Source: an optimization exercise on an open RTL-to-GDS flow (aim: small area, a short achievable clock period and few clock cycles). Production flows keep margins and buffers that such runs may drop. At most, simulation tests tie the RTL to the original design; equivalence was not proved. The series may have gaps, and a smaller design here may also do less where the tests do not look. No functional check of the RTL was part of runs 2 to 6.

==> flow/design.v <==
`timescale 1ns / 1ps
module Contorl_Memory_002(a,spo);
	input [7:0] a;
	output reg [31:0] spo;
	always@(*)
		begin
		case(a)
			8'h00: spo = 32'h00000010;
			8'h01: spo = 32'h00000010;
			8'h02: spo = 32'h00000010;
			8'h03: spo = 32'h00000008;
			8'h04: spo = 32'h00100000;
			8'h10: spo = 32'h00004100;
			8'h11: spo = 32'h00000010;
			8'h12: spo = 32'h00000020;
			8'h13: spo = 32'h000700C0;
			8'h14: spo = 32'h00000200;
			8'h15: spo = 32'h00200002;
			8'h20: spo = 32'h00004100;
			8'h21: spo = 32'h00000800;
			8'h22: spo = 32'h00001000;
			8'h23: spo = 32'h00200802;
			8'h30: spo = 32'h00004100;
			8'h31: spo = 32'h00000010;
			8'h32: spo = 32'h00000020;
			8'h33: spo = 32'h000000C0;
			8'h34: spo = 32'h00000200;
			8'h35: spo = 32'h00200002;
			8'h40: spo = 32'h00004100;
			8'h41: spo = 32'h00000010;
			8'h42: spo = 32'h00000020;
			8'h43: spo = 32'h000100C0;
			8'h44: spo = 32'h00000200;
			8'h45: spo = 32'h00200002;
			8'h50: spo = 32'h00208000;
			8'h60: spo = 32'h00004100;
			8'h61: spo = 32'h00000010;
			8'h62: spo = 32'h00000020;
			8'h63: spo = 32'h000400C0;
			8'h64: spo = 32'h00000200;
			8'h65: spo = 32'h00200002;
			8'h70: spo = 32'h00004100;
			8'h71: spo = 32'h00000010;
			8'h72: spo = 32'h00000020;
			8'h73: spo = 32'h000500C0;
			8'h74: spo = 32'h00000200;
			8'h75: spo = 32'h00200002;
			8'h80: spo = 32'h00004100;
			8'h81: spo = 32'h00000010;
			8'h82: spo = 32'h00000020;
			8'h83: spo = 32'h000600C0;
			8'h84: spo = 32'h00000200;
			8'h85: spo = 32'h00200002;
			8'h90: spo = 32'h00004100;
			8'h91: spo = 32'h00000010;
			8'h92: spo = 32'h00000020;
			8'h93: spo = 32'h000900C0;
			8'h94: spo = 32'h00000200;
			8'h95: spo = 32'h00200002;
			8'hA0: spo = 32'h00004100;
			8'hA1: spo = 32'h00000010;
			8'hA2: spo = 32'h00000020;
			8'hA3: spo = 32'h000800C0;
			8'hA4: spo = 32'h00000200;
			8'hA5: spo = 32'h00200002;
			8'hB0: spo = 32'h00004100;
			8'hB1: spo = 32'h00000010;
			8'hB2: spo = 32'h00000020;
			8'hB3: spo = 32'h000200C0;
			8'hB4: spo = 32'h00000200;
			8'hB5: spo = 32'h00200002;
			8'hC0: spo = 32'h00004100;
			8'hC1: spo = 32'h00000010;
			8'hC2: spo = 32'h00000020;
			8'hC3: spo = 32'h000300C0;
			8'hC4: spo = 32'h00000200;
			8'hC5: spo = 32'h00200002;
			8'hF0: spo = 32'h00004000;
			8'hF1: spo = 32'h00200002;
			8'hF2: spo = 32'h00000004;
			8'hF3: spo = 32'h00200002;
			default: spo = 32'h00000000;
		endcase
	end
endmodule
`timescale 1ns / 1ps
module CU_001(CLK,IR,CAR,CBR,ROM,zflag,RST);
	input CLK,zflag,RST;
	input [7:0] IR;
	input [31:0] ROM;
	output reg [7:0] CAR;
	output reg [31:0] CBR;   
	parameter	STORE	= 8'b0000_0001,
				LOAD  	= 8'b0000_0010,
				ADD		= 8'b0000_0011,		
				SUB		= 8'b0000_0100,
				JMPGEZ	= 8'b0000_0101,
				JMP		= 8'b0000_0110,
				HALT	   = 8'b0000_0111,
				MPY		= 8'b0000_1000,
				DIV		= 8'b0000_1001,		
				AND		= 8'b0000_1010,		 
				OR		   = 8'b0000_1011,		 
				NOT		= 8'b0000_1100,		 
				SHR		= 8'b0000_1101,		 
				SHL		= 8'b0000_1110,		 
				INC		= 8'b0000_1111,		 
				DEC		= 8'b0001_0000;
	always@(posedge CLK or posedge RST)
		begin
		if(RST)
			begin
			CAR <= 8'h00;
			CBR <= 32'h0000_0010;
		end
		else
			begin
			CBR <= ROM;					
			case(ROM[22:20])
				3'b010: CAR <= 0;
				3'b100: CAR <= 8'h50;
				3'b001:begin
						 	case(IR)
								STORE:   CAR <= 8'h20;
								LOAD:	 	CAR <= 8'h10;	
								ADD:		CAR <= 8'h30;	
								SUB:		CAR <= 8'h40;
								AND:	 	CAR <= 8'h60;	
								OR: 	 	CAR <= 8'h70;	
								NOT:	 	CAR <= 8'h80;	
								SHR:	 	CAR <= 8'h90;	
								SHL:	 	CAR <= 8'hA0;	
								MPY:	 	CAR <= 8'hB0;	
								DIV:	 	CAR <= 8'hC0;						
								HALT: 	CAR <= 8'h50;
								JMP:		CAR <= 8'hF2;
								JMPGEZ:	if(!zflag)
												CAR <= 8'hF2;
											else
												CAR <= 8'hF0;
								default:	CAR <= 8'h00;
							endcase						
					end				
				3'b000: CAR <= CAR+1;				
				default:;			
			endcase
		end
	end
endmodule
`timescale 1ns / 1ps
module Contorl_Uint_003(CLK,zflag,IR,CBR,RST);
	input CLK,zflag,RST;
	input [7:0]IR;
	output [31:0]CBR;
	wire [7:0]CAR;
	wire [31:0]ROM;
	wire [31:0]CBR_CBR;
	CU_001 cu(.CLK(CLK),
				 .IR(IR),
				 .CAR(CAR),
				 .CBR(CBR_CBR),
				 .ROM(ROM),
				 .zflag(zflag),
				 .RST(RST));
	Contorl_Memory_002 cm_1(.a(CAR),
									.spo(ROM));
	assign CBR = CBR_CBR;
endmodule
`timescale 1ns / 1ps
module ALU_001(ACC_IN,BR_IN,ALU_OUT,CON,CLK,zflag,RST);
	input CLK,RST;
	input signed[15:0] BR_IN,ACC_IN;
	input [31:0] CON;
	output reg zflag;
	output reg [15:0] ALU_OUT;
	reg [15:0] res;
	always@(posedge CLK or posedge RST)
		begin
		if(RST)
			begin
			ALU_OUT <= 0;
			zflag <= 0;
		end
		else
			begin
			if(CON[6]&&CON[7])
				begin
				res = ALU_OUT;
				case(CON[19:16])
					4'b0000:	res = ACC_IN + BR_IN;
					4'b0001:	res = ACC_IN - BR_IN;
					4'b0010:	res = ACC_IN * BR_IN;
					4'b0011:	if(BR_IN == 0) res = 16'hFFFF; else res = ACC_IN / BR_IN;
					4'b0100:	res = ACC_IN & BR_IN;
					4'b0101:	res = ACC_IN | BR_IN;
					4'b0110:	res = ~BR_IN ;
					4'b0111:	res = BR_IN;
					4'b1000:	res = ACC_IN << 1;
					4'b1001:	res = ACC_IN >> 1;
					default:;
				endcase
				ALU_OUT <= res;
				if(res==0)
					zflag <= 1;
				else
					zflag <= 0;
			end
			else;
		end		
	end
endmodule
`timescale 1ns / 1ps
module ACC_001(CON,CLK,ALU_IN,ACC_OUT,RST);
	input CLK,RST;
	input[15:0] ALU_IN;
	input[31:0] CON;
	output reg[15:0] ACC_OUT;
	always@(posedge CLK or posedge RST)
		begin
		if(RST)
			begin
			ACC_OUT <= 0;
		end
		else
			begin
			if(CON[9])
				ACC_OUT <= ALU_IN;
			else;
		end
	end
endmodule
`timescale 1ns / 1ps
module BR_001(CON,CLK,MBR_IN,BR_OUT,RST);
	input CLK,RST;
	input[15:0] MBR_IN;
	input[31:0] CON;
	output reg[15:0] BR_OUT;
	always@(posedge CLK or posedge RST)
	begin
		if(RST)
			begin
			BR_OUT <= 0;
		end
		else
			begin
			if(CON[5])
				BR_OUT<=MBR_IN;
			else;
		end		
	end
endmodule
`timescale 1ns / 1ps
module IR_001(CLK,CON,MBR_IN,IR_OUT,RST);
	input CLK,RST;
	input[15:0] MBR_IN;
	input[31:0] CON;
	output reg [7:0] IR_OUT;
	always@(posedge CLK or posedge RST)
		begin
		if(RST)
			begin
			IR_OUT <= 0;
		end
		else
			begin
			if(CON[3])
			IR_OUT <= MBR_IN[15:8];
			else;
		end
	end
endmodule
`timescale 1ns / 1ps
module MAR_001(CON,CLK,MBR_IN,MAR_OUT,PC_IN,RST);
	input CLK,RST;
	input [7:0] PC_IN;
	input [15:0] MBR_IN;
	input [31:0] CON;
	output reg [7:0] MAR_OUT;
	always@(posedge CLK or posedge RST)
		begin
		if(RST)
			begin
			MAR_OUT <= 0;
		end
		else
			begin
			if(CON[8])
				MAR_OUT <= MBR_IN[7:0];
			else;
			if(CON[1])
				MAR_OUT <= PC_IN;
			else;
		end
	end
endmodule
`timescale 1ns / 1ps
module MBR_001(CON,CLK,RAM_IN,MBR_OUT,ACC_IN,R_W,RST);
	input CLK,RST;
	input [15:0] RAM_IN,ACC_IN;
	input [31:0] CON;
	output reg[15:0] MBR_OUT;
	output reg R_W;
	always@(posedge CLK or posedge RST)
		begin
		if(RST)
			begin
			R_W <= 0;
			MBR_OUT <= 0;
		end
		else
			begin
			if(CON[4])
				begin
				MBR_OUT <= RAM_IN;
				R_W <= 0;
			end
			else;
			if(CON[11])
				begin
				MBR_OUT <= ACC_IN;
				R_W <= 0;
			end
			else;
			if(CON[12])
				begin
				R_W <= 1;
			end
			else;					
		end
	end
endmodule
`timescale 1ns / 1ps
module PC_001(CLK,MBR_IN,PC_OUT,CON,RST);
	input CLK,RST;
	input[15:0] MBR_IN;
	input[31:0] CON;
	output reg [7:0] PC_OUT;
	always@(posedge CLK or posedge RST)
		begin
		if(RST)
			begin
			PC_OUT <= 0;
		end
		else
			begin
			if(CON[14])
				PC_OUT <= PC_OUT + 1;
			else;
			if(CON[2])
				PC_OUT <= MBR_IN[7:0];
			else;
		end
	end
endmodule
`timescale 1ns / 1ps
module Top_002(CLK,RST,MEM_ADDR,MEM_RDATA,MEM_WDATA,MEM_WE,HALTED);
	input CLK,RST;
	input [15:0]MEM_RDATA;
	output [7:0]MEM_ADDR;
	output [15:0]MEM_WDATA;
	output MEM_WE;
	output reg HALTED;
	wire [15:0]MBR_OUT,RAM_DATA,ACC_OUT,ALU_OUT,BR_OUT;
	wire R_W,flag;
	wire [31:0]CON;
	wire [7:0]MAR_OUT,PC_OUT,IR_OUT,IR_CU;
	assign RAM_DATA = MEM_RDATA;
	assign MEM_ADDR = MAR_OUT;
	assign MEM_WDATA = MBR_OUT;
	assign MEM_WE = R_W;
	always@ (posedge CLK or posedge RST)
		begin
		if(RST)
			HALTED <= 0;
		else if(CON[15])
			HALTED <= 1;
	end
	assign IR_CU = CON[3] ? MBR_OUT[15:8] : IR_OUT;
	MBR_001 mbr(.CON(CON),
					.CLK(CLK),
					.RAM_IN(RAM_DATA),
					.MBR_OUT(MBR_OUT),
					.ACC_IN(ACC_OUT),
					.R_W(R_W),
					.RST(RST));
	MAR_001 mar(.CON(CON),
					.CLK(CLK),
					.MBR_IN(MBR_OUT),
					.MAR_OUT(MAR_OUT),
					.PC_IN(PC_OUT),
					.RST(RST));
	PC_001 pc(.CLK(CLK),
				 .MBR_IN(MBR_OUT),
				 .PC_OUT(PC_OUT),
				 .CON(CON),
				 .RST(RST));
	ACC_001 acc(.CON(CON),
					.CLK(CLK),
					.ALU_IN(ALU_OUT),
					.ACC_OUT(ACC_OUT),
					.RST(RST));
	ALU_001 alu(.ACC_IN(ACC_OUT),
					.BR_IN(BR_OUT),
					.ALU_OUT(ALU_OUT),
					.CON(CON),
					.CLK(CLK),
					.zflag(flag),
					.RST(RST));
	IR_001 ir(.CLK(CLK),
				 .CON(CON),
				 .MBR_IN(MBR_OUT),
				 .IR_OUT(IR_OUT),
				 .RST(RST));
	BR_001 br(.CON(CON),
				 .CLK(CLK),
				 .MBR_IN(MBR_OUT),
				 .BR_OUT(BR_OUT),
				 .RST(RST));
	Contorl_Uint_003 contorl_unit(.CLK(CLK),
											.zflag(flag),
											.IR(IR_CU),
											.CBR(CON),
											.RST(RST));
endmodule
==> flow/run.sh <==
#!/bin/bash
# synth_recipe.tcl (not shown) runs the flow's synth.tcl, then flattens the netlist and writes it again
# the make line also repeats each setting of config.mk as NAME=value (left out here)
make -C /OpenROAD-flow-scripts/flow DESIGN_CONFIG=/design/flow/config.mk WORK_HOME=/design/flow/orfs CLKGATE_MAP_FILE= SYNTH_SCRIPT=/design/flow/synth_recipe.tcl finish
==> flow/config.mk <==
export PLATFORM = sky130hd
export DESIGN_NAME = Top_002
export DESIGN_NICKNAME = Top_002
export VERILOG_FILES = /design/flow/design.v
export SDC_FILE = /design/flow/constraint.sdc
export NUM_CORES = 4
export LEC_CHECK = 0
export CAP_MARGIN = 20
export CORE_MARGIN = 2
export CORE_UTILIZATION = 40
export SLEW_MARGIN = 20
export SYNTH_MEMORY_MAX_BITS = 8192
==> flow/constraint.sdc <==
create_clock -name core_clock -period 31.0 [get_ports {CLK}]
set_input_delay 6.2000 -clock core_clock [delete_from_list [all_inputs] [get_ports {CLK}]]
set_output_delay 6.2000 -clock core_clock [all_outputs]
set_load 0.01 [all_outputs]
==> impl_results.md, run 1 <==
- Die Area: 50500 um2
- FF+latch count, synth: 115
- Antenna violations before repair: 0
- Prevailing post-synth register cell: dfrtp_1
- PortBufs: between 40 and 50
- Layout cells sized above 1: 15.8%
- Total GRT Usage: about a quarter
- Detailed-route vias per instance: between 6 and 7
- Starting Density: 40.6%
- Area Growth Syn to Fin: 16.2%
- Netlist cell types: between 80 and 90
- Status: timing/DRC/antenna clean
- Min-Delay Path Class: flop to flop
- Setup Fix Bufs, Post-CTS: 0
- Area fraction of the dominant cell type after synthesis: roughly 15%
- Clock H-tree levels: 4
- Total gr overflow: 0
- Crit path launch: acc.ACC_OUT[1]
- ANT cells: 0
- Hold Path End: mbr.R_W
- Area of placed instances: between 20000 and 25000 um2
- Worst hold path cell count: 1
- Vias in the first global route: about 18000
- Wire per inst: between 20 and 25 um
- Crit path max-delay cell type: or4b_2
- Hold-fix buffers, CTS: 0
- Period utilization: between 90% and 100%
- CTS tree: built
- Most frequent cell after synthesis: nand2_1
- Syn_nets: 2812
- Starting DRT DRC Count: between 1500 and 2000
- Tmin final: ~30 ns
- Final instance area: around 23000 um2
- Levels on crit path: roughly 140
- Max-cap violations: 0
- Antenna-violating nets left: 0
- Crit-path leading delay family: compound AO/OA/AOI/OAI gates
- Critical Path End: alu.zflag
- Mapped Area: about 19000 um2
- IO Pins: between 40 and 50
- Commonest cells in the netlist: nand2_1, ha_1, nor2_1, inv_1, a21oi_1
- Largest net degree at the start of global routing: 80
- Slew Viols, Final: 0
- Drc violations: 0
- CP startpoint kind: flop
- Top area cells in the synthesized netlist: dfrtp_1, ha_1, fa_1, nand2_1, xnor2_1
- YS warnings: 10
- Clock root cell: clkbuf_16
- Leading area contributor after synthesis: dfrtp_1
- Final Hold Vio Count: 0
- Layout Utilization: between 40% and 50%
- Worst hold start: contorl_unit.cu.CBR[12]
- Nets@finish: around 2900
- Worst-Margin Slew: 1.22 ns
- Post-synth EDFFs: 0
- CTS sink cnt: between 100 and 150
- Clock Path Buffers: 2
- Reg2reg setup slack: between 1 and 1.5 ns
- Crit path largest cell delay: around 0.60 ns
- Final setup viols: 0
- Post-Syn Instances: 2487
- Worst r2r dst: alu.zflag
- Worst-path fanout max: 10
- TritonCTS buffer count: 17
- Cts repair resizes: 28
- Post-synth ARST share: 100%
- Row count: 80
- WP data arrival: about 30 ns
- Crit Path Class: flop to flop
- Rel. slew slack: 18.3%
- Die width: between 200 and 250 um
- Core area: ~48000 um2
- CP dominant cell by count: ha_1
- Mean Syn Cell Area: ~7.8 um2
- Worst Path Required: 31.33 ns
- Clk Latency, worst-skew pair: ~0.43 ns
- RR Startpoint: acc.ACC_OUT[1]
- Die H: between 200 and 250 um
- Global-route wire length before repair: ~100000 um
- TritonRoute pass-1 iters: 8
- Buf+Inv Stages, Crit Path: 10
- Routability cong.: about 0.94
- Reg2reg path depth: about 140
- Worst Setup End Kind: flop
- CTS clk-pin slew, worst paths: 0.06 ns
- Post-Route Skew: 0.0145 ns
- Hold WS: between 0.4 and 0.5 ns
- DP HPWL: 49800 um
- Sequential-to-total area share from yosys stat: ~15%
- Peak Freq: 33.6 MHz
Testbench counts for the RTL of run 1, summed over its fixed seeds: cycles 1,151,094.
run 1: metrics by stage:
step | std cells | setup slack [ns] | setup TNS (ns)
2_1_floorplan | 2487 | 0.117 | 0
3_3_place_gp | 3123 | -0.674 | -2.60
3_5_place_dp | 3123 | -1.23 | -7.50
4_1_cts | 3155 | 0.0259 | 0
5_1_grt | 3193 | -0.290 | -0.595
6_report | 3193 | 1.20 | 0
run 1: worst register-to-register path: cells and delay by family (launching register included):
| family | cells | cell delay, ns |
|---|---|---|
| XOR/XNOR | 1 | 0.08 |
| multiplexers | 6 | 2.06 |
| flip-flops | 1 | 0.39 |
| AND/OR/NAND/NOR | 44 | 9.80 |
| buffers and inverters | 10 | 1.55 |
| AO/OA/AOI/OAI | 59 | 11.09 |
| adder cells (fa/ha/maj) | 17 | 4.75 |
run 1: cell families after synthesis:
kind of cell	after synthesis	synth area share, %
AO/OA/AOI/OAI	624	21.2
buffers and inverters	323	6.34
adder cells (fa/ha/maj)	307	22.8
flip-flops	115	14.8
XOR/XNOR	162	7.32
AND/OR/NAND/NOR	828	20.5
multiplexers	128	7.05
run 1: area by class of cell:
type                       instances  area, um2
clock buffer                      17        425
clock inverter                    15        195
fill                            4588      25300
inverter                         183        694
multi-input combinational       2049      16000
sequential                       115       2880
tap                              615        769
timing repair buffer             199       1610
run 1: routing by layer:
metal / global-route usage (%) / part of all wire, %
met5: 0 / 0
met4: 10.7 / 4.1
met3: 4.62 / 8.2
met2: 41.7 / 44
met1: 36.0 / 43
run 1: cell usage in the layout, fill, tap and decap left out, types with 8 or more instances in the layout:
cell type	count
nand2_1	252
ha_1	216
nor2_1	197
inv_1	178
buf_4	151
a21oi_1	134
o21ai_0	128
dfrtp_1	114
xnor2_1	98
fa_1	80
mux2_2	73
nor3_1	71
and2_1	66
xor2_1	61
mux2i_1	53
o21a_1	51
clkdlybuf4s50_1	43
nand3_1	42
a21o_1	33
or3_1	31
nand2b_1	28
a211oi_1	24
nor2b_1	24
o31ai_1	22
a31oi_1	22
o211ai_1	19
nand4_1	19
clkbuf_16	17
a21oi_2	15
or2_2	14
nor4_1	11
o21ai_1	11
and3_1	8
nand3b_1	8
o21ai_2	8
or4_1	8
ha_4	8
run 1: registers in the layout, summed over array words and instances, names as in the netlist, 16 cells and up:
name                 count
acc.ACC_OUT             16
mbr.MBR_OUT             16
alu.ALU_OUT             16
br.BR_OUT               16
contorl_unit.cu.CBR     16
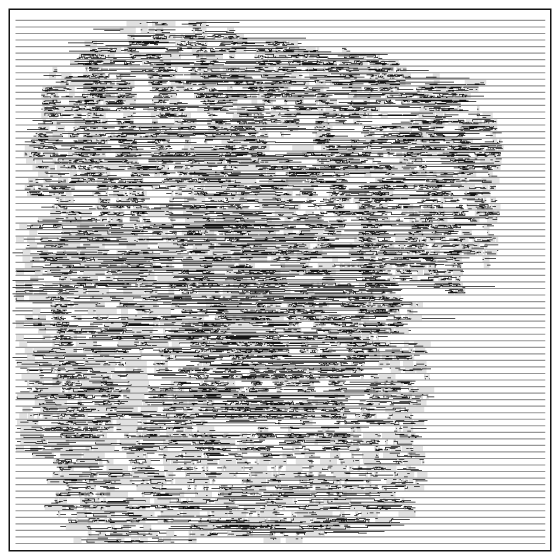
Fig. 1. Metal 1 (run 1).
Supply wires on this layer in gray. Cells faint in the background.
share of all routed wire: 43%
wire length on this layer: 29.7 mm
longest straight run: 70.8 um
nets with wire on the layer: 2728

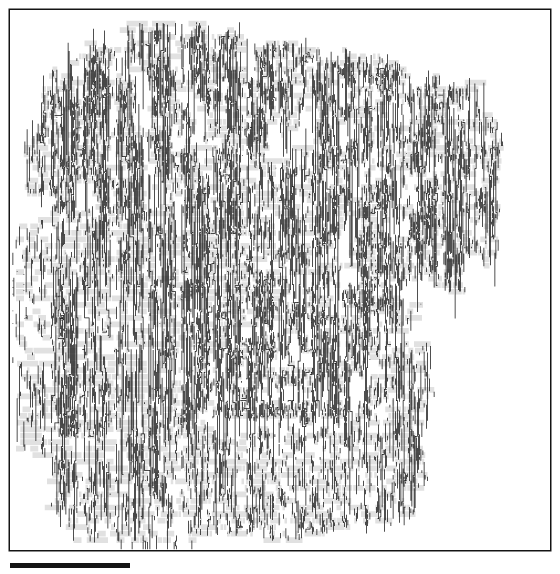
Fig. 2. The metal 2 layer (run 1).
Bar = 50 um. Cells faint in the background.
nets with wire on the layer: 2438
share of all routed wire: 44%
main direction: vertical
wire length on this layer: 30.2 mm
longest straight run: 78.5 um
routed wire length: 68300 um
vias: 19400

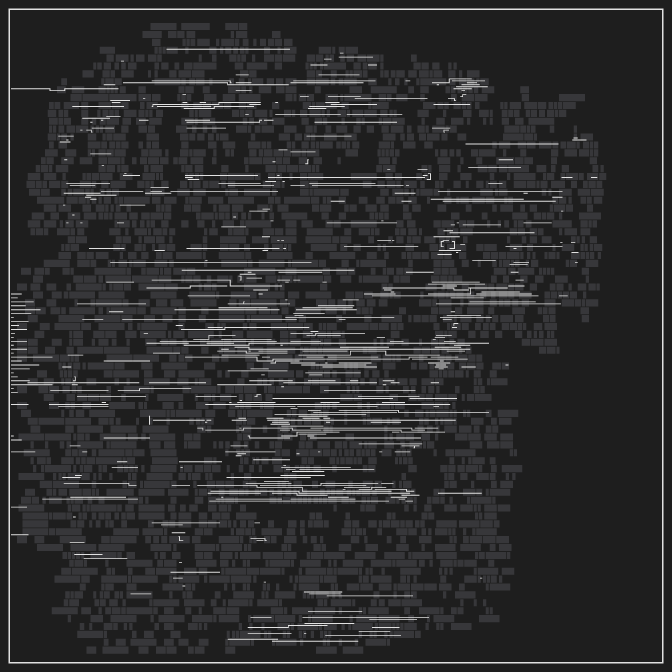
Fig. 3. M3 wires (run 1).
Cells faint in the background.
wire length on this layer: 5620 um
longest straight run: 84.2 um
main direction: horizontal
GRT met3 Usage: 4.62%

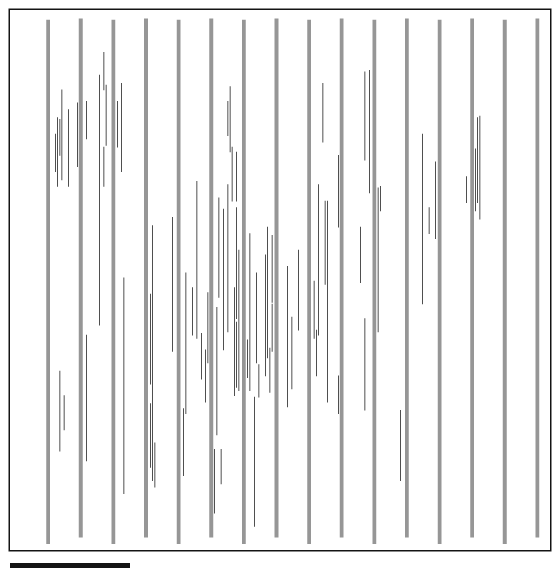
Fig. 4. The metal 4 layer (run 1).
Bar = 50 um. Supply wires on this layer in gray.
wire length on this layer: 2830 um
share of all routed wire: 4.1%
longest straight run: 106 um

Fig. 5: run 1, placement view
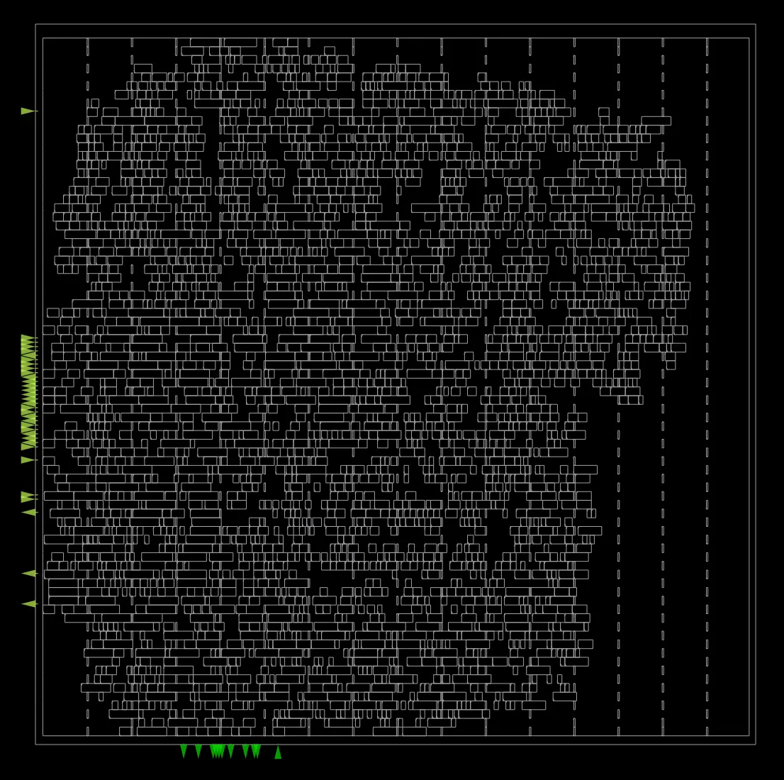

==> run 2, diff against run 1 <==
==> flow/design.v (replaced) <==
`timescale 1ns / 1ps
module Top_002(CLK,RST,MEM_ADDR,MEM_RDATA,MEM_WDATA,MEM_WE,HALTED);
	input CLK,RST;
	input [15:0]MEM_RDATA;
	output [7:0]MEM_ADDR;
	output [15:0]MEM_WDATA;
	output MEM_WE;
	output reg HALTED;
	parameter K = 4;                
	localparam NI = 16 / K;         
	reg [7:0]  PC;
	reg [15:0] ACC, BR, R;
	reg        Z;
	reg [3:0]  op;                  
	reg        pv;                  
	reg        isF, isO, isS, isI;
	reg        WE;
	reg [3:0]  cnt;
	reg        negq;                
	assign MEM_ADDR  = isF ? PC : BR[7:0];
	assign MEM_WDATA = ACC;
	assign MEM_WE    = WE;
	wire [15:0] neg = -ACC;
	reg [15:0] alu;
	always @(*) begin
		case (op)
			4'h2:    alu = BR;
			4'h3:    alu = ACC + BR;
			4'h4:    alu = ACC - BR;
			4'h8:    alu = R;
			4'h9:    alu = (negq && BR != 16'h0) ? neg : ACC;
			4'hA:    alu = ACC & BR;
			4'hB:    alu = ACC | BR;
			4'hC:    alu = ~BR;
			4'hD:    alu = {1'b0, ACC[15:1]};
			4'hE:    alu = {ACC[14:0], 1'b0};
			default: alu = ACC;
		endcase
	end
	wire zn = pv ? (alu == 16'h0) : Z;
	wire        isdiv = op[0];
	wire        inv   = isdiv & ~BR[15];
	wire [15:0] Y     = BR ^ {16{inv}};
	reg  [15:0] rs, qs, X;
	reg  [16:0] S;
	reg         c;
	integer j;
	always @(*) begin
		rs = R; qs = ACC;
		for (j = 0; j < K; j = j + 1) begin
			X = {rs[14:0], isdiv & qs[15]};
			S = {1'b0, X} + {1'b0, Y} + {16'h0, inv};
			c = isdiv ? S[16] : qs[15];
			rs = c ? S[15:0] : X;
			qs = {qs[14:0], S[16]};
		end
	end
	wire [3:0] d = MEM_RDATA[11:8];
	wire [7:0] pc1 = PC + 8'd1;
	always @(posedge CLK or posedge RST) begin
		if (RST) begin
			PC <= 8'h0; ACC <= 16'h0; Z <= 1'b0; pv <= 1'b0;
			isF <= 1'b1; isO <= 1'b0; isS <= 1'b0; isI <= 1'b0;
			WE <= 1'b0; HALTED <= 1'b0;
		end else begin
			if (isF) begin
				if (pv) begin
					ACC <= alu;
					Z <= zn;
				end
				pv <= 1'b0;
				case (d)
					4'h1: begin isF <= 1'b0; isS <= 1'b1; WE <= 1'b1; PC <= pc1; end
					4'h5: PC <= zn ? pc1 : MEM_RDATA[7:0];
					4'h6: PC <= MEM_RDATA[7:0];
					4'h7: begin isF <= 1'b0; HALTED <= 1'b1; end
					4'hD, 4'hE: begin pv <= 1'b1; PC <= pc1; end
					default: begin isF <= 1'b0; isO <= 1'b1; PC <= pc1; end
				endcase
			end
			if (isO) begin
				isO <= 1'b0;
				if (op == 4'h8 || op == 4'h9) begin
					isI <= 1'b1;
					if (op[0] && ACC[15]) ACC <= neg;
				end else begin
					isF <= 1'b1;
					pv <= 1'b1;
				end
			end
			if (isS) begin
				isS <= 1'b0; WE <= 1'b0; isF <= 1'b1;
			end
			if (isI) begin
				ACC <= qs;
				if (cnt == NI - 1) begin
					isI <= 1'b0; isF <= 1'b1; pv <= 1'b1;
				end
			end
		end
	end
	always @(posedge CLK) begin
		if (isF) op <= d;
		if (isF | isO) BR <= MEM_RDATA;
		if (isO) begin
			R <= 16'h0;
			cnt <= 4'h0;
			negq <= ACC[15] ^ MEM_RDATA[15];
		end
		if (isI) begin
			R <= rs;
			cnt <= cnt + 4'h1;
		end
	end
endmodule
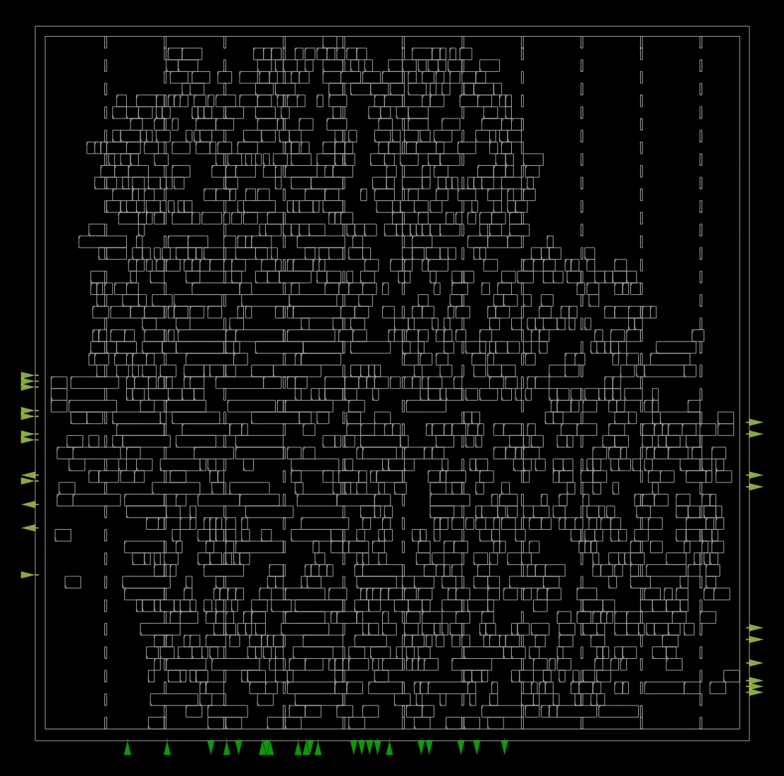
Fig. 6. Placement view (run 2).
Post-Layout Cell Count: 1669
core area: 25800 um2
row count: 59

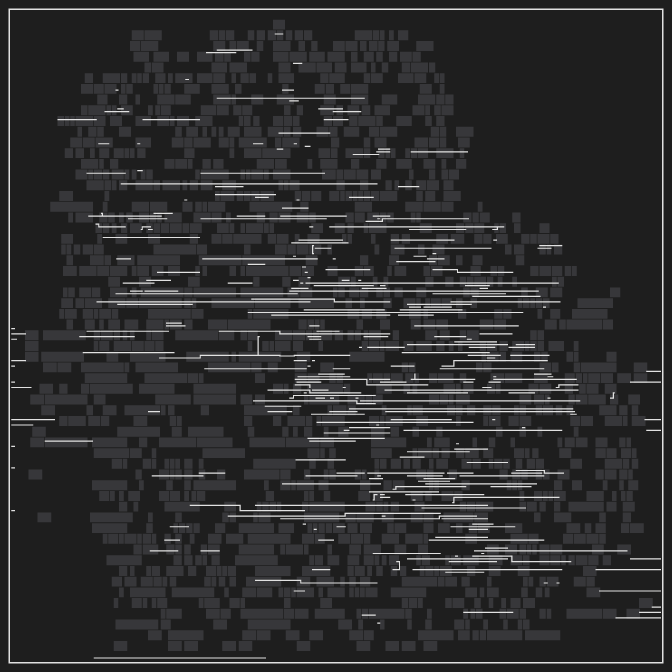
Fig. 7. M3 wires (run 2).
Cells faint in the background.
longest straight run: 69.7 um
share of all routed wire: 8.9%
GRT met3 Usage: 5.62%
vias: 10700
routed wire length: 38400 um

==> impl_results.md, run 2 <==
- Antenna violations before repair: 0
- GRT Max-Usage Layer: met2
- Area Growth Syn to Fin: 8.62%
- Placed Cells incl. Taps: approximately 1700
- Mux contribution to synthesized area: under 10%
- Die width: around 170 um
- Mapped Area: ~10000 um2
- Clock root cell: clkbuf_16
- Status: timing/DRC/antenna clean
- Crit path largest cell delay: between 0.8 and 0.9 ns
- Drc violations: 0
- Period utilization: a little over two fifths
- Area of placed instances: 11100 um2
- TritonRoute pass-1 iters: 5
- YS warnings: 1
- Antenna-violating nets left: 0
- Commonest non-fill, non-tap cell in the layout: nand2_1
- Commonest non-fill, non-tap cells in the layout: nand2_1, nor2_1, a21oi_1
- Final setup viols: 0
- Largest family of logic cells by synthesized area: compound AO/OA/AOI/OAI gates
- Final Hold Vio Count: 0
- Crit Path Class: flop to flop
- Post-synth EDFFs: between 40 and 50
- Final instance area: roughly 11000 um2
- Post-synthesis adder-cell area fraction: 10.7%
- Die Area: approximately 27000 um2
- Syn_nets: about 1400
- IO Pins: 44
- Top area cells in the synthesized netlist: edfxtp_1, ha_1, dfrtp_1, xnor2_1, a21oi_1
- Setup Fix Bufs, Post-CTS: 0
- Largest regs: ACC (16), BR (16), R (16)
- Largest net degree at the start of global routing: 67
- Final worst setup slack: between 15 and 20 ns
- CTS tree: built
- FF+latch count, synth: 73
- Sequential-to-total area share from yosys stat: 19.5%
- CTS clk-pin slew, worst paths: around 0.070 ns
- DP HPWL: 28600 um
- Starting Density: about two fifths
- Wire per inst: 23.0 um
- Most frequent cell after synthesis: nand2_1
- Detailed-route vias per instance: 6.42
- Routing usage on met2: approximately two fifths
- Cts repair resizes: 0
- Area fraction of the dominant cell type after synthesis: about an eighth
- Worst-path fanout max: 66
- Worst-Margin Slew: 1.00 ns
- Min-Delay Path Class: flop to flop
- Total GRT Usage: between 20% and 30%
- Slew Viols, Final: 0
- RSZ-0062 raised after global routing: false
- Peak Freq: 74.0 MHz
- CP startpoint kind: flop
- Total Neg Setup Slack: 0 ns
- CP dominant cell by count: a21o_1
- Layout Utilization: between 40 and 50%
- Clock Path Buffers: 2
- Clock H-tree levels: 3
- CTS sink cnt: 73
- Global-route wire length before repair: between 50000 and 60000 um
- Commonest cells in the netlist: nand2_1, nor2_1, a21oi_1, o21ai_0, ha_1
- Post-Syn Instances: around 1300
- Clk Latency, worst-skew pair: ~0.35 ns
- Prevailing post-synth register cell: edfxtp_1
- Setup WS pre-CTS: approximately 18 ns
- Total gr overflow: 0
- Compound-Gate Fraction of Synth Area: 28.6%
- Die H: about 170 um
- Worst Path Required: approximately 31 ns
- Routability cong.: ~0.95
- Crit path max-delay cell type: a2111oi_0
- Leading area contributor after synthesis: edfxtp_1
- Post-Route Skew: about 0.013 ns
- Starting DRT DRC Count: 1237
- Fraction of synthesized cell area in xor and xnor cells: about 8.4%
- Nets@finish: about 1400
- PortBufs: 43
- Grt met1 use: between 30% and 40%
- Tmin final: approximately 14 ns
- WP data arrival: roughly 14 ns
- Netlist cell types: 95
- Post-synth ARST share: a little over two fifths
- Layout cells sized above 1: 7.20%
- Vias in the first global route: 9889
- ANT cells: 0
- Post-synthesis simple-gate area fraction: roughly a quarter
- Max-cap violations: 0
- Hold-fix buffers, CTS: 0
- TritonCTS buffer count: 9
- Rel. slew slack: 31.6%
- Worst Setup End Kind: flop
- Mean Syn Cell Area: about 7.8 um2
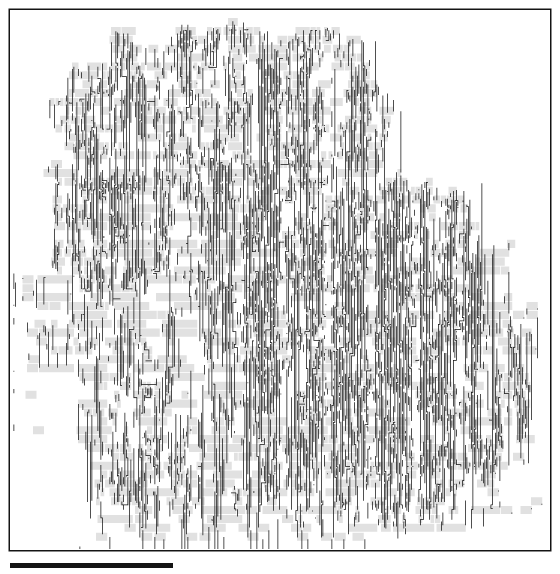
Fig. 8. The metal 2 layer (run 2).
Bar = 50 um. Cells faint in the background.
wire length on this layer: 16400 um
main direction: vertical
share of all routed wire: 43%
nets with wire on the layer: 1184

[run 2: changes by cell type in the layout (fill, tap and decap cells not counted), sizes merged, moves of 41 or more]
cell,previous run,this run
buf,156,18
ha,227,81
dfrtp,114,31
a21oi,150,97
inv,186,41
and2,71,16
o21ai,147,98
nand2,256,122
nor3,72,28
edfxtp,0,41
mux2,73,30
fa,80,5
nor2,199,113
mux2i,55,11
[run 2: kinds of logic (layout without fill, tap and decap cells)]
| kind of cell | count (synthesis) | in the layout |
|---|---|---|
| AOI/OAI and AO/OA | 441 | 441 |
| buffers and inverters | 119 | 117 |
| and+or+nand+nor | 476 | 476 |
| DFF | 73 | 73 |
| muxes | 41 | 41 |
| xor gates and xnor gates | 100 | 100 |
| adders and majority gates | 86 | 86 |
[run 2: through the flow]
stage                     hold WS [ns]
after floorplan                  0.446
after global placement           0.468
after detailed placement         0.476
after CTS                        0.486
after global routing             0.495
final                            0.482
[run 2: area by class of cell]
cell class,instances,area [um2]
fill,2638,14500
multi-input combinational,1144,7900
sequential,73,2030
timing repair buffer,61,566
tap,335,419
clock buffer,10,229
inverter,40,150
clock inverter,6,43.8
[run 2: worst paths after layout]
path                             from      to  slack, ns  depth (start not counted)
min in group asynchronous         RST  ACC[7]       6.27                          3
worst min register to register    isS     isS       0.48                          1
max in group asynchronous         RST     isF      24.35                          3
worst min-delay path              isS     isS       0.48                          1
worst max-delay path            op[0]   R[11]      17.49                         43
worst max register to register  op[0]   R[11]      17.49                         43
[run 2: metal layers]
layer  part of all wire [%]  up-vias
li1                       -     5007
met1                     44     5083
met2                     43      531
met3                    8.9       93
met4                    4.1        0
met5                      0        -
[run 2: critical path, delay by kind of cell (launching register included)]
| kind | cells | cell delay [ns] |
|---|---|---|
| compound gates | 28 | 7.65 |
| simple gates | 6 | 1.73 |
| buf+inv | 1 | 0.53 |
| flops | 1 | 0.32 |
| fa+ha+maj | 4 | 1.35 |
| xor+xnor | 1 | 0.65 |
| mux | 3 | 1.09 |
Fig. 9: run 2, metal 1
Supply wires on this layer in gray. Cells faint in the background.
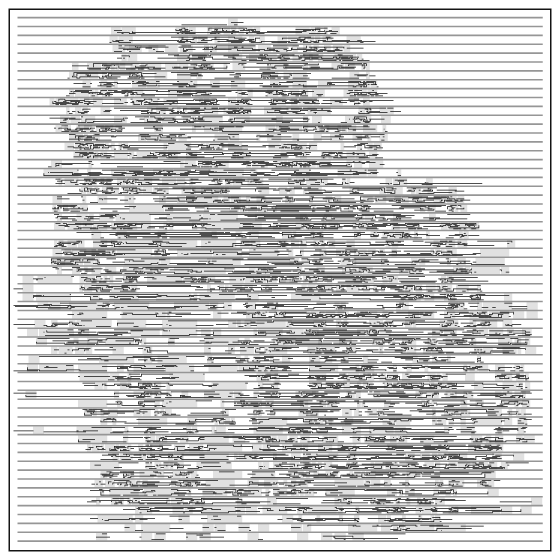

==> run 3, diff against run 2 <==
==> flow/design.v (replaced) <==
`timescale 1ns / 1ps
module Top_002(CLK,RST,MEM_ADDR,MEM_RDATA,MEM_WDATA,MEM_WE,HALTED);
	input CLK,RST;
	input [15:0]MEM_RDATA;
	output [7:0]MEM_ADDR;
	output [15:0]MEM_WDATA;
	output MEM_WE;
	output reg HALTED;
	reg [7:0]  PC;
	reg [15:0] ACC, BR, R;
	reg        Z;
	reg [3:0]  op;                  
	reg        pv;                  
	reg        isF, isO, isI;
	reg        WE;
	reg [3:0]  cnt;
	reg        negq;                
	assign MEM_ADDR  = isF ? PC : BR[7:0];
	assign MEM_WDATA = ACC;
	assign MEM_WE    = WE;
	wire o_ld  = (op == 4'h2);
	wire o_add = (op == 4'h3);
	wire o_sub = (op == 4'h4);
	wire o_mpy = (op == 4'h8);
	wire o_div = (op == 4'h9);
	wire o_and = (op == 4'hA);
	wire o_or  = (op == 4'hB);
	wire o_not = (op == 4'hC);
	wire o_shr = (op == 4'hD);
	wire o_shl = (op == 4'hE);
	wire isdiv  = op[0];
	wire dinv   = isdiv & ~BR[15];
	wire do_neg = ~isI & o_div & (isO ? ACC[15] : negq);
	wire selA   = ~isI & (o_add | o_sub | o_and | o_or | o_shl | (o_div & ~do_neg) | (isO & o_mpy));
	wire selR   = ~isI & ~isO & o_mpy;
	wire selBB  = isI | o_ld | o_add | o_sub | o_and | o_or | o_not;
	wire selBA  = ~isI & (o_shl | do_neg);
	wire inv    = isI ? dinv : (o_sub | o_not | do_neg);
	wire cin    = isI ? dinv : (o_sub | do_neg);
	wire [15:0] X = (ACC & {16{selA}}) | (R & {16{selR}}) |
	                ({R[14:0], isdiv & ACC[15]} & {16{isI}});
	wire [15:0] Y = ((BR & {16{selBB}}) | (ACC & {16{selBA}})) ^ {16{inv}};
	wire [15:0] p = X ^ Y;
	wire [15:0] g = X & Y;
	wire [16:0] sum = {1'b0, X} + {1'b0, Y} + {16'h0, cin};
	wire        cout = sum[16];
	wire div0 = o_div & (BR == 16'h0);
	wire [15:0] res = o_and ? g :
	                  o_or  ? (g | p) :
	                  o_shr ? {1'b0, ACC[15:1]} :
	                  (sum[15:0] | {16{div0 & ~isO}});
	wire zn = pv ? (res == 16'h0) : Z;
	wire takes = isdiv ? cout : ACC[15];    
	wire sml = (res[15:4] == 12'h0);
	reg [15:0] nacc;
	reg [3:0]  ncnt;
	always @(*) begin
		nacc = res; ncnt = 4'd0;
		if (sml) begin
			if (res[3])      begin nacc = {res[3:0], 12'h0}; ncnt = 4'd12; end
			else if (res[2]) begin nacc = {res[2:0], 13'h0}; ncnt = 4'd13; end
			else if (res[1]) begin nacc = {res[1:0], 14'h0}; ncnt = 4'd14; end
			else             begin nacc = {res[0], 15'h0};   ncnt = 4'd15; end
		end
	end
	wire zro = sml & (res[3:0] == 4'h0);
	wire [3:0] d = MEM_RDATA[11:8];
	wire [7:0] pc1 = PC + 8'd1;
	always @(posedge CLK or posedge RST) begin
		if (RST) begin
			PC <= 8'h0; ACC <= 16'h0; Z <= 1'b0; pv <= 1'b0;
			isF <= 1'b1; isO <= 1'b0; isI <= 1'b0;
			WE <= 1'b0; HALTED <= 1'b0;
		end else begin
			if (isF) begin
				if (pv) begin
					ACC <= res;
					Z <= zn;
				end
				pv <= 1'b0;
				case (d)
					4'h1: begin isF <= 1'b0; WE <= 1'b1; PC <= pc1; end
					4'h5: PC <= zn ? pc1 : MEM_RDATA[7:0];
					4'h6: PC <= MEM_RDATA[7:0];
					4'h7: begin isF <= 1'b0; HALTED <= 1'b1; end
					4'hD, 4'hE: begin pv <= 1'b1; PC <= pc1; end
					default: begin isF <= 1'b0; isO <= 1'b1; PC <= pc1; end
				endcase
			end
			if (isO) begin
				isO <= 1'b0;
				if ((o_mpy | o_div) & ~zro) begin
					isI <= 1'b1;
				end else begin
					isF <= 1'b1;
					pv <= 1'b1;
				end
				if (o_mpy | o_div)
					ACC <= nacc;
			end
			if (WE) begin
				WE <= 1'b0; isF <= 1'b1;
			end
			if (isI) begin
				ACC <= {ACC[14:0], cout};
				if (cnt == 4'd15) begin
					isI <= 1'b0; isF <= 1'b1; pv <= 1'b1;
				end
			end
		end
	end
	always @(posedge CLK) begin
		if (isF) op <= d;
		if (isF | isO) BR <= MEM_RDATA;
		if (isO) begin
			R <= 16'h0;
			cnt <= ncnt;
			negq <= ACC[15] ^ MEM_RDATA[15];
		end
		if (isI) begin
			R <= takes ? sum[15:0] : X;
			cnt <= cnt + 4'd1;
		end
	end
endmodule
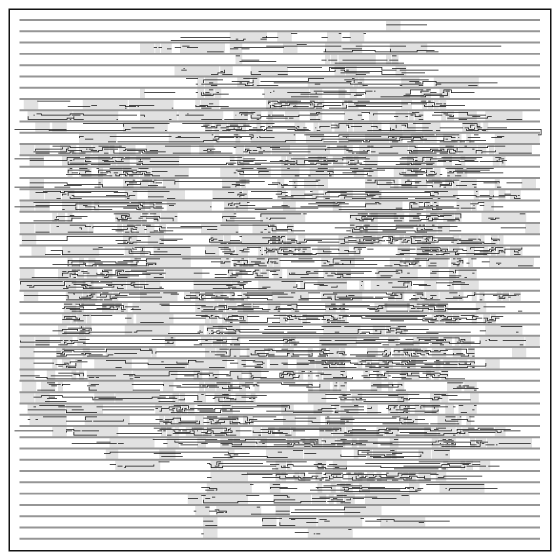
Fig. 10. Metal 1 (run 3).
Supply wires on this layer in gray. Cells faint in the background.
vias: 5941
grt met1 use: 32.6%
routed wire length: 20000 um

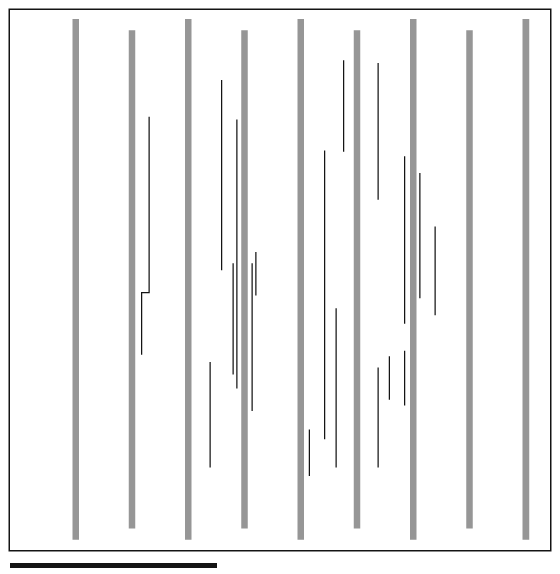
Fig. 11. The metal 4 layer (run 3).
Bar = 50 um. Supply wires on this layer in gray.
wire length on this layer: 577 um
longest straight run: 69.4 um

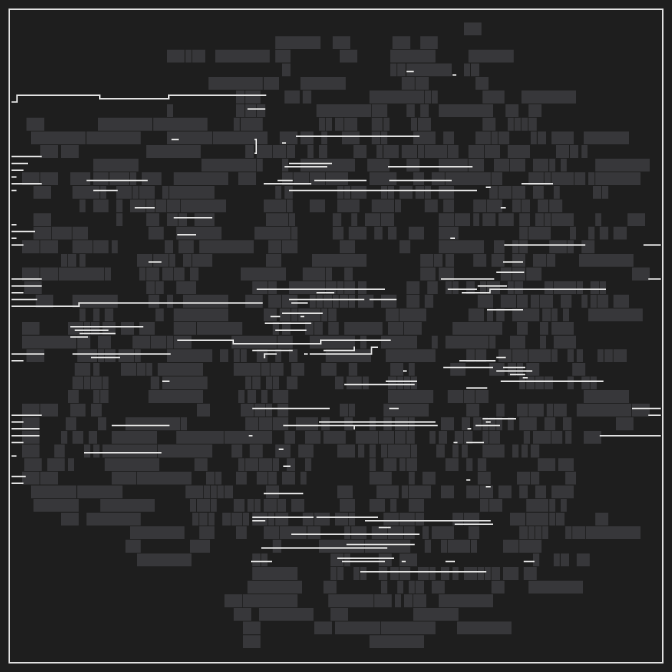
Fig. 12. M3 wires (run 3).
Cells faint in the background.
wire length on this layer: 1050 um
main direction: horizontal
nets with wire on the layer: 94
longest straight run: 37.3 um

==> impl_results.md, run 3 <==
- Sequential-to-total area share from yosys stat: 31.5%
- Hold-fix buffers, CTS: 0
- YS warnings: 1
- Routability cong.: a little over 0.9
- Commonest cells in the netlist: nand2_1, nor2_1, inv_1, a21oi_1, edfxtp_1
- Period utilization: 26.7%
- Detailed-route vias per instance: roughly 6
- CTS sink cnt: slightly above 70
- Area fraction of the dominant cell type after synthesis: between 10% and 20%
- Clock H-tree levels: 3
- CTS clk-pin slew, worst paths: 0.06 ns
- Nets@finish: just over 800
- Commonest non-fill, non-tap cell in the layout: nand2_1
- Worst-Margin Slew: 1.03 ns
- Tmin final: a little over 8 ns
- Area Growth Syn to Fin: 13.8%
- Vias in the first global route: 5606
- FF+latch count, synth: 72
- CTS tree: built
- TritonCTS buffer count: 9
- TritonRoute pass-1 iters: 6
- Clock root cell: clkbuf_16
- CP startpoint kind: flop
- Total Neg Setup Slack: 0 ns
- Die Area: 17000 um2
- Mapped Area: 6380 um2
- Total GRT Usage: between 20 and 25%
- Slew Viols, Final: 0
- Post-synth ARST share: between 40% and 50%
- Max-cap violations: 0
- Antenna-violating nets left: 0
- Netlist cell types: 83
- PortBufs: 43
- Post-synth EDFFs: slightly above 40
- Starting DRT DRC Count: around 580
- ANT cells: 0
- Rel. slew slack: a little over 30%
- Leading area contributor after synthesis: edfxtp_1
- Clock Path Buffers: 2
- Layout cells sized above 1: under 10%
- DP HPWL: roughly 14000 um
- Final instance area: 7260 um2
- Status: timing/DRC/antenna clean
- Clk Latency, worst-skew pair: 0.35 ns
- Largest regs: ACC (16), BR (16), R (16)
- Final setup viols: 0
- Starting Density: between 40% and 50%
- RSZ-0062 raised after global routing: false
- Crit path largest cell delay: ~0.83 ns
- Total gr overflow: 0
- Wire per inst: 20.3 um
- Setup Fix Bufs, Post-CTS: 0
- Antenna violations before repair: 0
- Row count: 46
- Most frequent cell after synthesis: nand2_1
- Area of placed instances: slightly below 7000 um2
- Global-route wire length before repair: 31400 um
- Min-Delay Path Class: flop to flop
- Die H: 130 um
- Die width: 130 um
- Cts repair resizes: 0
- Drc violations: 0
- Worst Setup End Kind: output port
- Mean Syn Cell Area: 8.47 um2
- Prevailing post-synth register cell: edfxtp_1
- WP data arrival: approximately 2.1 ns
- Syn_nets: slightly above 800
- Worst-path fanout max: 22
- Largest net degree at the start of global routing: between 60 and 70
- Worst Path Required: between 20 and 25 ns
- Worst-path cell chain: mux2_2, clkdlybuf4s50_1
- Crit path max-delay cell type: dfstp_2
- Top area cells in the synthesized netlist: edfxtp_1, dfrtp_1, ha_1, nand2_1, nor2_1
- Peak Freq: ~120 MHz
- Post-Route Skew: approximately 0.011 ns
- Post-Syn Instances: around 750
- IO Pins: 44
- Core area: 15700 um2
- Final Hold Vio Count: 0
- Crit Path Class: flop to output port
run 3: cell types whose count changed in the layout (fill, tap and decap cells not counted), moves of 17 or more:
cell	before	now
a21oi_1	97	46
mux2_2	28	10
nand2b_1	31	3
xor2_1	29	7
nand2_1	122	77
o21ai_0	91	39
nor2_1	113	63
ha_1	81	34
xnor2_1	71	24
nor3_1	27	10
inv_1	37	54
run 3: kinds of logic (layout without fill, tap and decap cells):
kind of cell	count (synthesis)	count (layout)	share of synthesized area, %
AOI/OAI and AO/OA	250	250	28.3
xor gates and xnor gates	31	31	4.26
adders and majority gates	36	36	7.30
buffers and inverters	104	123	6.55
DFF	72	72	31.5
muxes	19	19	3.26
and+or+nand+nor	241	241	18.9
run 3: worst paths after layout:
path / from / end / slack [ns] / cells after the start
min reg2reg: HALTED / HALTED / 0.48 / 1
max reg2reg: op[0] / PC[0] / 25.01 / 21
max in group asynchronous: RST / isI / 24.36 / 3
min: HALTED / HALTED / 0.48 / 1
min in group asynchronous: RST / ACC[9] / 6.27 / 3
max: isF / MEM_ADDR[2] / 22.72 / 2
run 3: worst max-delay path, delay by kind of cell (launching register included):
kind	cells	cell delay, ns
flip-flops	1	0.83
multiplexers	1	0.41
buffers and inverters	1	0.48
run 3: per-layer routing:
layer | track usage, % | up-vias | routed length [um]
met1 | 32.6 | 2885 | 8990
met2 | 40.3 | 210 | 9400
met4 | 9.30 | 0 | 577
met3 | 2.71 | 43 | 1050
met5 | 0 | - | 0
li1 | - | 2803 | -
run 3: stage by stage:
| step | utilization, % | cells | setup WS (ns) | hold slack, ns |
|---|---|---|---|---|
| after floorplan | - | 753 | 23.27 | 0.449 |
| after CTS | 46.1 | 988 | 22.71 | 0.481 |
| after detailed placement | 44.2 | 972 | 22.47 | 0.464 |
| final | 46.2 | 988 | 22.72 | 0.477 |
| after global routing | 46.2 | 988 | 22.64 | 0.519 |
| after global placement | 44.2 | 972 | 22.58 | 0.466 |
run 3: final cells by class:
class	count	area, um2
clock buffer	11	243
sequential	72	2010
clock inverter	5	56.3
timing repair buffer	53	505
fill	1540	8460
multi-input combinational	577	3970
inverter	54	203
tap	216	270
Fig. 13: run 3, placement view
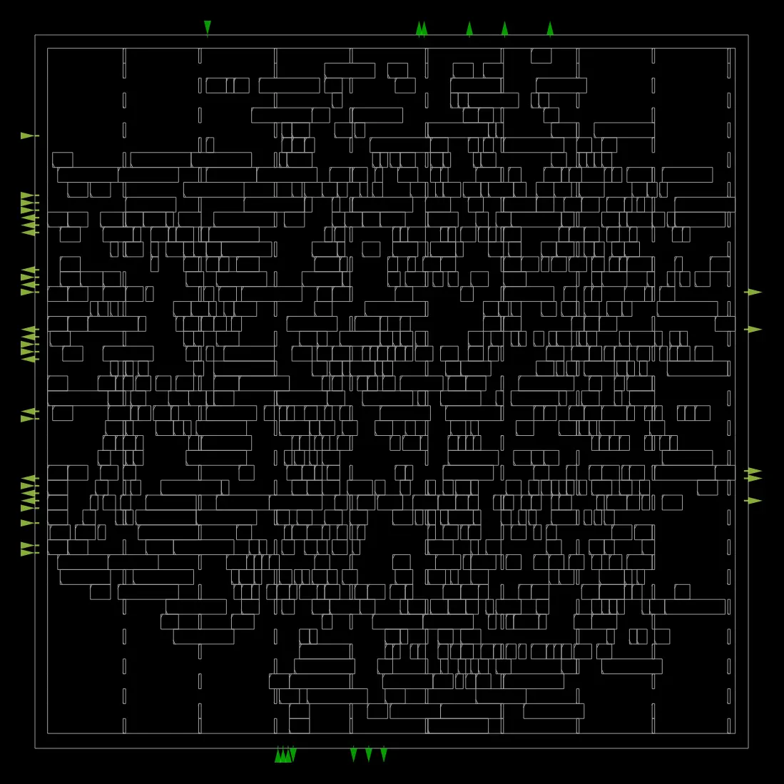

==> run 4, diff against run 3 <==
--- a/flow/design.v
+++ b/flow/design.v
@@ -6,7 +6,7 @@
 	output [15:0]MEM_WDATA;
 	output MEM_WE;
 	output reg HALTED;
-	reg [7:0]  PC;
+	reg [7:0]  PC, MAR;
 	reg [15:0] ACC, BR, R;
 	reg        Z;
 	reg [3:0]  op;                  
@@ -15,7 +15,7 @@
 	reg        WE;
 	reg [3:0]  cnt;
 	reg        negq;                
-	assign MEM_ADDR  = isF ? PC : BR[7:0];
+	assign MEM_ADDR  = MAR;
 	assign MEM_WDATA = ACC;
 	assign MEM_WE    = WE;
 	wire o_ld  = (op == 4'h2);
@@ -65,10 +65,14 @@
 	end
 	wire zro = sml & (res[3:0] == 4'h0);
 	wire [3:0] d = MEM_RDATA[11:8];
+	wire [7:0] a = MEM_RDATA[7:0];
 	wire [7:0] pc1 = PC + 8'd1;
+	wire jump = ~d[3] & d[2] & ((d[1] & ~d[0]) | (~d[1] & d[0] & ~zn));
+	wire opnd = (d == 4'h1) | (d == 4'h2) | (d == 4'h3) | (d == 4'h4) |
+	            (d[3] & ~(d[2] & (d[1] | d[0])));
 	always @(posedge CLK or posedge RST) begin
 		if (RST) begin
-			PC <= 8'h0; ACC <= 16'h0; Z <= 1'b0; pv <= 1'b0;
+			PC <= 8'h0; MAR <= 8'h0; ACC <= 16'h0; Z <= 1'b0; pv <= 1'b0;
 			isF <= 1'b1; isO <= 1'b0; isI <= 1'b0;
 			WE <= 1'b0; HALTED <= 1'b0;
 		end else begin
@@ -78,15 +82,17 @@
 					Z <= zn;
 				end
 				pv <= 1'b0;
+				PC <= jump ? a : pc1;
+				MAR <= (jump | opnd) ? a : pc1;
 				case (d)
-					4'h1: begin isF <= 1'b0; WE <= 1'b1; PC <= pc1; end
-					4'h5: PC <= zn ? pc1 : MEM_RDATA[7:0];
-					4'h6: PC <= MEM_RDATA[7:0];
+					4'h1: begin isF <= 1'b0; WE <= 1'b1; end
+					4'h5, 4'h6: ;
 					4'h7: begin isF <= 1'b0; HALTED <= 1'b1; end
-					4'hD, 4'hE: begin pv <= 1'b1; PC <= pc1; end
-					default: begin isF <= 1'b0; isO <= 1'b1; PC <= pc1; end
+					4'hD, 4'hE: pv <= 1'b1;
+					default: begin isF <= 1'b0; isO <= 1'b1; end
 				endcase
-			end
+			end else
+				MAR <= PC;
 			if (isO) begin
 				isO <= 1'b0;
 				if ((o_mpy | o_div) & ~zro) begin
@@ -111,7 +117,7 @@
 	end
 	always @(posedge CLK) begin
 		if (isF) op <= d;
-		if (isF | isO) BR <= MEM_RDATA;
+		if (isO) BR <= MEM_RDATA;
 		if (isO) begin
 			R <= 16'h0;
 			cnt <= ncnt;
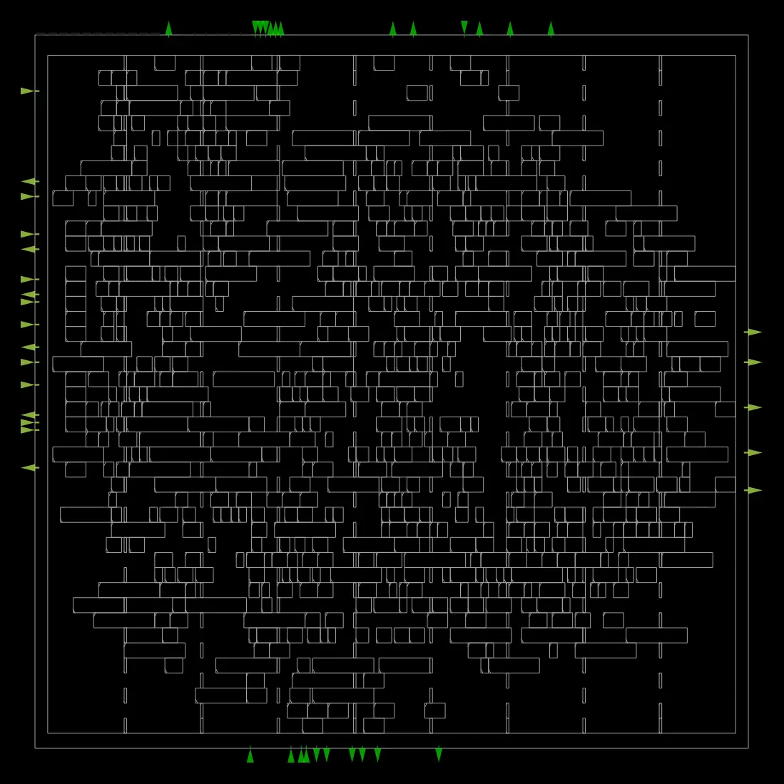
Fig. 14. Placement view (run 4).
row count: 45
num sequential: 80
Layout Utilization: 46.8%
Post-Layout Cell Count: 926
sequential share of cell area: 31.0%

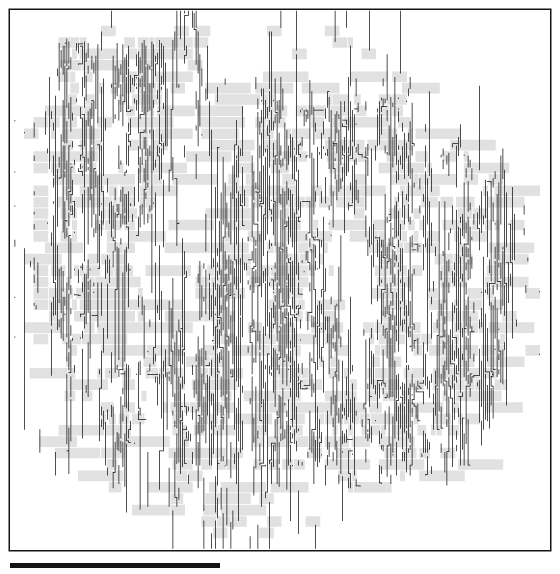
Fig. 15. The metal 2 layer (run 4).
Bar = 50 um. Cells faint in the background.
routing usage on met2: 38.7%
vias: 5879
routed wire length: 19200 um

==> impl_results.md, run 4 <==
- Area Growth Syn to Fin: 14.2%
- IO Pins: 44
- Worst-Margin Slew: between 0.9 and 1 ns
- Wire per inst: approximately 21 um
- Core area: between 15000 and 20000 um2
- Top area cells in the synthesized netlist: edfxtp_1, dfrtp_1, ha_1, nand2_1, nor2_1
- Hold-fix buffers, CTS: 0
- Setup WS pre-CTS: about 22 ns
- TritonCTS buffer count: 9
- Mapped Area: about 6200 um2
- Area fraction of the dominant cell type after synthesis: slightly below 20%
- Worst-path fanout max: 23
- Most frequent cell after synthesis: nand2_1
- Layout cells sized above 1: 6.91%
- Syn_nets: roughly 770
- Tmin final: roughly 8.4 ns
- Crit path max-delay cell type: clkdlybuf4s50_1
- Vias in the first global route: ~5800
- Commonest cells in the netlist: nand2_1, nor2_1, inv_1, edfxtp_1, a21oi_1
- PortBufs: 43
- Commonest non-fill, non-tap cells in the layout: nand2_1, nor2_1, inv_1
- Placed Cells incl. Taps: 910
- Clk Latency, worst-skew pair: 0.35 ns
- Starting DRT DRC Count: 694
- WP data arrival: about 8.7 ns
- Worst-path cell chain: clkdlybuf4s50_1, nand2b_1, o21ai_0, nand2_1, inv_1, nor4_1, a21oi_1, and3_1, o311ai_2
- Antenna-violating nets left: 0
- Die H: 129 um
- Drc violations: 0
- Total gr overflow: 0
- Total Neg Setup Slack: 0 ns
- Mean Syn Cell Area: 8.75 um2
- Global-route wire length before repair: 31000 um
- Starting Density: 41.0%
- Prevailing post-synth register cell: edfxtp_1
- Antenna violations before repair: 0
- Min-Delay Path Class: flop to flop
- Total GRT Usage: 23.9%
- CTS clk-pin slew, worst paths: around 0.060 ns
- Post-Syn Instances: between 700 and 800
- Sequential-to-total area share from yosys stat: 35.5%
- Clock H-tree levels: 3
- CP startpoint kind: input port
- Crit path largest cell delay: between 0.6 and 0.7 ns
- Peak Freq: roughly 120 MHz
- CTS sink cnt: 80
- Clock Path Buffers: 2
- Largest regs: ACC (16), BR (16), R (16)
- Die Area: 16600 um2
- Worst Path Required: between 30 and 40 ns
- Detailed-route vias per instance: 6.35
- Worst Setup End Kind: flop
- Post-Route Skew: about 0.0088 ns
- RSZ-0062 raised after global routing: false
- Routability cong.: approximately 0.9
- Final setup viols: 0
- Setup Fix Bufs, Post-CTS: 0
- Period utilization: 27.1%
- Largest net degree at the start of global routing: 56
- Final worst setup slack: roughly 23 ns
- Crit Path Class: input port to flop
- DP HPWL: 13200 um
- Post-synth ARST share: between 40% and 50%
- CTS tree: built
- TritonRoute pass-1 iters: 8
- FF+latch count, synth: 80
- Max-cap violations: 0
- Clock root cell: clkbuf_16
- Commonest non-fill, non-tap cell in the layout: nand2_1
- Netlist cell types: 72
- Leading area contributor after synthesis: edfxtp_1
- Rel. slew slack: roughly a third
- YS warnings: 1
- Post-synth EDFFs: 41
- Final Hold Vio Count: 0
- Die width: between 100 and 150 um
- Nets@finish: between 700 and 800
- Status: timing/DRC/antenna clean
- Slew Viols, Final: 0
- Cts repair resizes: 0
- ANT cells: 0
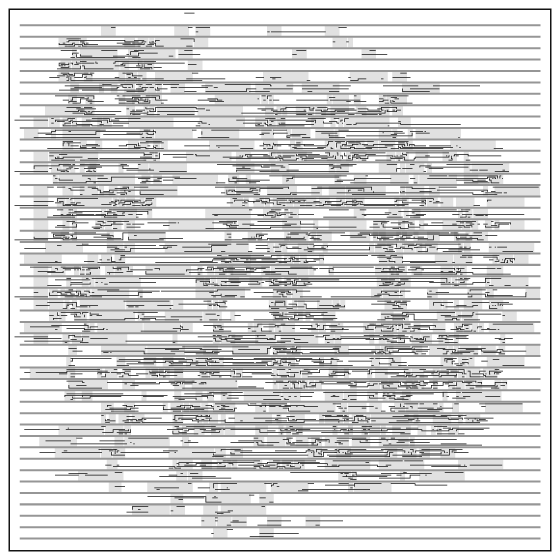
Fig. 16. Metal 1 (run 4).
Supply wires on this layer in gray. Cells faint in the background.
longest straight run: 73.4 um
main direction: horizontal
grt met1 use: 31.8%

run 4: critical path, delay by kind of cell:
family | cells | cell delay [ns]
buffers and inverters | 2 | 0.81
AOI/OAI and AO/OA | 3 | 0.44
and+or+nand+nor | 4 | 1.20
run 4: path summary, 6_finish.rpt:
path / depth (start not counted) / from / slack, ns / endpoint
setup / recovery: 9 / MEM_RDATA[9] / 22.59 / MAR[2]
setup reg to reg: 17 / isI / 24.45 / ACC[2]
hold / removal: 1 / HALTED / 0.48 / HALTED
hold reg to reg: 1 / HALTED / 0.48 / HALTED
max in group asynchronous: 2 / RST / 24.05 / pv
min in group asynchronous: 2 / RST / 6.37 / ACC[5]
run 4: layout make-up:
type / instances / area [um2]
fillers: 1498 / 8090
multi-input cells: 537 / 3660
flip-flops and latches: 80 / 2210
repair buffers: 55 / 520
well taps: 188 / 235
clock buffers: 9 / 225
inverters: 50 / 188
clock inverters: 7 / 80.1
run 4: layer usage:
layer / part of all wire [%] / GRT usage (%) / vias to the layer above
met5: 0 / 0 / -
met4: 2.7 / 8.95 / 0
met3: 7.8 / 4.70 / 44
met2: 47 / 38.7 / 269
met1: 43 / 31.8 / 2847
li1: - / - / 2719
run 4: cells by family after synthesis:
group | Yosys count | share of synthesized area, %
AO/OA/AOI/OAI | 226 | 25.8
flip-flops | 80 | 35.5
XOR/XNOR | 31 | 4.36
AND/OR/NAND/NOR | 225 | 17.8
adder cells (fa/ha/maj) | 36 | 7.47
multiplexers | 19 | 3.15
buffers and inverters | 95 | 5.97
run 4: through the flow:
stage | hold WS (ns) | cell area (um2)
finish | 0.482 | 7110
floorplan | 0.435 | 6230
global placement | 0.457 | 6810
global route | 0.506 | 7110
detailed placement | 0.466 | 6810
CTS | 0.485 | 7110
Fig. 17: run 4, M3 wires
Cells faint in the background.
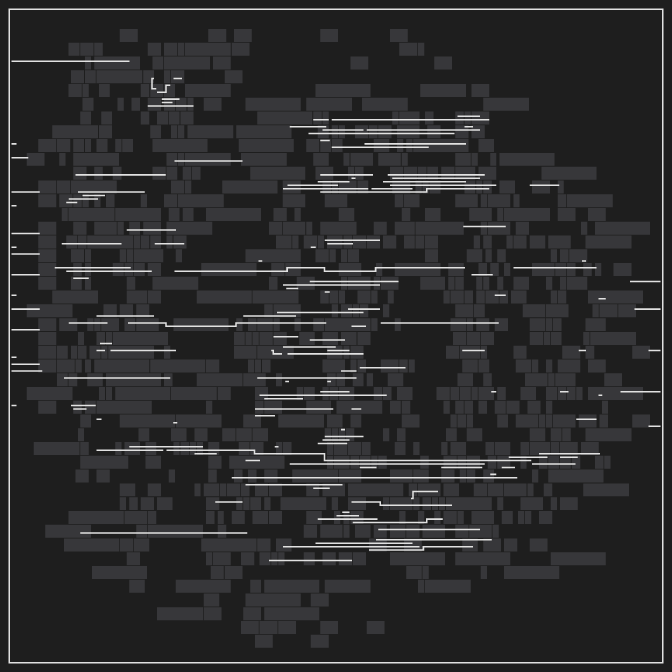

--- run 5 (changed files replaced; the others as in run 4) ---
==> flow/design.v <==
`timescale 1ns / 1ps
module Top_002(CLK,RST,MEM_ADDR,MEM_RDATA,MEM_WDATA,MEM_WE,HALTED);
	input CLK,RST;
	input [15:0]MEM_RDATA;
	output [7:0]MEM_ADDR;
	output [15:0]MEM_WDATA;
	output MEM_WE;
	output reg HALTED;
	reg [7:0]  PC, MAR;
	reg [15:0] ACC, BR, R;
	reg        Z;
	reg [3:0]  op;                  
	reg        pv;                  
	reg        isF, isO, isI;
	reg        WE;
	reg [3:0]  cnt;
	reg        negq;                
	assign MEM_ADDR  = MAR;
	assign MEM_WDATA = ACC;
	assign MEM_WE    = WE;
	wire o_ld  = (op == 4'h2);
	wire o_add = (op == 4'h3);
	wire o_sub = (op == 4'h4);
	wire o_mpy = (op == 4'h8);
	wire o_div = (op == 4'h9);
	wire o_and = (op == 4'hA);
	wire o_or  = (op == 4'hB);
	wire o_not = (op == 4'hC);
	wire o_shr = (op == 4'hD);
	wire o_shl = (op == 4'hE);
	wire md     = o_mpy | o_div;
	wire isdiv  = op[0];
	wire minv   = isdiv ? ~BR[15] : negq;      
	wire do_neg = ~isI & (isO ? (md & ACC[15]) : (o_div & negq));
	wire selA   = ~isI & (o_add | o_sub | o_and | o_or | o_shl |
	                      (isO & md & ~ACC[15]) | (~isO & o_div & ~negq));
	wire selR   = ~isI & ~isO & o_mpy;
	wire selBB  = isI | o_ld | o_add | o_sub | o_and | o_or | o_not;
	wire selBA  = ~isI & (o_shl | do_neg);
	wire inv    = isI ? minv : (o_sub | o_not | do_neg);
	wire cin    = isI ? minv : (o_sub | do_neg);
	wire [15:0] X = (ACC & {16{selA}}) | (R & {16{selR}}) |
	                ({R[14:0], isdiv & ACC[15]} & {16{isI}});
	wire [15:0] Y = ((BR & {16{selBB}}) | (ACC & {16{selBA}})) ^ {16{inv}};
	wire [15:0] p = X ^ Y;
	wire [15:0] g = X & Y;
	wire [16:0] sum = {1'b0, X} + {1'b0, Y} + {16'h0, cin};
	wire        cout = sum[16];
	wire bz   = (BR == 16'h0);
	wire div0 = o_div & bz;
	wire m_sum = ~(o_and | o_or | o_shr);
	wire [15:0] res = (g & {16{o_and}}) | ((g | p) & {16{o_or}}) |
	                  ({1'b0, ACC[15:1]} & {16{o_shr}}) |
	                  (sum[15:0] & {16{m_sum}}) | {16{div0 & ~isO}};
	wire zn = pv ? (res == 16'h0) : Z;
	wire takes = isdiv ? cout : ACC[15];    
	wire sml  = (res[15:4] == 12'h0);
	wire zro  = sml & (res[3:0] == 4'h0);
	wire nrm  = isO & sml;
	reg [3:0] top;
	reg [3:0] ncnt;
	always @(*) begin
		if (res[3])      begin top = res[3:0];         ncnt = 4'd12; end
		else if (res[2]) begin top = {res[2:0], 1'b0}; ncnt = 4'd13; end
		else if (res[1]) begin top = {res[1:0], 2'b0}; ncnt = 4'd14; end
		else             begin top = {res[0], 3'b0};   ncnt = 4'd15; end
	end
	wire [15:0] nacc = {nrm ? top : res[15:12], res[11:0] & {12{~nrm}}};
	wire [3:0] d = MEM_RDATA[11:8];
	wire [7:0] a = MEM_RDATA[7:0];
	wire [7:0] pc1 = PC + 8'd1;
	wire jump = ~d[3] & d[2] & ((d[1] & ~d[0]) | (~d[1] & d[0] & ~zn));
	wire opnd = (d == 4'h1) | (d == 4'h2) | (d == 4'h3) | (d == 4'h4) |
	            (d[3] & ~(d[2] & (d[1] | d[0])));
	always @(posedge CLK or posedge RST) begin
		if (RST) begin
			PC <= 8'h0; MAR <= 8'h0; ACC <= 16'h0; Z <= 1'b0; pv <= 1'b0;
			isF <= 1'b1; isO <= 1'b0; isI <= 1'b0;
			WE <= 1'b0; HALTED <= 1'b0;
		end else begin
			if (isF) begin
				if (pv) begin
					ACC <= nacc;
					Z <= zn;
				end
				pv <= 1'b0;
				PC <= jump ? a : pc1;
				MAR <= (jump | opnd) ? a : pc1;
				case (d)
					4'h1: begin isF <= 1'b0; WE <= 1'b1; end
					4'h5, 4'h6: ;
					4'h7: begin isF <= 1'b0; HALTED <= 1'b1; end
					4'hD, 4'hE: pv <= 1'b1;
					default: begin isF <= 1'b0; isO <= 1'b1; end
				endcase
			end else
				MAR <= PC;
			if (isO) begin
				isO <= 1'b0;
				if (md & ~zro) begin
					isI <= 1'b1;
				end else begin
					isF <= 1'b1;
					pv <= 1'b1;
				end
				if (md)
					ACC <= nacc;
			end
			if (WE) begin
				WE <= 1'b0; isF <= 1'b1;
			end
			if (isI) begin
				ACC <= {ACC[14:0], cout};
				if (cnt == 4'd15 || bz) begin
					isI <= 1'b0; isF <= 1'b1; pv <= 1'b1;
				end
			end
		end
	end
	always @(posedge CLK) begin
		if (isF) op <= d;
		if (isO) BR <= MEM_RDATA;
		R <= {16{isI}} & (takes ? sum[15:0] : X);
		cnt <= isO ? (sml ? ncnt : 4'd0) : cnt + 4'd1;
		if (isO) begin
			negq <= ACC[15] ^ (op[0] & MEM_RDATA[15]);
		end
	end
endmodule
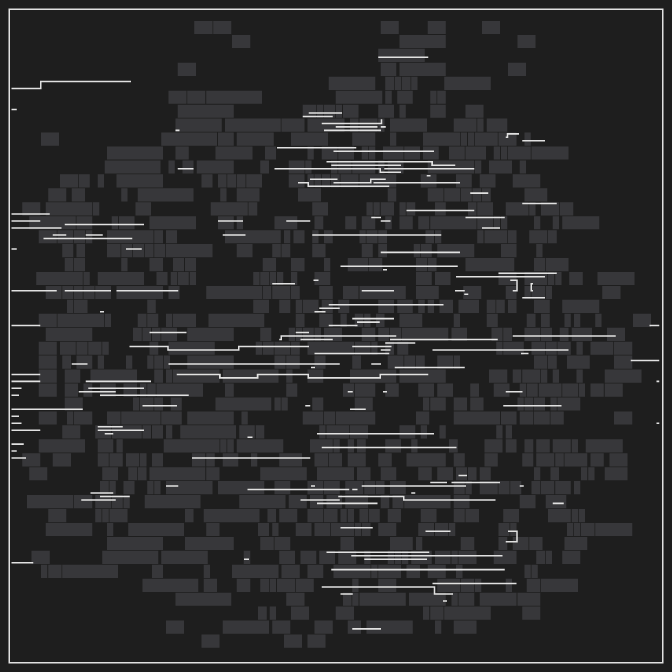
Fig. 18. M3 wires (run 5).
Cells faint in the background.
nets with wire on the layer: 99
wire length on this layer: 1330 um
share of all routed wire: 6.7%
longest straight run: 33.6 um
main direction: horizontal

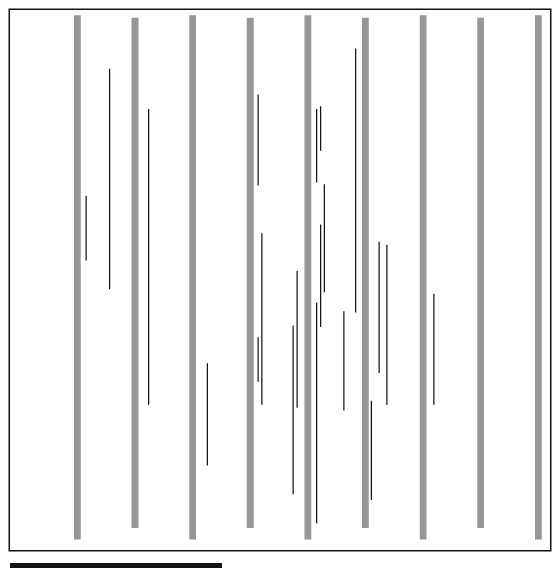
Fig. 19. The metal 4 layer (run 5).
Bar = 50 um. Supply wires on this layer in gray.
main direction: vertical
wire length on this layer: 632 um
nets with wire on the layer: 17
share of all routed wire: 3.2%
longest straight run: 69.4 um

==> impl_results.md, run 5 <==
- Placed Cells incl. Taps: approximately 900
- Worst-Margin Slew: 1.09 ns
- Reg2reg setup slack: 24.72 ns
- Area Growth Syn to Fin: 14.9%
- Syn_nets: 740
- FF+latch count, synth: 80
- Clock H-tree levels: 3
- Total gr overflow: 0
- CTS sink cnt: 80
- Most frequent cell after synthesis: nand2_1
- Clk Latency, worst-skew pair: ~0.36 ns
- Starting DRT DRC Count: 550
- Worst r2r dst: ACC[12]
- CP dominant cell by count: nor3_1
- Period utilization: a little over a quarter
- Final worst setup slack: around 23 ns
- Wire per inst: 22.0 um
- Starting Density: around 40%
- Commonest cells in the netlist: nand2_1, nor2_1, inv_1, dfrtp_1, o21ai_0
- Top area cells in the synthesized netlist: dfrtp_1, edfxtp_1, ha_1, dfxtp_1, nand2_1
- Antenna-violating nets left: 0
- WL met2: 9430 um
- Antenna violations before repair: 0
- Mean Syn Cell Area: just under 9 um2
- Setup WS pre-CTS: approximately 22 ns
- CTS clk-pin slew, worst paths: 0.06 ns
- Post-Syn Instances: around 700
- RR Startpoint: op[3]
- Crit path largest cell delay: 0.55 ns
- Worst hold start: HALTED
- Metal3 WL: 1330 um
- Sequential-to-total area share from yosys stat: 33.1%
- DP HPWL: 14200 um
- Rel. slew slack: between 20% and 30%
- Global-route wire length before repair: between 30000 and 40000 um
- Largest net degree at the start of global routing: 55
- RSZ-0062 raised after global routing: false
- Hold-fix buffers, CTS: 0
- Routed wire length: between 15000 and 20000 um
- Tmin final: around 8.3 ns
- Layout cells sized above 1: between 10% and 20%
- Cts repair resizes: 0
- Post-Route Skew: roughly 0.014 ns
- Die H: ~130 um
- Worst hold path cell count: 1
- Netlist cell types: 94
- Commonest non-fill, non-tap cell in the layout: nand2_1
- Setup Fix Bufs, Post-CTS: 0
- Slew Viols, Final: 0
- Total GRT Usage: around 25%
- Worst-path fanout max: 9
- IO Pins: 44
- Final Hold Vio Count: 0
- Vias in the first global route: between 5000 and 6000
- Top Layer Used: met4
- Clock Path Buffers: 2
- Routability cong.: a little over 0.9
- Die width: roughly 130 um
- Post-synth ARST share: a little under 50%
- Post-Layout Cell Count: 906
- Drc violations: 0
- Leading area contributor after synthesis: dfrtp_1
- Final setup viols: 0
- ANT cells: 0
- Detailed-route vias per instance: 6.38
- PortBufs: 43
- Clock root cell: clkbuf_16
- Prevailing post-synth register cell: dfrtp_1
- CP startpoint kind: input port
- TritonCTS buffer count: 9
- Post-synth EDFFs: 21
- CTS tree: built
- YS warnings: 1
- Status: timing/DRC/antenna clean
- Hold Path End: HALTED
- Worst Path Required: between 30 and 40 ns
- Total Neg Setup Slack: 0 ns
- Crit path max-delay cell type: clkdlybuf4s50_1
- Worst-path cell chain: clkdlybuf4s50_1, or2_2, o32ai_1, inv_1, nor2_1, nor3_1, nor3_1
- TritonRoute pass-1 iters: 6
- Commonest non-fill, non-tap cells in the layout: nand2_1, nor2_1, inv_1
- Area fraction of the dominant cell type after synthesis: 15.7%
- Peak Freq: 121 MHz
- Largest regs: ACC (16), BR (16), R (16)
- Crit Path Class: input port to flop
- Vias: 5781
- Nets@finish: around 770
- Hold WS: roughly 0.47 ns
- Mapped Area: between 6000 and 7000 um2
- Met1 WL: 8550 um
- Die Area: 16200 um2
- Reg2reg path depth: 20
- WP data arrival: about 8.6 ns
- Max-cap violations: 0
- Worst Setup End Kind: flop
- Core area: ~15000 um2
- Row count: between 40 and 50
- Min-Delay Path Class: flop to flop
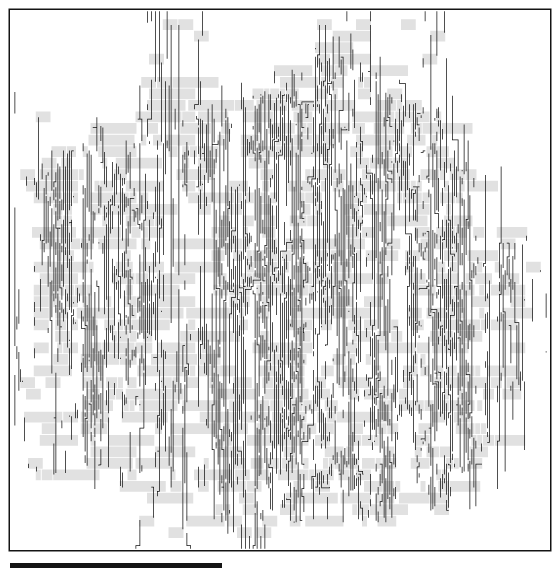
Fig. 20. The metal 2 layer (run 5).
Bar = 50 um. Cells faint in the background.
wire length on this layer: 9430 um
share of all routed wire: 47%
main direction: vertical
longest straight run: 70.0 um
nets with wire on the layer: 656

[run 5: cell types whose count changed in the layout (fill, tap and decap cells not counted), sizes merged, moves of 11 or more]
cell    before  now
dfxtp        0   20
o221ai       0   11
xnor2        7   23
a22o         2   17
a22oi       18    2
xor2        24    9
edfxtp      41   21
o211ai      30    9
a21oi       39   28
[run 5: kinds of logic after synthesis]
family | Yosys count | share of synthesized area, %
AND/OR/NAND/NOR | 218 | 18.6
AO/OA/AOI/OAI | 216 | 27.3
buffers and inverters | 92 | 6.74
flip-flops | 80 | 33.1
adder cells (fa/ha/maj) | 36 | 7.67
XOR/XNOR | 32 | 4.62
multiplexers | 12 | 2.08
[run 5: critical path, delay by kind of cell]
kind / cells / cell delay [ns]
buffers and inverters: 2 / 0.75
and+or+nand+nor: 4 / 1.20
AOI/OAI and AO/OA: 1 / 0.40
[run 5: metal layers]
| metal | vias to the layer above | track usage, % |
|---|---|---|
| met4 | 0 | 12.7 |
| met1 | 2823 | 33.2 |
| met2 | 258 | 39.7 |
| li1 | 2652 | - |
| met3 | 48 | 3.77 |
| met5 | - | 0 |
[run 5: how the worst max path moves through the flow]
stage,endpoint,depth (start not counted),slack (ns),startpoint
3_3_place_gp,MAR[2],7,22.43,MEM_RDATA[11]
2_1_floorplan,MAR[2],7,23.32,MEM_RDATA[9]
4_1_cts,MAR[1],7,22.76,MEM_RDATA[11]
6_report,MAR[1],7,22.71,MEM_RDATA[11]
3_5_place_dp,MAR[1],7,22.40,MEM_RDATA[11]
5_1_grt,MAR[1],7,22.58,MEM_RDATA[11]
[run 5: stage by stage]
step | util, % | cell area, um2
detailed placement | 44.2 | 6650
global route | 46.4 | 6970
finish | 46.4 | 6970
global placement | 44.2 | 6650
floorplan | - | 6070
CTS | 46.4 | 6970
[run 5: layout make-up]
class	instances	area, um2
clock inverters	7	101
flip-flops and latches	80	2010
well taps	188	235
clock buffers	9	225
fillers	1455	8060
multi-input cells	514	3680
inverters	52	195
repair buffers	56	528
Fig. 21: run 5, metal 1
Supply wires on this layer in gray. Cells faint in the background.
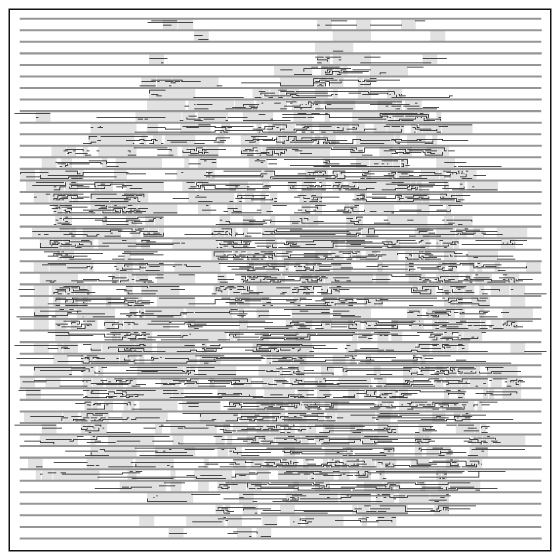

==> run 6, diff against run 5 <==
--- a/flow/design.v
+++ b/flow/design.v
@@ -6,7 +6,7 @@
 	output [15:0]MEM_WDATA;
 	output MEM_WE;
 	output reg HALTED;
-	reg [7:0]  PC, MAR;
+	reg [7:0]  MAR;
 	reg [15:0] ACC, BR, R;
 	reg        Z;
 	reg [3:0]  op;                  
@@ -68,58 +68,44 @@
 	wire [15:0] nacc = {nrm ? top : res[15:12], res[11:0] & {12{~nrm}}};
 	wire [3:0] d = MEM_RDATA[11:8];
 	wire [7:0] a = MEM_RDATA[7:0];
-	wire [7:0] pc1 = PC + 8'd1;
-	wire jump = ~d[3] & d[2] & ((d[1] & ~d[0]) | (~d[1] & d[0] & ~zn));
-	wire opnd = (d == 4'h1) | (d == 4'h2) | (d == 4'h3) | (d == 4'h4) |
-	            (d[3] & ~(d[2] & (d[1] | d[0])));
+	wire [7:0] pc1 = MAR + 8'd1;
+	wire i_st  = ~d[3] & ~d[2] & ~d[1] & d[0];         
+	wire i_hlt = ~d[3] & d[2] & d[1] & d[0];           
+	wire i_shx = d[3] & d[2] & (d[1] | d[0]);          
+	wire i_opO = (~d[2] & ~i_st) | (d[2] & ~d[1] & ~d[0]);    
+	wire i_stF = d[2] & (d[1] ^ d[0]);                 
+	wire maj  = (d[3] & d[1]) | (d[3] & d[0]) | (d[1] & d[0]);
+	wire nad  = d[2] & (maj | (d[0] & zn));
+	wire last = (cnt == 4'd15) | bz;    
+	wire endO = isO & (~md | zro);      
 	always @(posedge CLK or posedge RST) begin
 		if (RST) begin
-			PC <= 8'h0; MAR <= 8'h0; ACC <= 16'h0; Z <= 1'b0; pv <= 1'b0;
+			MAR <= 8'h0; ACC <= 16'h0; Z <= 1'b0; pv <= 1'b0;
 			isF <= 1'b1; isO <= 1'b0; isI <= 1'b0;
 			WE <= 1'b0; HALTED <= 1'b0;
 		end else begin
-			if (isF) begin
-				if (pv) begin
-					ACC <= nacc;
-					Z <= zn;
-				end
-				pv <= 1'b0;
-				PC <= jump ? a : pc1;
-				MAR <= (jump | opnd) ? a : pc1;
-				case (d)
-					4'h1: begin isF <= 1'b0; WE <= 1'b1; end
-					4'h5, 4'h6: ;
-					4'h7: begin isF <= 1'b0; HALTED <= 1'b1; end
-					4'hD, 4'hE: pv <= 1'b1;
-					default: begin isF <= 1'b0; isO <= 1'b1; end
-				endcase
-			end else
-				MAR <= PC;
-			if (isO) begin
-				isO <= 1'b0;
-				if (md & ~zro) begin
-					isI <= 1'b1;
-				end else begin
-					isF <= 1'b1;
-					pv <= 1'b1;
-				end
-				if (md)
-					ACC <= nacc;
-			end
-			if (WE) begin
-				WE <= 1'b0; isF <= 1'b1;
-			end
-			if (isI) begin
+			isF <= (isF & i_stF) | endO | WE | (isI & last);
+			isO <= isF & i_opO;
+			isI <= (isO & md & ~zro) | (isI & ~last);
+			WE  <= isF & i_st;
+			pv  <= (isF & i_shx) | endO | (isI & last);
+			if (isF & i_hlt) HALTED <= 1'b1;
+			if (isF & ~nad)
+				MAR <= a;
+			else if (isF)
+				MAR <= pc1;
+			else if (~isI)
+				MAR <= BR[7:0];
+			if (isF & pv) Z <= zn;
+			if ((isF & pv) | (isO & md))
+				ACC <= nacc;
+			else if (isI)
 				ACC <= {ACC[14:0], cout};
-				if (cnt == 4'd15 || bz) begin
-					isI <= 1'b0; isF <= 1'b1; pv <= 1'b1;
-				end
-			end
 		end
 	end
 	always @(posedge CLK) begin
 		if (isF) op <= d;
-		if (isO) BR <= MEM_RDATA;
+		if (isF | isO) BR <= {MEM_RDATA[15:8], isF ? pc1 : MEM_RDATA[7:0]};
 		R <= {16{isI}} & (takes ? sum[15:0] : X);
 		cnt <= isO ? (sml ? ncnt : 4'd0) : cnt + 4'd1;
 		if (isO) begin
==> flow/flow/run.sh (new file) <==
#!/bin/bash
export SETUP_SLACK_MARGIN=${MARGIN:-24}
bash standard.sh > standard.log 2>&1
==> flow/standard.sh (new file) <==
#!/bin/bash
# synth_recipe.tcl (not shown) runs the flow's synth.tcl, then flattens the netlist and writes it again
# the make line also repeats each setting of config.mk as NAME=value (left out here)
make -C /OpenROAD-flow-scripts/flow DESIGN_CONFIG=/design/flow/config.mk WORK_HOME=/design/flow/orfs CLKGATE_MAP_FILE= SYNTH_SCRIPT=/design/flow/synth_recipe.tcl "${@:-finish}"
removed: flow/run.sh
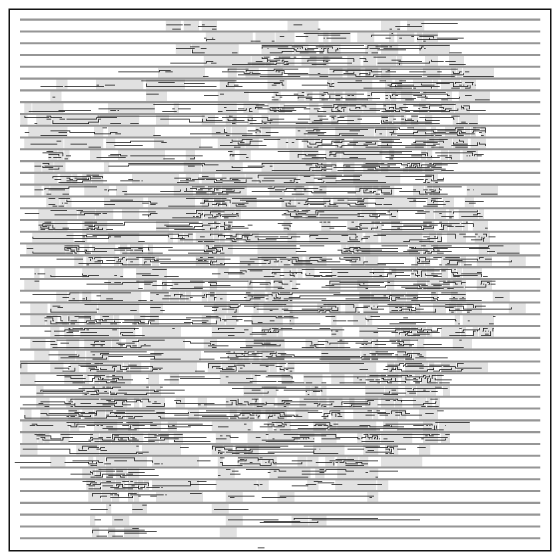
Fig. 22. Metal 1 (run 6).
Supply wires on this layer in gray. Cells faint in the background.
share of all routed wire: 42%
main direction: horizontal

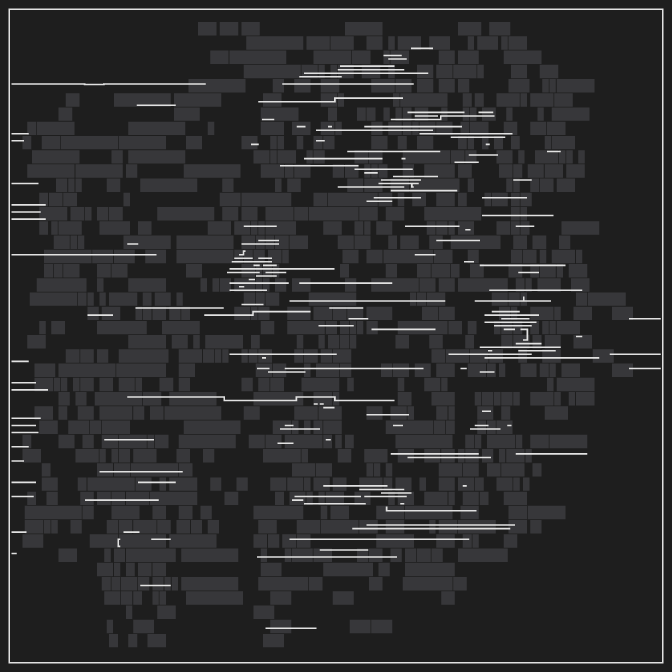
Fig. 23. M3 wires (run 6).
Cells faint in the background.
longest straight run: 34.0 um
nets with wire on the layer: 113

==> impl_results.md, run 6 <==
- Detailed-route vias per instance: ~6.3
- Routing usage on met2: between 30% and 40%
- Fillers: about 1300
- Starting DRT DRC Count: 833
- Final setup viols: 0
- Worst-path fanout max: 2
- TritonRoute pass-1 iters: 8
- Total GRT Usage: roughly 25%
- Period utilization: 23.0%
- PortBufs: between 40 and 50
- Most frequent cell after synthesis: nand2_1
- Slew Viols, Final: 0
- GRT met3 Usage: ~4%
- Commonest cells in the netlist: nand2_1, nor2_1, inv_1, clkbuf_1, ha_1
- Syn_nets: approximately 730
- Largest net degree at the start of global routing: 64
- Clock H-tree levels: 3
- Hold Path End: cnt[0]
- Layout cells sized above 1: between 10% and 20%
- Setup WS pre-CTS: about 23 ns
- Clock root cell: clkbuf_16
- Global-route wire length before repair: 30600 um
- Hold WS: 0.494 ns
- Area fraction of the dominant cell type after synthesis: 12.9%
- Peak Freq: 140 MHz
- Die width: around 120 um
- CTS tree: built
- ANT cells: 0
- Worst-Margin Slew: 0.971 ns
- DP HPWL: between 10000 and 15000 um
- Total Neg Setup Slack: 0 ns
- Mean Syn Cell Area: between 8 and 9 um2
- Nets@finish: 773
- Crit Path Class: flop to output port
- FF+latch count, synth: just over 70
- RSZ-0062 raised after global routing: true
- Status: timing/DRC/antenna clean
- Top area cells in the synthesized netlist: dfrtp_1, edfxtp_1, ha_1, dfxtp_1, xnor2_1
- Post-Syn Instances: 671
- Tmin final: about 7 ns
- Leading area contributor after synthesis: dfrtp_1
- Clock Path Buffers: 2
- Starting Density: approximately 40%
- Crit path largest cell delay: between 0.4 and 0.5 ns
- Rel. slew slack: 34.9%
- CTS clk-pin slew, worst paths: 0.06 ns
- Final worst setup slack: around 24 ns
- Wire per inst: around 21 um
- Die Area: 15500 um2
- Commonest non-fill, non-tap cells in the layout: nand2_1, nor2_1, inv_1
- Antenna violations before repair: 0
- Die H: 125 um
- Worst hold start: cnt[0]
- Worst Path Required: ~25 ns
- Sequential-to-total area share from yosys stat: a little under a third
- WP data arrival: about 0.92 ns
- TritonCTS buffer count: 9
- Buf+Inv Stages, Crit Path: 1
- Min-Delay Path Class: flop to flop
- Placed Cells incl. Taps: 856
- Worst Setup End Kind: output port
- Routability cong.: ~0.93
- Prevailing post-synth register cell: dfrtp_1
- Core area: about 14000 um2
- Antenna-violating nets left: 0
- Crit path max-delay cell type: dfrtp_2
- Post-Layout Cell Count: ~910
- Grt met1 use: 32.4%
- Worst hold path cell count: 1
- Crit path launch: ACC[13]
- RR Startpoint: op[3]
- Reg2reg path depth: 16
- Netlist cell types: 74
- Commonest non-fill, non-tap cell in the layout: nand2_1
- Worst-path cell chain: buf_6
- Drc violations: 0
- Area Growth Syn to Fin: 21.1%
- Post-synth ARST share: 43.1%
- Post-Route Skew: ~0.0088 ns
- Post-synth EDFFs: 21
- Worst r2r dst: MAR[0]
- YS warnings: 1
- Vias in the first global route: between 5000 and 6000
- CP startpoint kind: flop
- Max-cap violations: 0
- IO Pins: 44
- Final Hold Vio Count: 0
- Crit-path leading delay family: flip-flops
- CTS sink cnt: between 70 and 80
- Row count: 44
- GRT Max-Usage Layer: met2
- Clk Latency, worst-skew pair: 0.35 ns
- Reg2reg setup slack: approximately 24 ns
- Mapped Area: about 5800 um2
- Largest regs: ACC (16), BR (16), R (16)
- Total gr overflow: 0
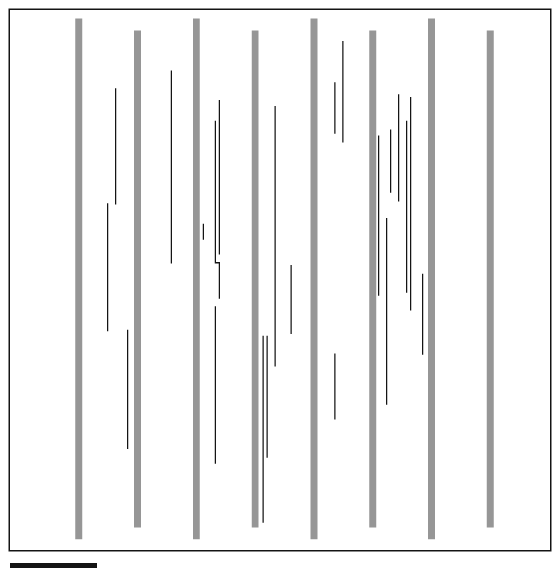
Fig. 24. The metal 4 layer (run 6).
Bar = 20 um. Supply wires on this layer in gray.
nets with wire on the layer: 17
longest straight run: 59.8 um
main direction: vertical
vias: 5677
routed wire length: 19200 um

[run 6: cell type report]
class                   count  area, um2  share of cell area (%)
multi-input cells         503       3750                    53.2
clock inverters             4       77.6                    1.10
clock buffers              12        246                    3.50
flip-flops and latches     72       1830                    26.0
well taps                 184        230                    3.27
inverters                  46        173                    2.45
repair buffers             85        743                    10.5
[run 6: worst max-delay path by stage]
| stage | to | slack (ns) | depth (start not counted) |
|---|---|---|---|
| 4_1_cts | MEM_WDATA[12] | 23.89 | 1 |
| 5_1_grt | MEM_ADDR[2] | 23.88 | 1 |
| 3_3_place_gp | MAR[1] | 23.11 | 6 |
| 3_5_place_dp | MAR[1] | 23.07 | 6 |
| 6_report | MEM_WDATA[13] | 23.88 | 1 |
| 2_1_floorplan | MAR[1] | 23.81 | 5 |
[run 6: cells by family (layout without fill, tap and decap cells)]
group,after synthesis,in the layout,share of synthesized area (%)
flip-flops,72,72,31.1
adder cells (fa/ha/maj),38,38,8.43
multiplexers,20,20,3.53
AND/OR/NAND/NOR,201,202,17.8
buffers and inverters,97,147,6.51
XOR/XNOR,35,35,5.27
AO/OA/AOI/OAI,208,208,27.4
[run 6: metal layers]
metal / routed length [um] / vias up
met5: 0 / -
met4: 664 / 0
met3: 1410 / 45
met2: 9070 / 291
met1: 8010 / 2750
li1: - / 2591
[run 6: through the flow]
stage | cell area (um2) | utilization, %
floorplan | 5830 | -
global placement | 6370 | 44.3
detailed placement | 6370 | 44.3
CTS | 6960 | 48.5
global route | 7050 | 49.1
finish | 7050 | 49.1
[run 6: repair_timing]
item / in CTS / in global routing
hold buffers: 0 / 0
pin swaps: 5 / 3
buffers inserted: 28 / 5
endpoints found under the setup margin: 41 / 50
gates resized for setup: 175 / 8
cloned: 1 / 0
Fig. 25: run 6, placement view
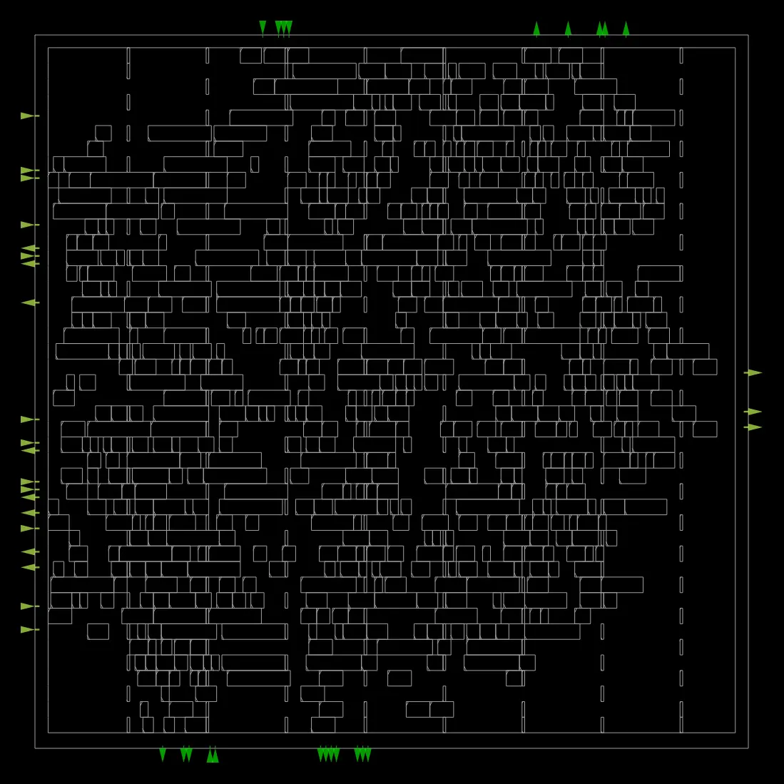

==> run 7, diff against run 6 <==
--- a/flow/design.v
+++ b/flow/design.v
@@ -32,26 +32,23 @@
 	wire isdiv  = op[0];
 	wire minv   = isdiv ? ~BR[15] : negq;      
 	wire do_neg = ~isI & (isO ? (md & ACC[15]) : (o_div & negq));
-	wire selA   = ~isI & (o_add | o_sub | o_and | o_or | o_shl |
+	wire selA   = ~isI & (o_add | o_sub | o_shl |
 	                      (isO & md & ~ACC[15]) | (~isO & o_div & ~negq));
 	wire selR   = ~isI & ~isO & o_mpy;
-	wire selBB  = isI | o_ld | o_add | o_sub | o_and | o_or | o_not;
+	wire selBB  = isI | o_ld | o_add | o_sub | o_or | o_not;
 	wire selBA  = ~isI & (o_shl | do_neg);
 	wire inv    = isI ? minv : (o_sub | o_not | do_neg);
 	wire cin    = isI ? minv : (o_sub | do_neg);
-	wire [15:0] X = (ACC & {16{selA}}) | (R & {16{selR}}) |
-	                ({R[14:0], isdiv & ACC[15]} & {16{isI}});
+	wire [15:0] eA = {16{selA}} | (BR & {16{o_and}}) | (~BR & {16{o_or}});
+	wire [15:0] X = (ACC & eA) | (R & {16{selR}}) |
+	                ({R[14:0], isdiv & ACC[15]} & {16{isI}}) |
+	                ({1'b0, ACC[15:1]} & {16{o_shr}});
 	wire [15:0] Y = ((BR & {16{selBB}}) | (ACC & {16{selBA}})) ^ {16{inv}};
-	wire [15:0] p = X ^ Y;
-	wire [15:0] g = X & Y;
 	wire [16:0] sum = {1'b0, X} + {1'b0, Y} + {16'h0, cin};
 	wire        cout = sum[16];
 	wire bz   = (BR == 16'h0);
 	wire div0 = o_div & bz;
-	wire m_sum = ~(o_and | o_or | o_shr);
-	wire [15:0] res = (g & {16{o_and}}) | ((g | p) & {16{o_or}}) |
-	                  ({1'b0, ACC[15:1]} & {16{o_shr}}) |
-	                  (sum[15:0] & {16{m_sum}}) | {16{div0 & ~isO}};
+	wire [15:0] res = sum[15:0] | {16{div0 & ~isO}};
 	wire zn = pv ? (res == 16'h0) : Z;
 	wire takes = isdiv ? cout : ACC[15];    
 	wire sml  = (res[15:4] == 12'h0);
==> flow/flow/run.sh (replaced) <==
#!/bin/bash
# Layout flow: the standard flow (standard.sh: ORFS synthesis to final
# layout, unchanged), run with
#  - a setup-slack margin, so that ORFS's repair_timing sizes the design for
#    a period shorter than the design's;
export SETUP_SLACK_MARGIN=${MARGIN:-24}
export BUFFER_PORTS_ARGS="-buffer_cell sky130_fd_sc_hd__buf_1"
bash standard.sh > standard.log 2>&1
--- a/flow/config.mk
+++ b/flow/config.mk
@@ -7,6 +7,7 @@
 export LEC_CHECK = 0
 export CAP_MARGIN = 20
 export CORE_MARGIN = 2
-export CORE_UTILIZATION = 40
+export CORE_UTILIZATION = 70
+export CTS_BUF_LIST = sky130_fd_sc_hd__clkbuf_4 sky130_fd_sc_hd__clkbuf_8
 export SLEW_MARGIN = 20
 export SYNTH_MEMORY_MAX_BITS = 8192
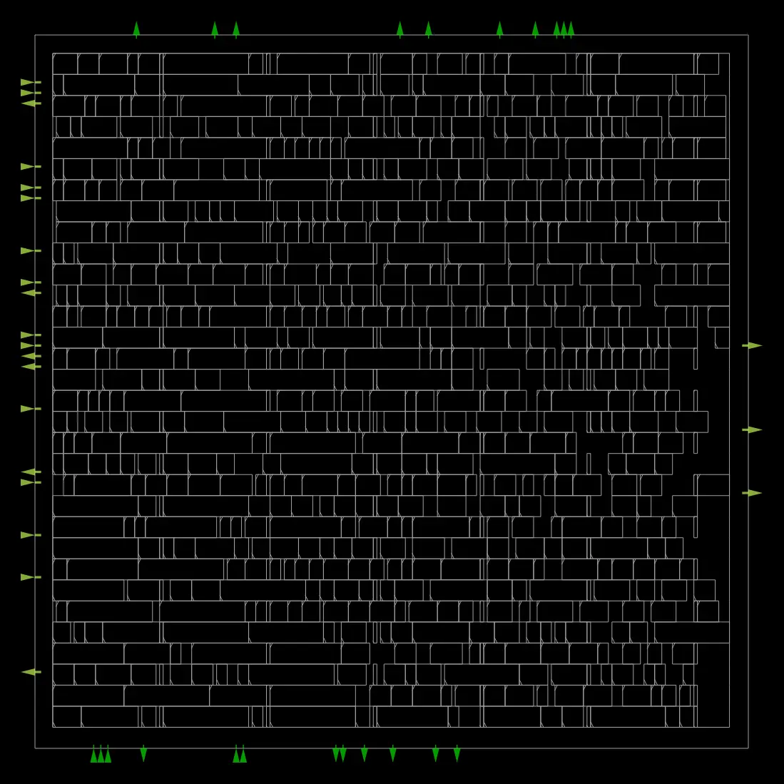
Fig. 26. Placement view (run 7).
fillers: 382
num sequential: 72
Post-Layout Cell Count: 794

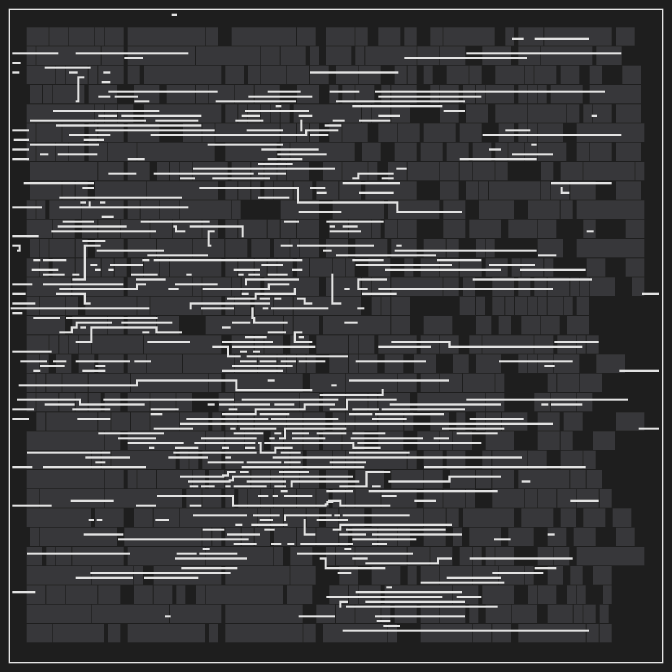
Fig. 27. M3 wires (run 7).
Cells faint in the background.
main direction: horizontal
longest straight run: 52.4 um
wire length on this layer: 2610 um
share of all routed wire: 13%
routed wire length: 20600 um
vias: 6132
GRT met3 Usage: 10.6%

==> impl_results.md, run 7 <==
- Status: timing/DRC/antenna clean
- CTS tree: built
- Die Area: 8490 um2
- Commonest non-fill, non-tap cell in the layout: nand2_1
- Area fraction of the dominant cell type after synthesis: around 14%
- Drc violations: 0
- CP startpoint kind: flop
- Crit path largest cell delay: between 0.4 and 0.5 ns
- Top area cells in the synthesized netlist: dfrtp_1, edfxtp_1, dfxtp_1, ha_1, nand2_1
- PortBufs: between 40 and 50
- Netlist cell types: 72
- Setup WS pre-CTS: 22.90 ns
- Leading area contributor after synthesis: dfrtp_1
- Total GRT Usage: between 40% and 50%
- Final worst setup slack: ~24 ns
- Worst r2r dst: MAR[2]
- Max-cap violations: 0
- Slew Viols, Final: 0
- Core area: 7610 um2
- Detailed-route vias per instance: 7.72
- RR Startpoint: isO
- Rel. slew slack: about 28%
- Clk Latency, worst-skew pair: 0.38 ns
- Reg2reg path depth: 16
- Period utilization: 23.4%
- WP data arrival: 1.04 ns
- Worst-path fanout max: 3
- Syn_nets: 663
- Post-synth ARST share: a little over two fifths
- Peak Freq: between 100 and 150 MHz
- TritonRoute pass-1 iters: 9
- Row count: 32
- Worst-Margin Slew: ~1.1 ns
- Commonest cells in the netlist: nand2_1, nor2_1, a21oi_1, o21ai_0, dfrtp_1
- Worst hold path cell count: 1
- CTS clk-pin slew, worst paths: 0.10 ns
- Placed Cells incl. Taps: around 740
- RSZ-0062 raised after global routing: true
- Final setup viols: 0
- Mapped Area: between 5000 and 6000 um2
- Crit path max-delay cell type: dfrtp_1
- Mean Syn Cell Area: between 8 and 9 um2
- Worst Path Required: ~25 ns
- Worst hold start: cnt[0]
- Antenna violations before repair: 0
- ANT cells: 0
- Hold Path End: cnt[0]
- TritonCTS buffer count: 9
- Area Growth Syn to Fin: 20.7%
- Vias in the first global route: 5482
- Die width: around 90 um
- Final Hold Vio Count: 0
- Die H: around 90 um
- Starting DRT DRC Count: between 1000 and 1500
- Global-route wire length before repair: between 20000 and 30000 um
- YS warnings: 1
- Starting Density: 71.5%
- Prevailing post-synth register cell: dfrtp_1
- Area of placed instances: between 5000 and 6000 um2
- Min-Delay Path Class: flop to flop
- Largest regs: ACC (16), BR (16), R (16)
- Clock H-tree levels: 3
- Post-Route Skew: roughly 0.014 ns
- Sequential-to-total area share from yosys stat: between 30% and 40%
- Clock root cell: clkbuf_8
- Routability cong.: ~0.94
- Crit-path leading delay family: flip-flops
- Wire per inst: ~26 um
- CTS sink cnt: between 70 and 80
- Antenna-violating nets left: 0
- Final instance area: ~6600 um2
- Total gr overflow: 0
- IO Pins: 44
- Reg2reg setup slack: roughly 24 ns
- Worst-path cell chain: clkbuf_2
- Tmin final: 7.24 ns
- Most frequent cell after synthesis: nand2_1
- Crit Path Class: flop to output port
- Commonest non-fill, non-tap cells in the layout: nand2_1, buf_4, nor2_1
- Largest net degree at the start of global routing: 54
- Total Neg Setup Slack: 0 ns
- Post-Syn Instances: around 620
- Buf+Inv Stages, Crit Path: 1
- Clock Path Buffers: 2
- Nets@finish: roughly 730
- DP HPWL: 11200 um
- Hold WS: 0.510 ns
- FF+latch count, synth: between 70 and 80
- Worst Setup End Kind: output port
- Post-synth EDFFs: 21
- Layout cells sized above 1: between 20% and 30%
Testbench counts for the RTL of run 7, summed over its fixed seeds: cycles 251,751.
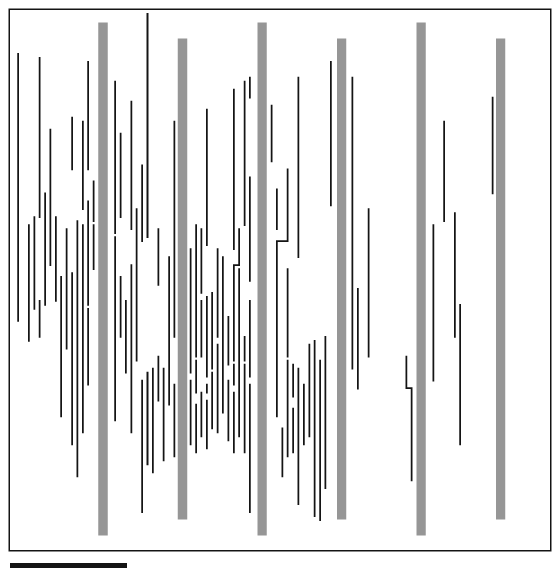
Fig. 28. The metal 4 layer (run 7).
Bar = 20 um. Supply wires on this layer in gray.
longest straight run: 49.6 um
share of all routed wire: 8.4%
nets with wire on the layer: 78
main direction: vertical

[run 7: cell count changes in the layout (fill, tap and decap cells not counted), sizes merged, moves of 15 or more]
cell | previous run | this run
ha | 36 | 19
a211oi | 27 | 6
a22o | 17 | 0
a22oi | 1 | 26
inv | 47 | 21
nor3 | 6 | 21
[run 7: worst max path at each step]
stage	start	to	slack (ns)	depth (start not counted)
finish	MAR[7]	MEM_ADDR[7]	23.76	1
global route	MAR[7]	MEM_ADDR[7]	23.80	1
CTS	ACC[9]	MEM_WDATA[9]	23.87	1
detailed placement	MEM_RDATA[9]	MAR[5]	22.90	7
global placement	MEM_RDATA[9]	MAR[0]	23.02	6
floorplan	MEM_RDATA[8]	MAR[0]	23.75	5
[run 7: per-layer routing]
layer  part of all wire, %  GRT usage [%]  wire length (um)
met5                     0              0                 0
met4                   8.4           20.9              1740
met3                    13           10.6              2610
met2                    45           73.1              9240
met1                    34           56.3              7050
[run 7: cell families after synthesis]
group	share of synthesized area [%]
AOI/OAI and AO/OA	26.0
xor gates and xnor gates	7.57
adders and majority gates	5.11
buffers and inverters	4.23
DFF	33.2
muxes	4.81
and+or+nand+nor	19.1
[run 7: layout make-up]
type	instances	area [um2]	area share, %
clock buffers	9	124	1.89
clock inverters	7	61.3	0.934
inverters	17	63.8	0.973
multi-input cells	496	3650	55.6
flip-flops and latches	72	1830	27.8
well taps	102	128	1.95
repair buffers	91	708	10.8
[run 7: metrics by stage]
step                utilization, %
global route                  86.3
CTS                           82.6
global placement              74.6
finish                        86.3
detailed placement            74.6
floorplan                        -
[run 7: what timing repair did]
item,CTS,global route
gates cloned,2,0
hold buffers,0,0
buffers inserted,28,10
pin swaps,9,6
setup endpoints to repair,34,34
resized for setup,47,60
hold endpoints to repair,0,0
Fig. 29: run 7, the metal 2 layer
Bar = 20 um. Cells faint in the background.
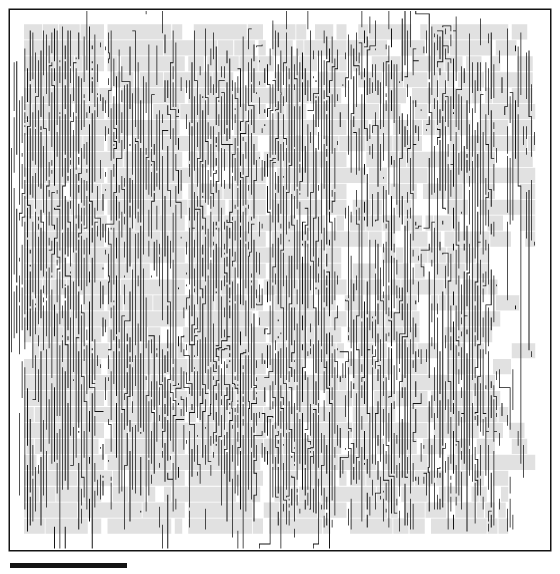

==> run 8, diff against run 7 <==
--- a/flow/config.mk
+++ b/flow/config.mk
@@ -7,7 +7,7 @@
 export LEC_CHECK = 0
 export CAP_MARGIN = 20
 export CORE_MARGIN = 2
-export CORE_UTILIZATION = 70
+export CORE_UTILIZATION = 55
 export CTS_BUF_LIST = sky130_fd_sc_hd__clkbuf_4 sky130_fd_sc_hd__clkbuf_8
 export SLEW_MARGIN = 20
 export SYNTH_MEMORY_MAX_BITS = 8192
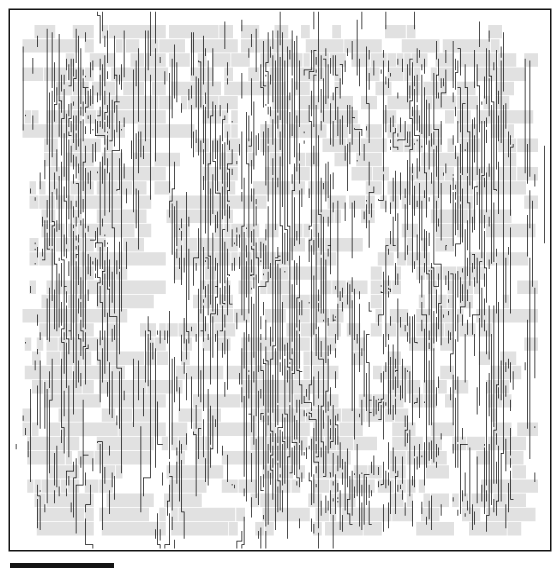
Fig. 30. The metal 2 layer (run 8).
Bar = 20 um. Cells faint in the background.
nets with wire on the layer: 606
main direction: vertical
longest straight run: 66.6 um
share of all routed wire: 47%

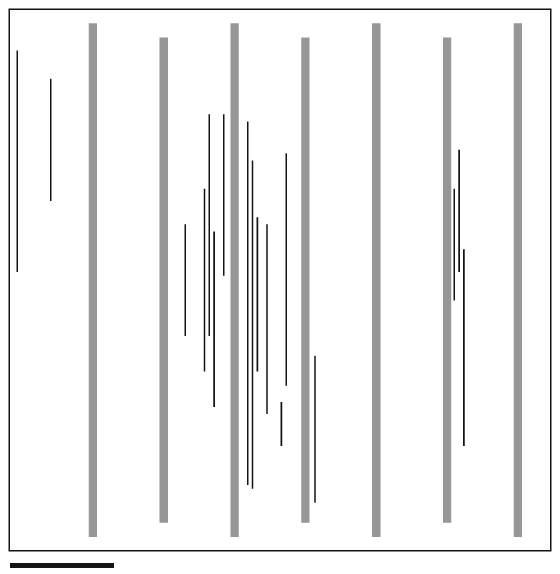
Fig. 31. The metal 4 layer (run 8).
Bar = 20 um. Supply wires on this layer in gray.
nets with wire on the layer: 17
share of all routed wire: 3.5%
wire length on this layer: 586 um
longest straight run: 69.4 um
routed wire length: 16700 um
vias: 5322

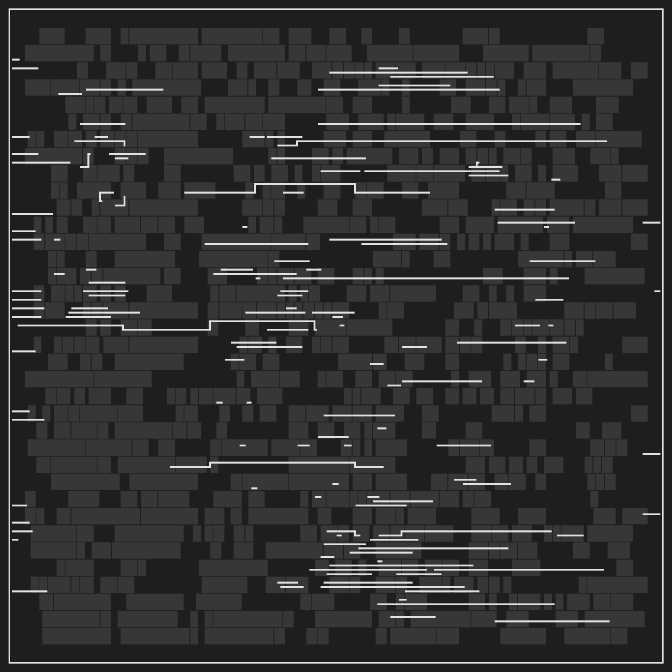
Fig. 32. M3 wires (run 8).
Cells faint in the background.
share of all routed wire: 6.8%
nets with wire on the layer: 101
longest straight run: 49.0 um
GRT met3 Usage: 5.31%

==> impl_results.md, run 8 <==
- WP data arrival: roughly 0.93 ns
- PortBufs: 43
- Tmin final: roughly 7.1 ns
- Mean Syn Cell Area: between 8 and 9 um2
- Post-Syn Instances: roughly 620
- Row count: 36
- Clock H-tree levels: 3
- Mux contribution to synthesized area: under 10%
- Hold-fix buffers, CTS: 0
- Die width: ~100 um
- DP HPWL: roughly 11000 um
- Sequential-to-total area share from yosys stat: around 33%
- Post-synthesis simple-gate area fraction: a little under a fifth
- Crit-path leading delay family: flip-flops
- Largest family of logic cells by synthesized area: compound AO/OA/AOI/OAI gates
- Status: timing/DRC/antenna clean
- Post-synth EDFFs: 21
- ANT cells: 0
- Commonest non-fill, non-tap cell in the layout: nand2_1
- Global-route wire length before repair: approximately 26000 um
- Max-cap violations: 0
- Crit Path Class: flop to output port
- Final setup viols: 0
- Most frequent cell after synthesis: nand2_1
- Worst-Margin Slew: 0.993 ns
- Top area cells in the synthesized netlist: dfrtp_1, edfxtp_1, dfxtp_1, ha_1, nand2_1
- Crit path max-delay cell type: dfrtp_2
- Netlist cell types: between 70 and 80
- Post-synth ARST share: between 40% and 50%
- TritonCTS buffer count: 9
- Wire per inst: 20.4 um
- Nets@finish: slightly above 700
- Clock root cell: clkbuf_8
- Peak Freq: around 140 MHz
- TritonRoute pass-1 iters: 5
- Largest regs: ACC (16), BR (16), R (16)
- Fraction of synthesized cell area in xor and xnor cells: about 7.6%
- Total Neg Setup Slack: 0 ns
- Crit path largest cell delay: around 0.45 ns
- Final Hold Vio Count: 0
- Clock Path Buffers: 2
- Worst-path cell chain: buf_6
- Starting DRT DRC Count: around 480
- Commonest cells in the netlist: nand2_1, nor2_1, a21oi_1, o21ai_0, dfrtp_1
- Reg2reg path depth: 16
- Post-Route Skew: about 0.014 ns
- Area Growth Syn to Fin: 16.8%
- CP startpoint kind: flop
- Area fraction of the dominant cell type after synthesis: 13.8%
- Total gr overflow: 0
- RSZ-0062 raised after global routing: true
- Period utilization: 23.0%
- CTS sink cnt: just over 70
- Core area: about 9700 um2
- Slew Viols, Final: 0
- Prevailing post-synth register cell: dfrtp_1
- Reg2reg setup slack: about 25 ns
- IO Pins: between 40 and 50
- Critical Path End: MEM_WDATA[15]
- YS warnings: 1
- Worst Path Required: ~25 ns
- Worst-path fanout max: 2
- Worst r2r dst: ACC[12]
- CTS clk-pin slew, worst paths: ~0.090 ns
- FF+latch count, synth: 72
- Post-synthesis adder-cell area fraction: 5.11%
- CTS tree: built
- Levels on crit path: 1
- Syn_nets: approximately 660
- Drc violations: 0
- Antenna-violating nets left: 0
- Detailed-route vias per instance: between 6 and 7
- Routability cong.: approximately 0.90
- Starting Density: a little under three fifths
- Worst Setup End Kind: output port
- Clk Latency, worst-skew pair: about 0.36 ns
- Die H: just over 100 um
- Leading area contributor after synthesis: dfrtp_1
- Total GRT Usage: a little under a third
- Mapped Area: around 5400 um2
- Layout cells sized above 1: roughly 20%
- Compound-Gate Fraction of Synth Area: between 20% and 30%
- Buf+Inv Stages, Crit Path: 1
- RR Startpoint: op[0]
- Crit path launch: ACC[15]
- Rel. slew slack: between 30% and 40%
- Vias in the first global route: about 5000
[run 8: cell families after synthesis]
kind of cell | count (synthesis)
DFF | 72
adders and majority gates | 21
xor gates and xnor gates | 47
and+or+nand+nor | 207
buffers and inverters | 57
muxes | 25
AOI/OAI and AO/OA | 195
[run 8: layer usage]
layer,wire length [um],track usage [%],up-vias
met1,7190,43.0,2554
met5,0,0,-
met4,586,16.3,0
met2,7750,48.7,241
li1,-,-,2490
met3,1130,5.31,37
[run 8: what timing repair did]
item / CTS / global route
gates resized for setup: 33 / 44
pin swaps: 4 / 7
setup buffers: 26 / 7
setup endpoints to repair: 34 / 34
gates cloned: 0 / 1
[run 8: cell type report]
class / count / area (um2)
multi-input cells: 496 / 3500
fillers: 798 / 3330
flip-flops and latches: 72 / 1830
repair buffers: 84 / 611
well taps: 133 / 166
clock buffers: 9 / 124
inverters: 17 / 63.8
clock inverters: 7 / 61.3
[run 8: worst reg2reg max path, cell delays in order, from the launching register on]
cell,delay (ns)
edfxtp_1,0.37
buf_4,0.27
nor3b_1,0.56
a21oi_1,0.08
nand2_1,0.56
a22oi_1,0.21
xor2_1,0.19
fa_1,0.49
fa_1,0.51
a21o_1,0.24
a221o_2,0.39
o211ai_1,0.26
a21oi_1,0.10
nor3_1,0.72
and3_4,0.46
nand4_1,0.24
a32oi_1,0.27
[run 8: metrics by stage]
step | cells | hold WS, ns | instance area [um2] | setup slack [ns]
after floorplan | 624 | 0.441 | 5480 | 23.75
after global placement | 768 | 0.464 | 5700 | 23.01
after detailed placement | 768 | 0.456 | 5700 | 22.90
after CTS | 810 | 0.480 | 6190 | 23.86
after global routing | 818 | 0.514 | 6350 | 23.85
final | 818 | 0.480 | 6350 | 23.87
[run 8: worst min path at each step]
stage | startpoint | end | cells past startpoint
floorplan | cnt[0] | cnt[0] | 1
global placement | HALTED | HALTED | 1
detailed placement | HALTED | HALTED | 1
CTS | cnt[0] | cnt[0] | 1
global route | cnt[0] | cnt[0] | 1
finish | cnt[0] | cnt[0] | 1

## static timing again, ports no longer ideal
The results above use ideal ports. As a check the final layouts listed here were re-extracted and re-timed, cells and wires unchanged. Step 1: set_driving_cell puts a clkbuf_16 on CLK and a buf_2 on each other input, an assumption about the parent block. Step 2, shift: input delay + t, output delay - t, t = (earliest + latest rising clock arrival at the registers) / 2. This alone moves slack from input paths to output paths. Slacks: ideal / step 1 / step 2; pairs: ideal / step 1.
run	t, ns	slack for setup (ns)	worst setup path after step 2	latest minus earliest clock arrival (ns)	worst register clock-pin slew, ns
run 1	0.476	1.197 / 1.197 / 1.197	register to register	0.016 / 0.016	0.06 / 0.06
run 2	0.386	17.489 / 17.489 / 17.489	register to register	0.013 / 0.013	0.07 / 0.07
run 3	0.389	22.724 / 22.682 / 22.424	input to register	0.011 / 0.011	0.07 / 0.07
run 4	0.394	22.585 / 22.606 / 22.212	input to register	0.009 / 0.008	0.07 / 0.07
run 5	0.392	22.712 / 22.728 / 22.336	input to register	0.014 / 0.014	0.07 / 0.07
run 6	0.387	23.878 / 23.839 / 23.535	input to register	0.009 / 0.009	0.06 / 0.06
run 7	0.410	23.761 / 23.724 / 23.418	input to register	0.015 / 0.014	0.10 / 0.10
run 8	0.383	23.867 / 23.834 / 23.589	input to register	0.014 / 0.014	0.09 / 0.09
After both steps setup and hold are still met in every run listed. For run 5, which loses most, drivers alone change the setup slack by +0.016 ns; drivers and shift together by -0.376 ns.
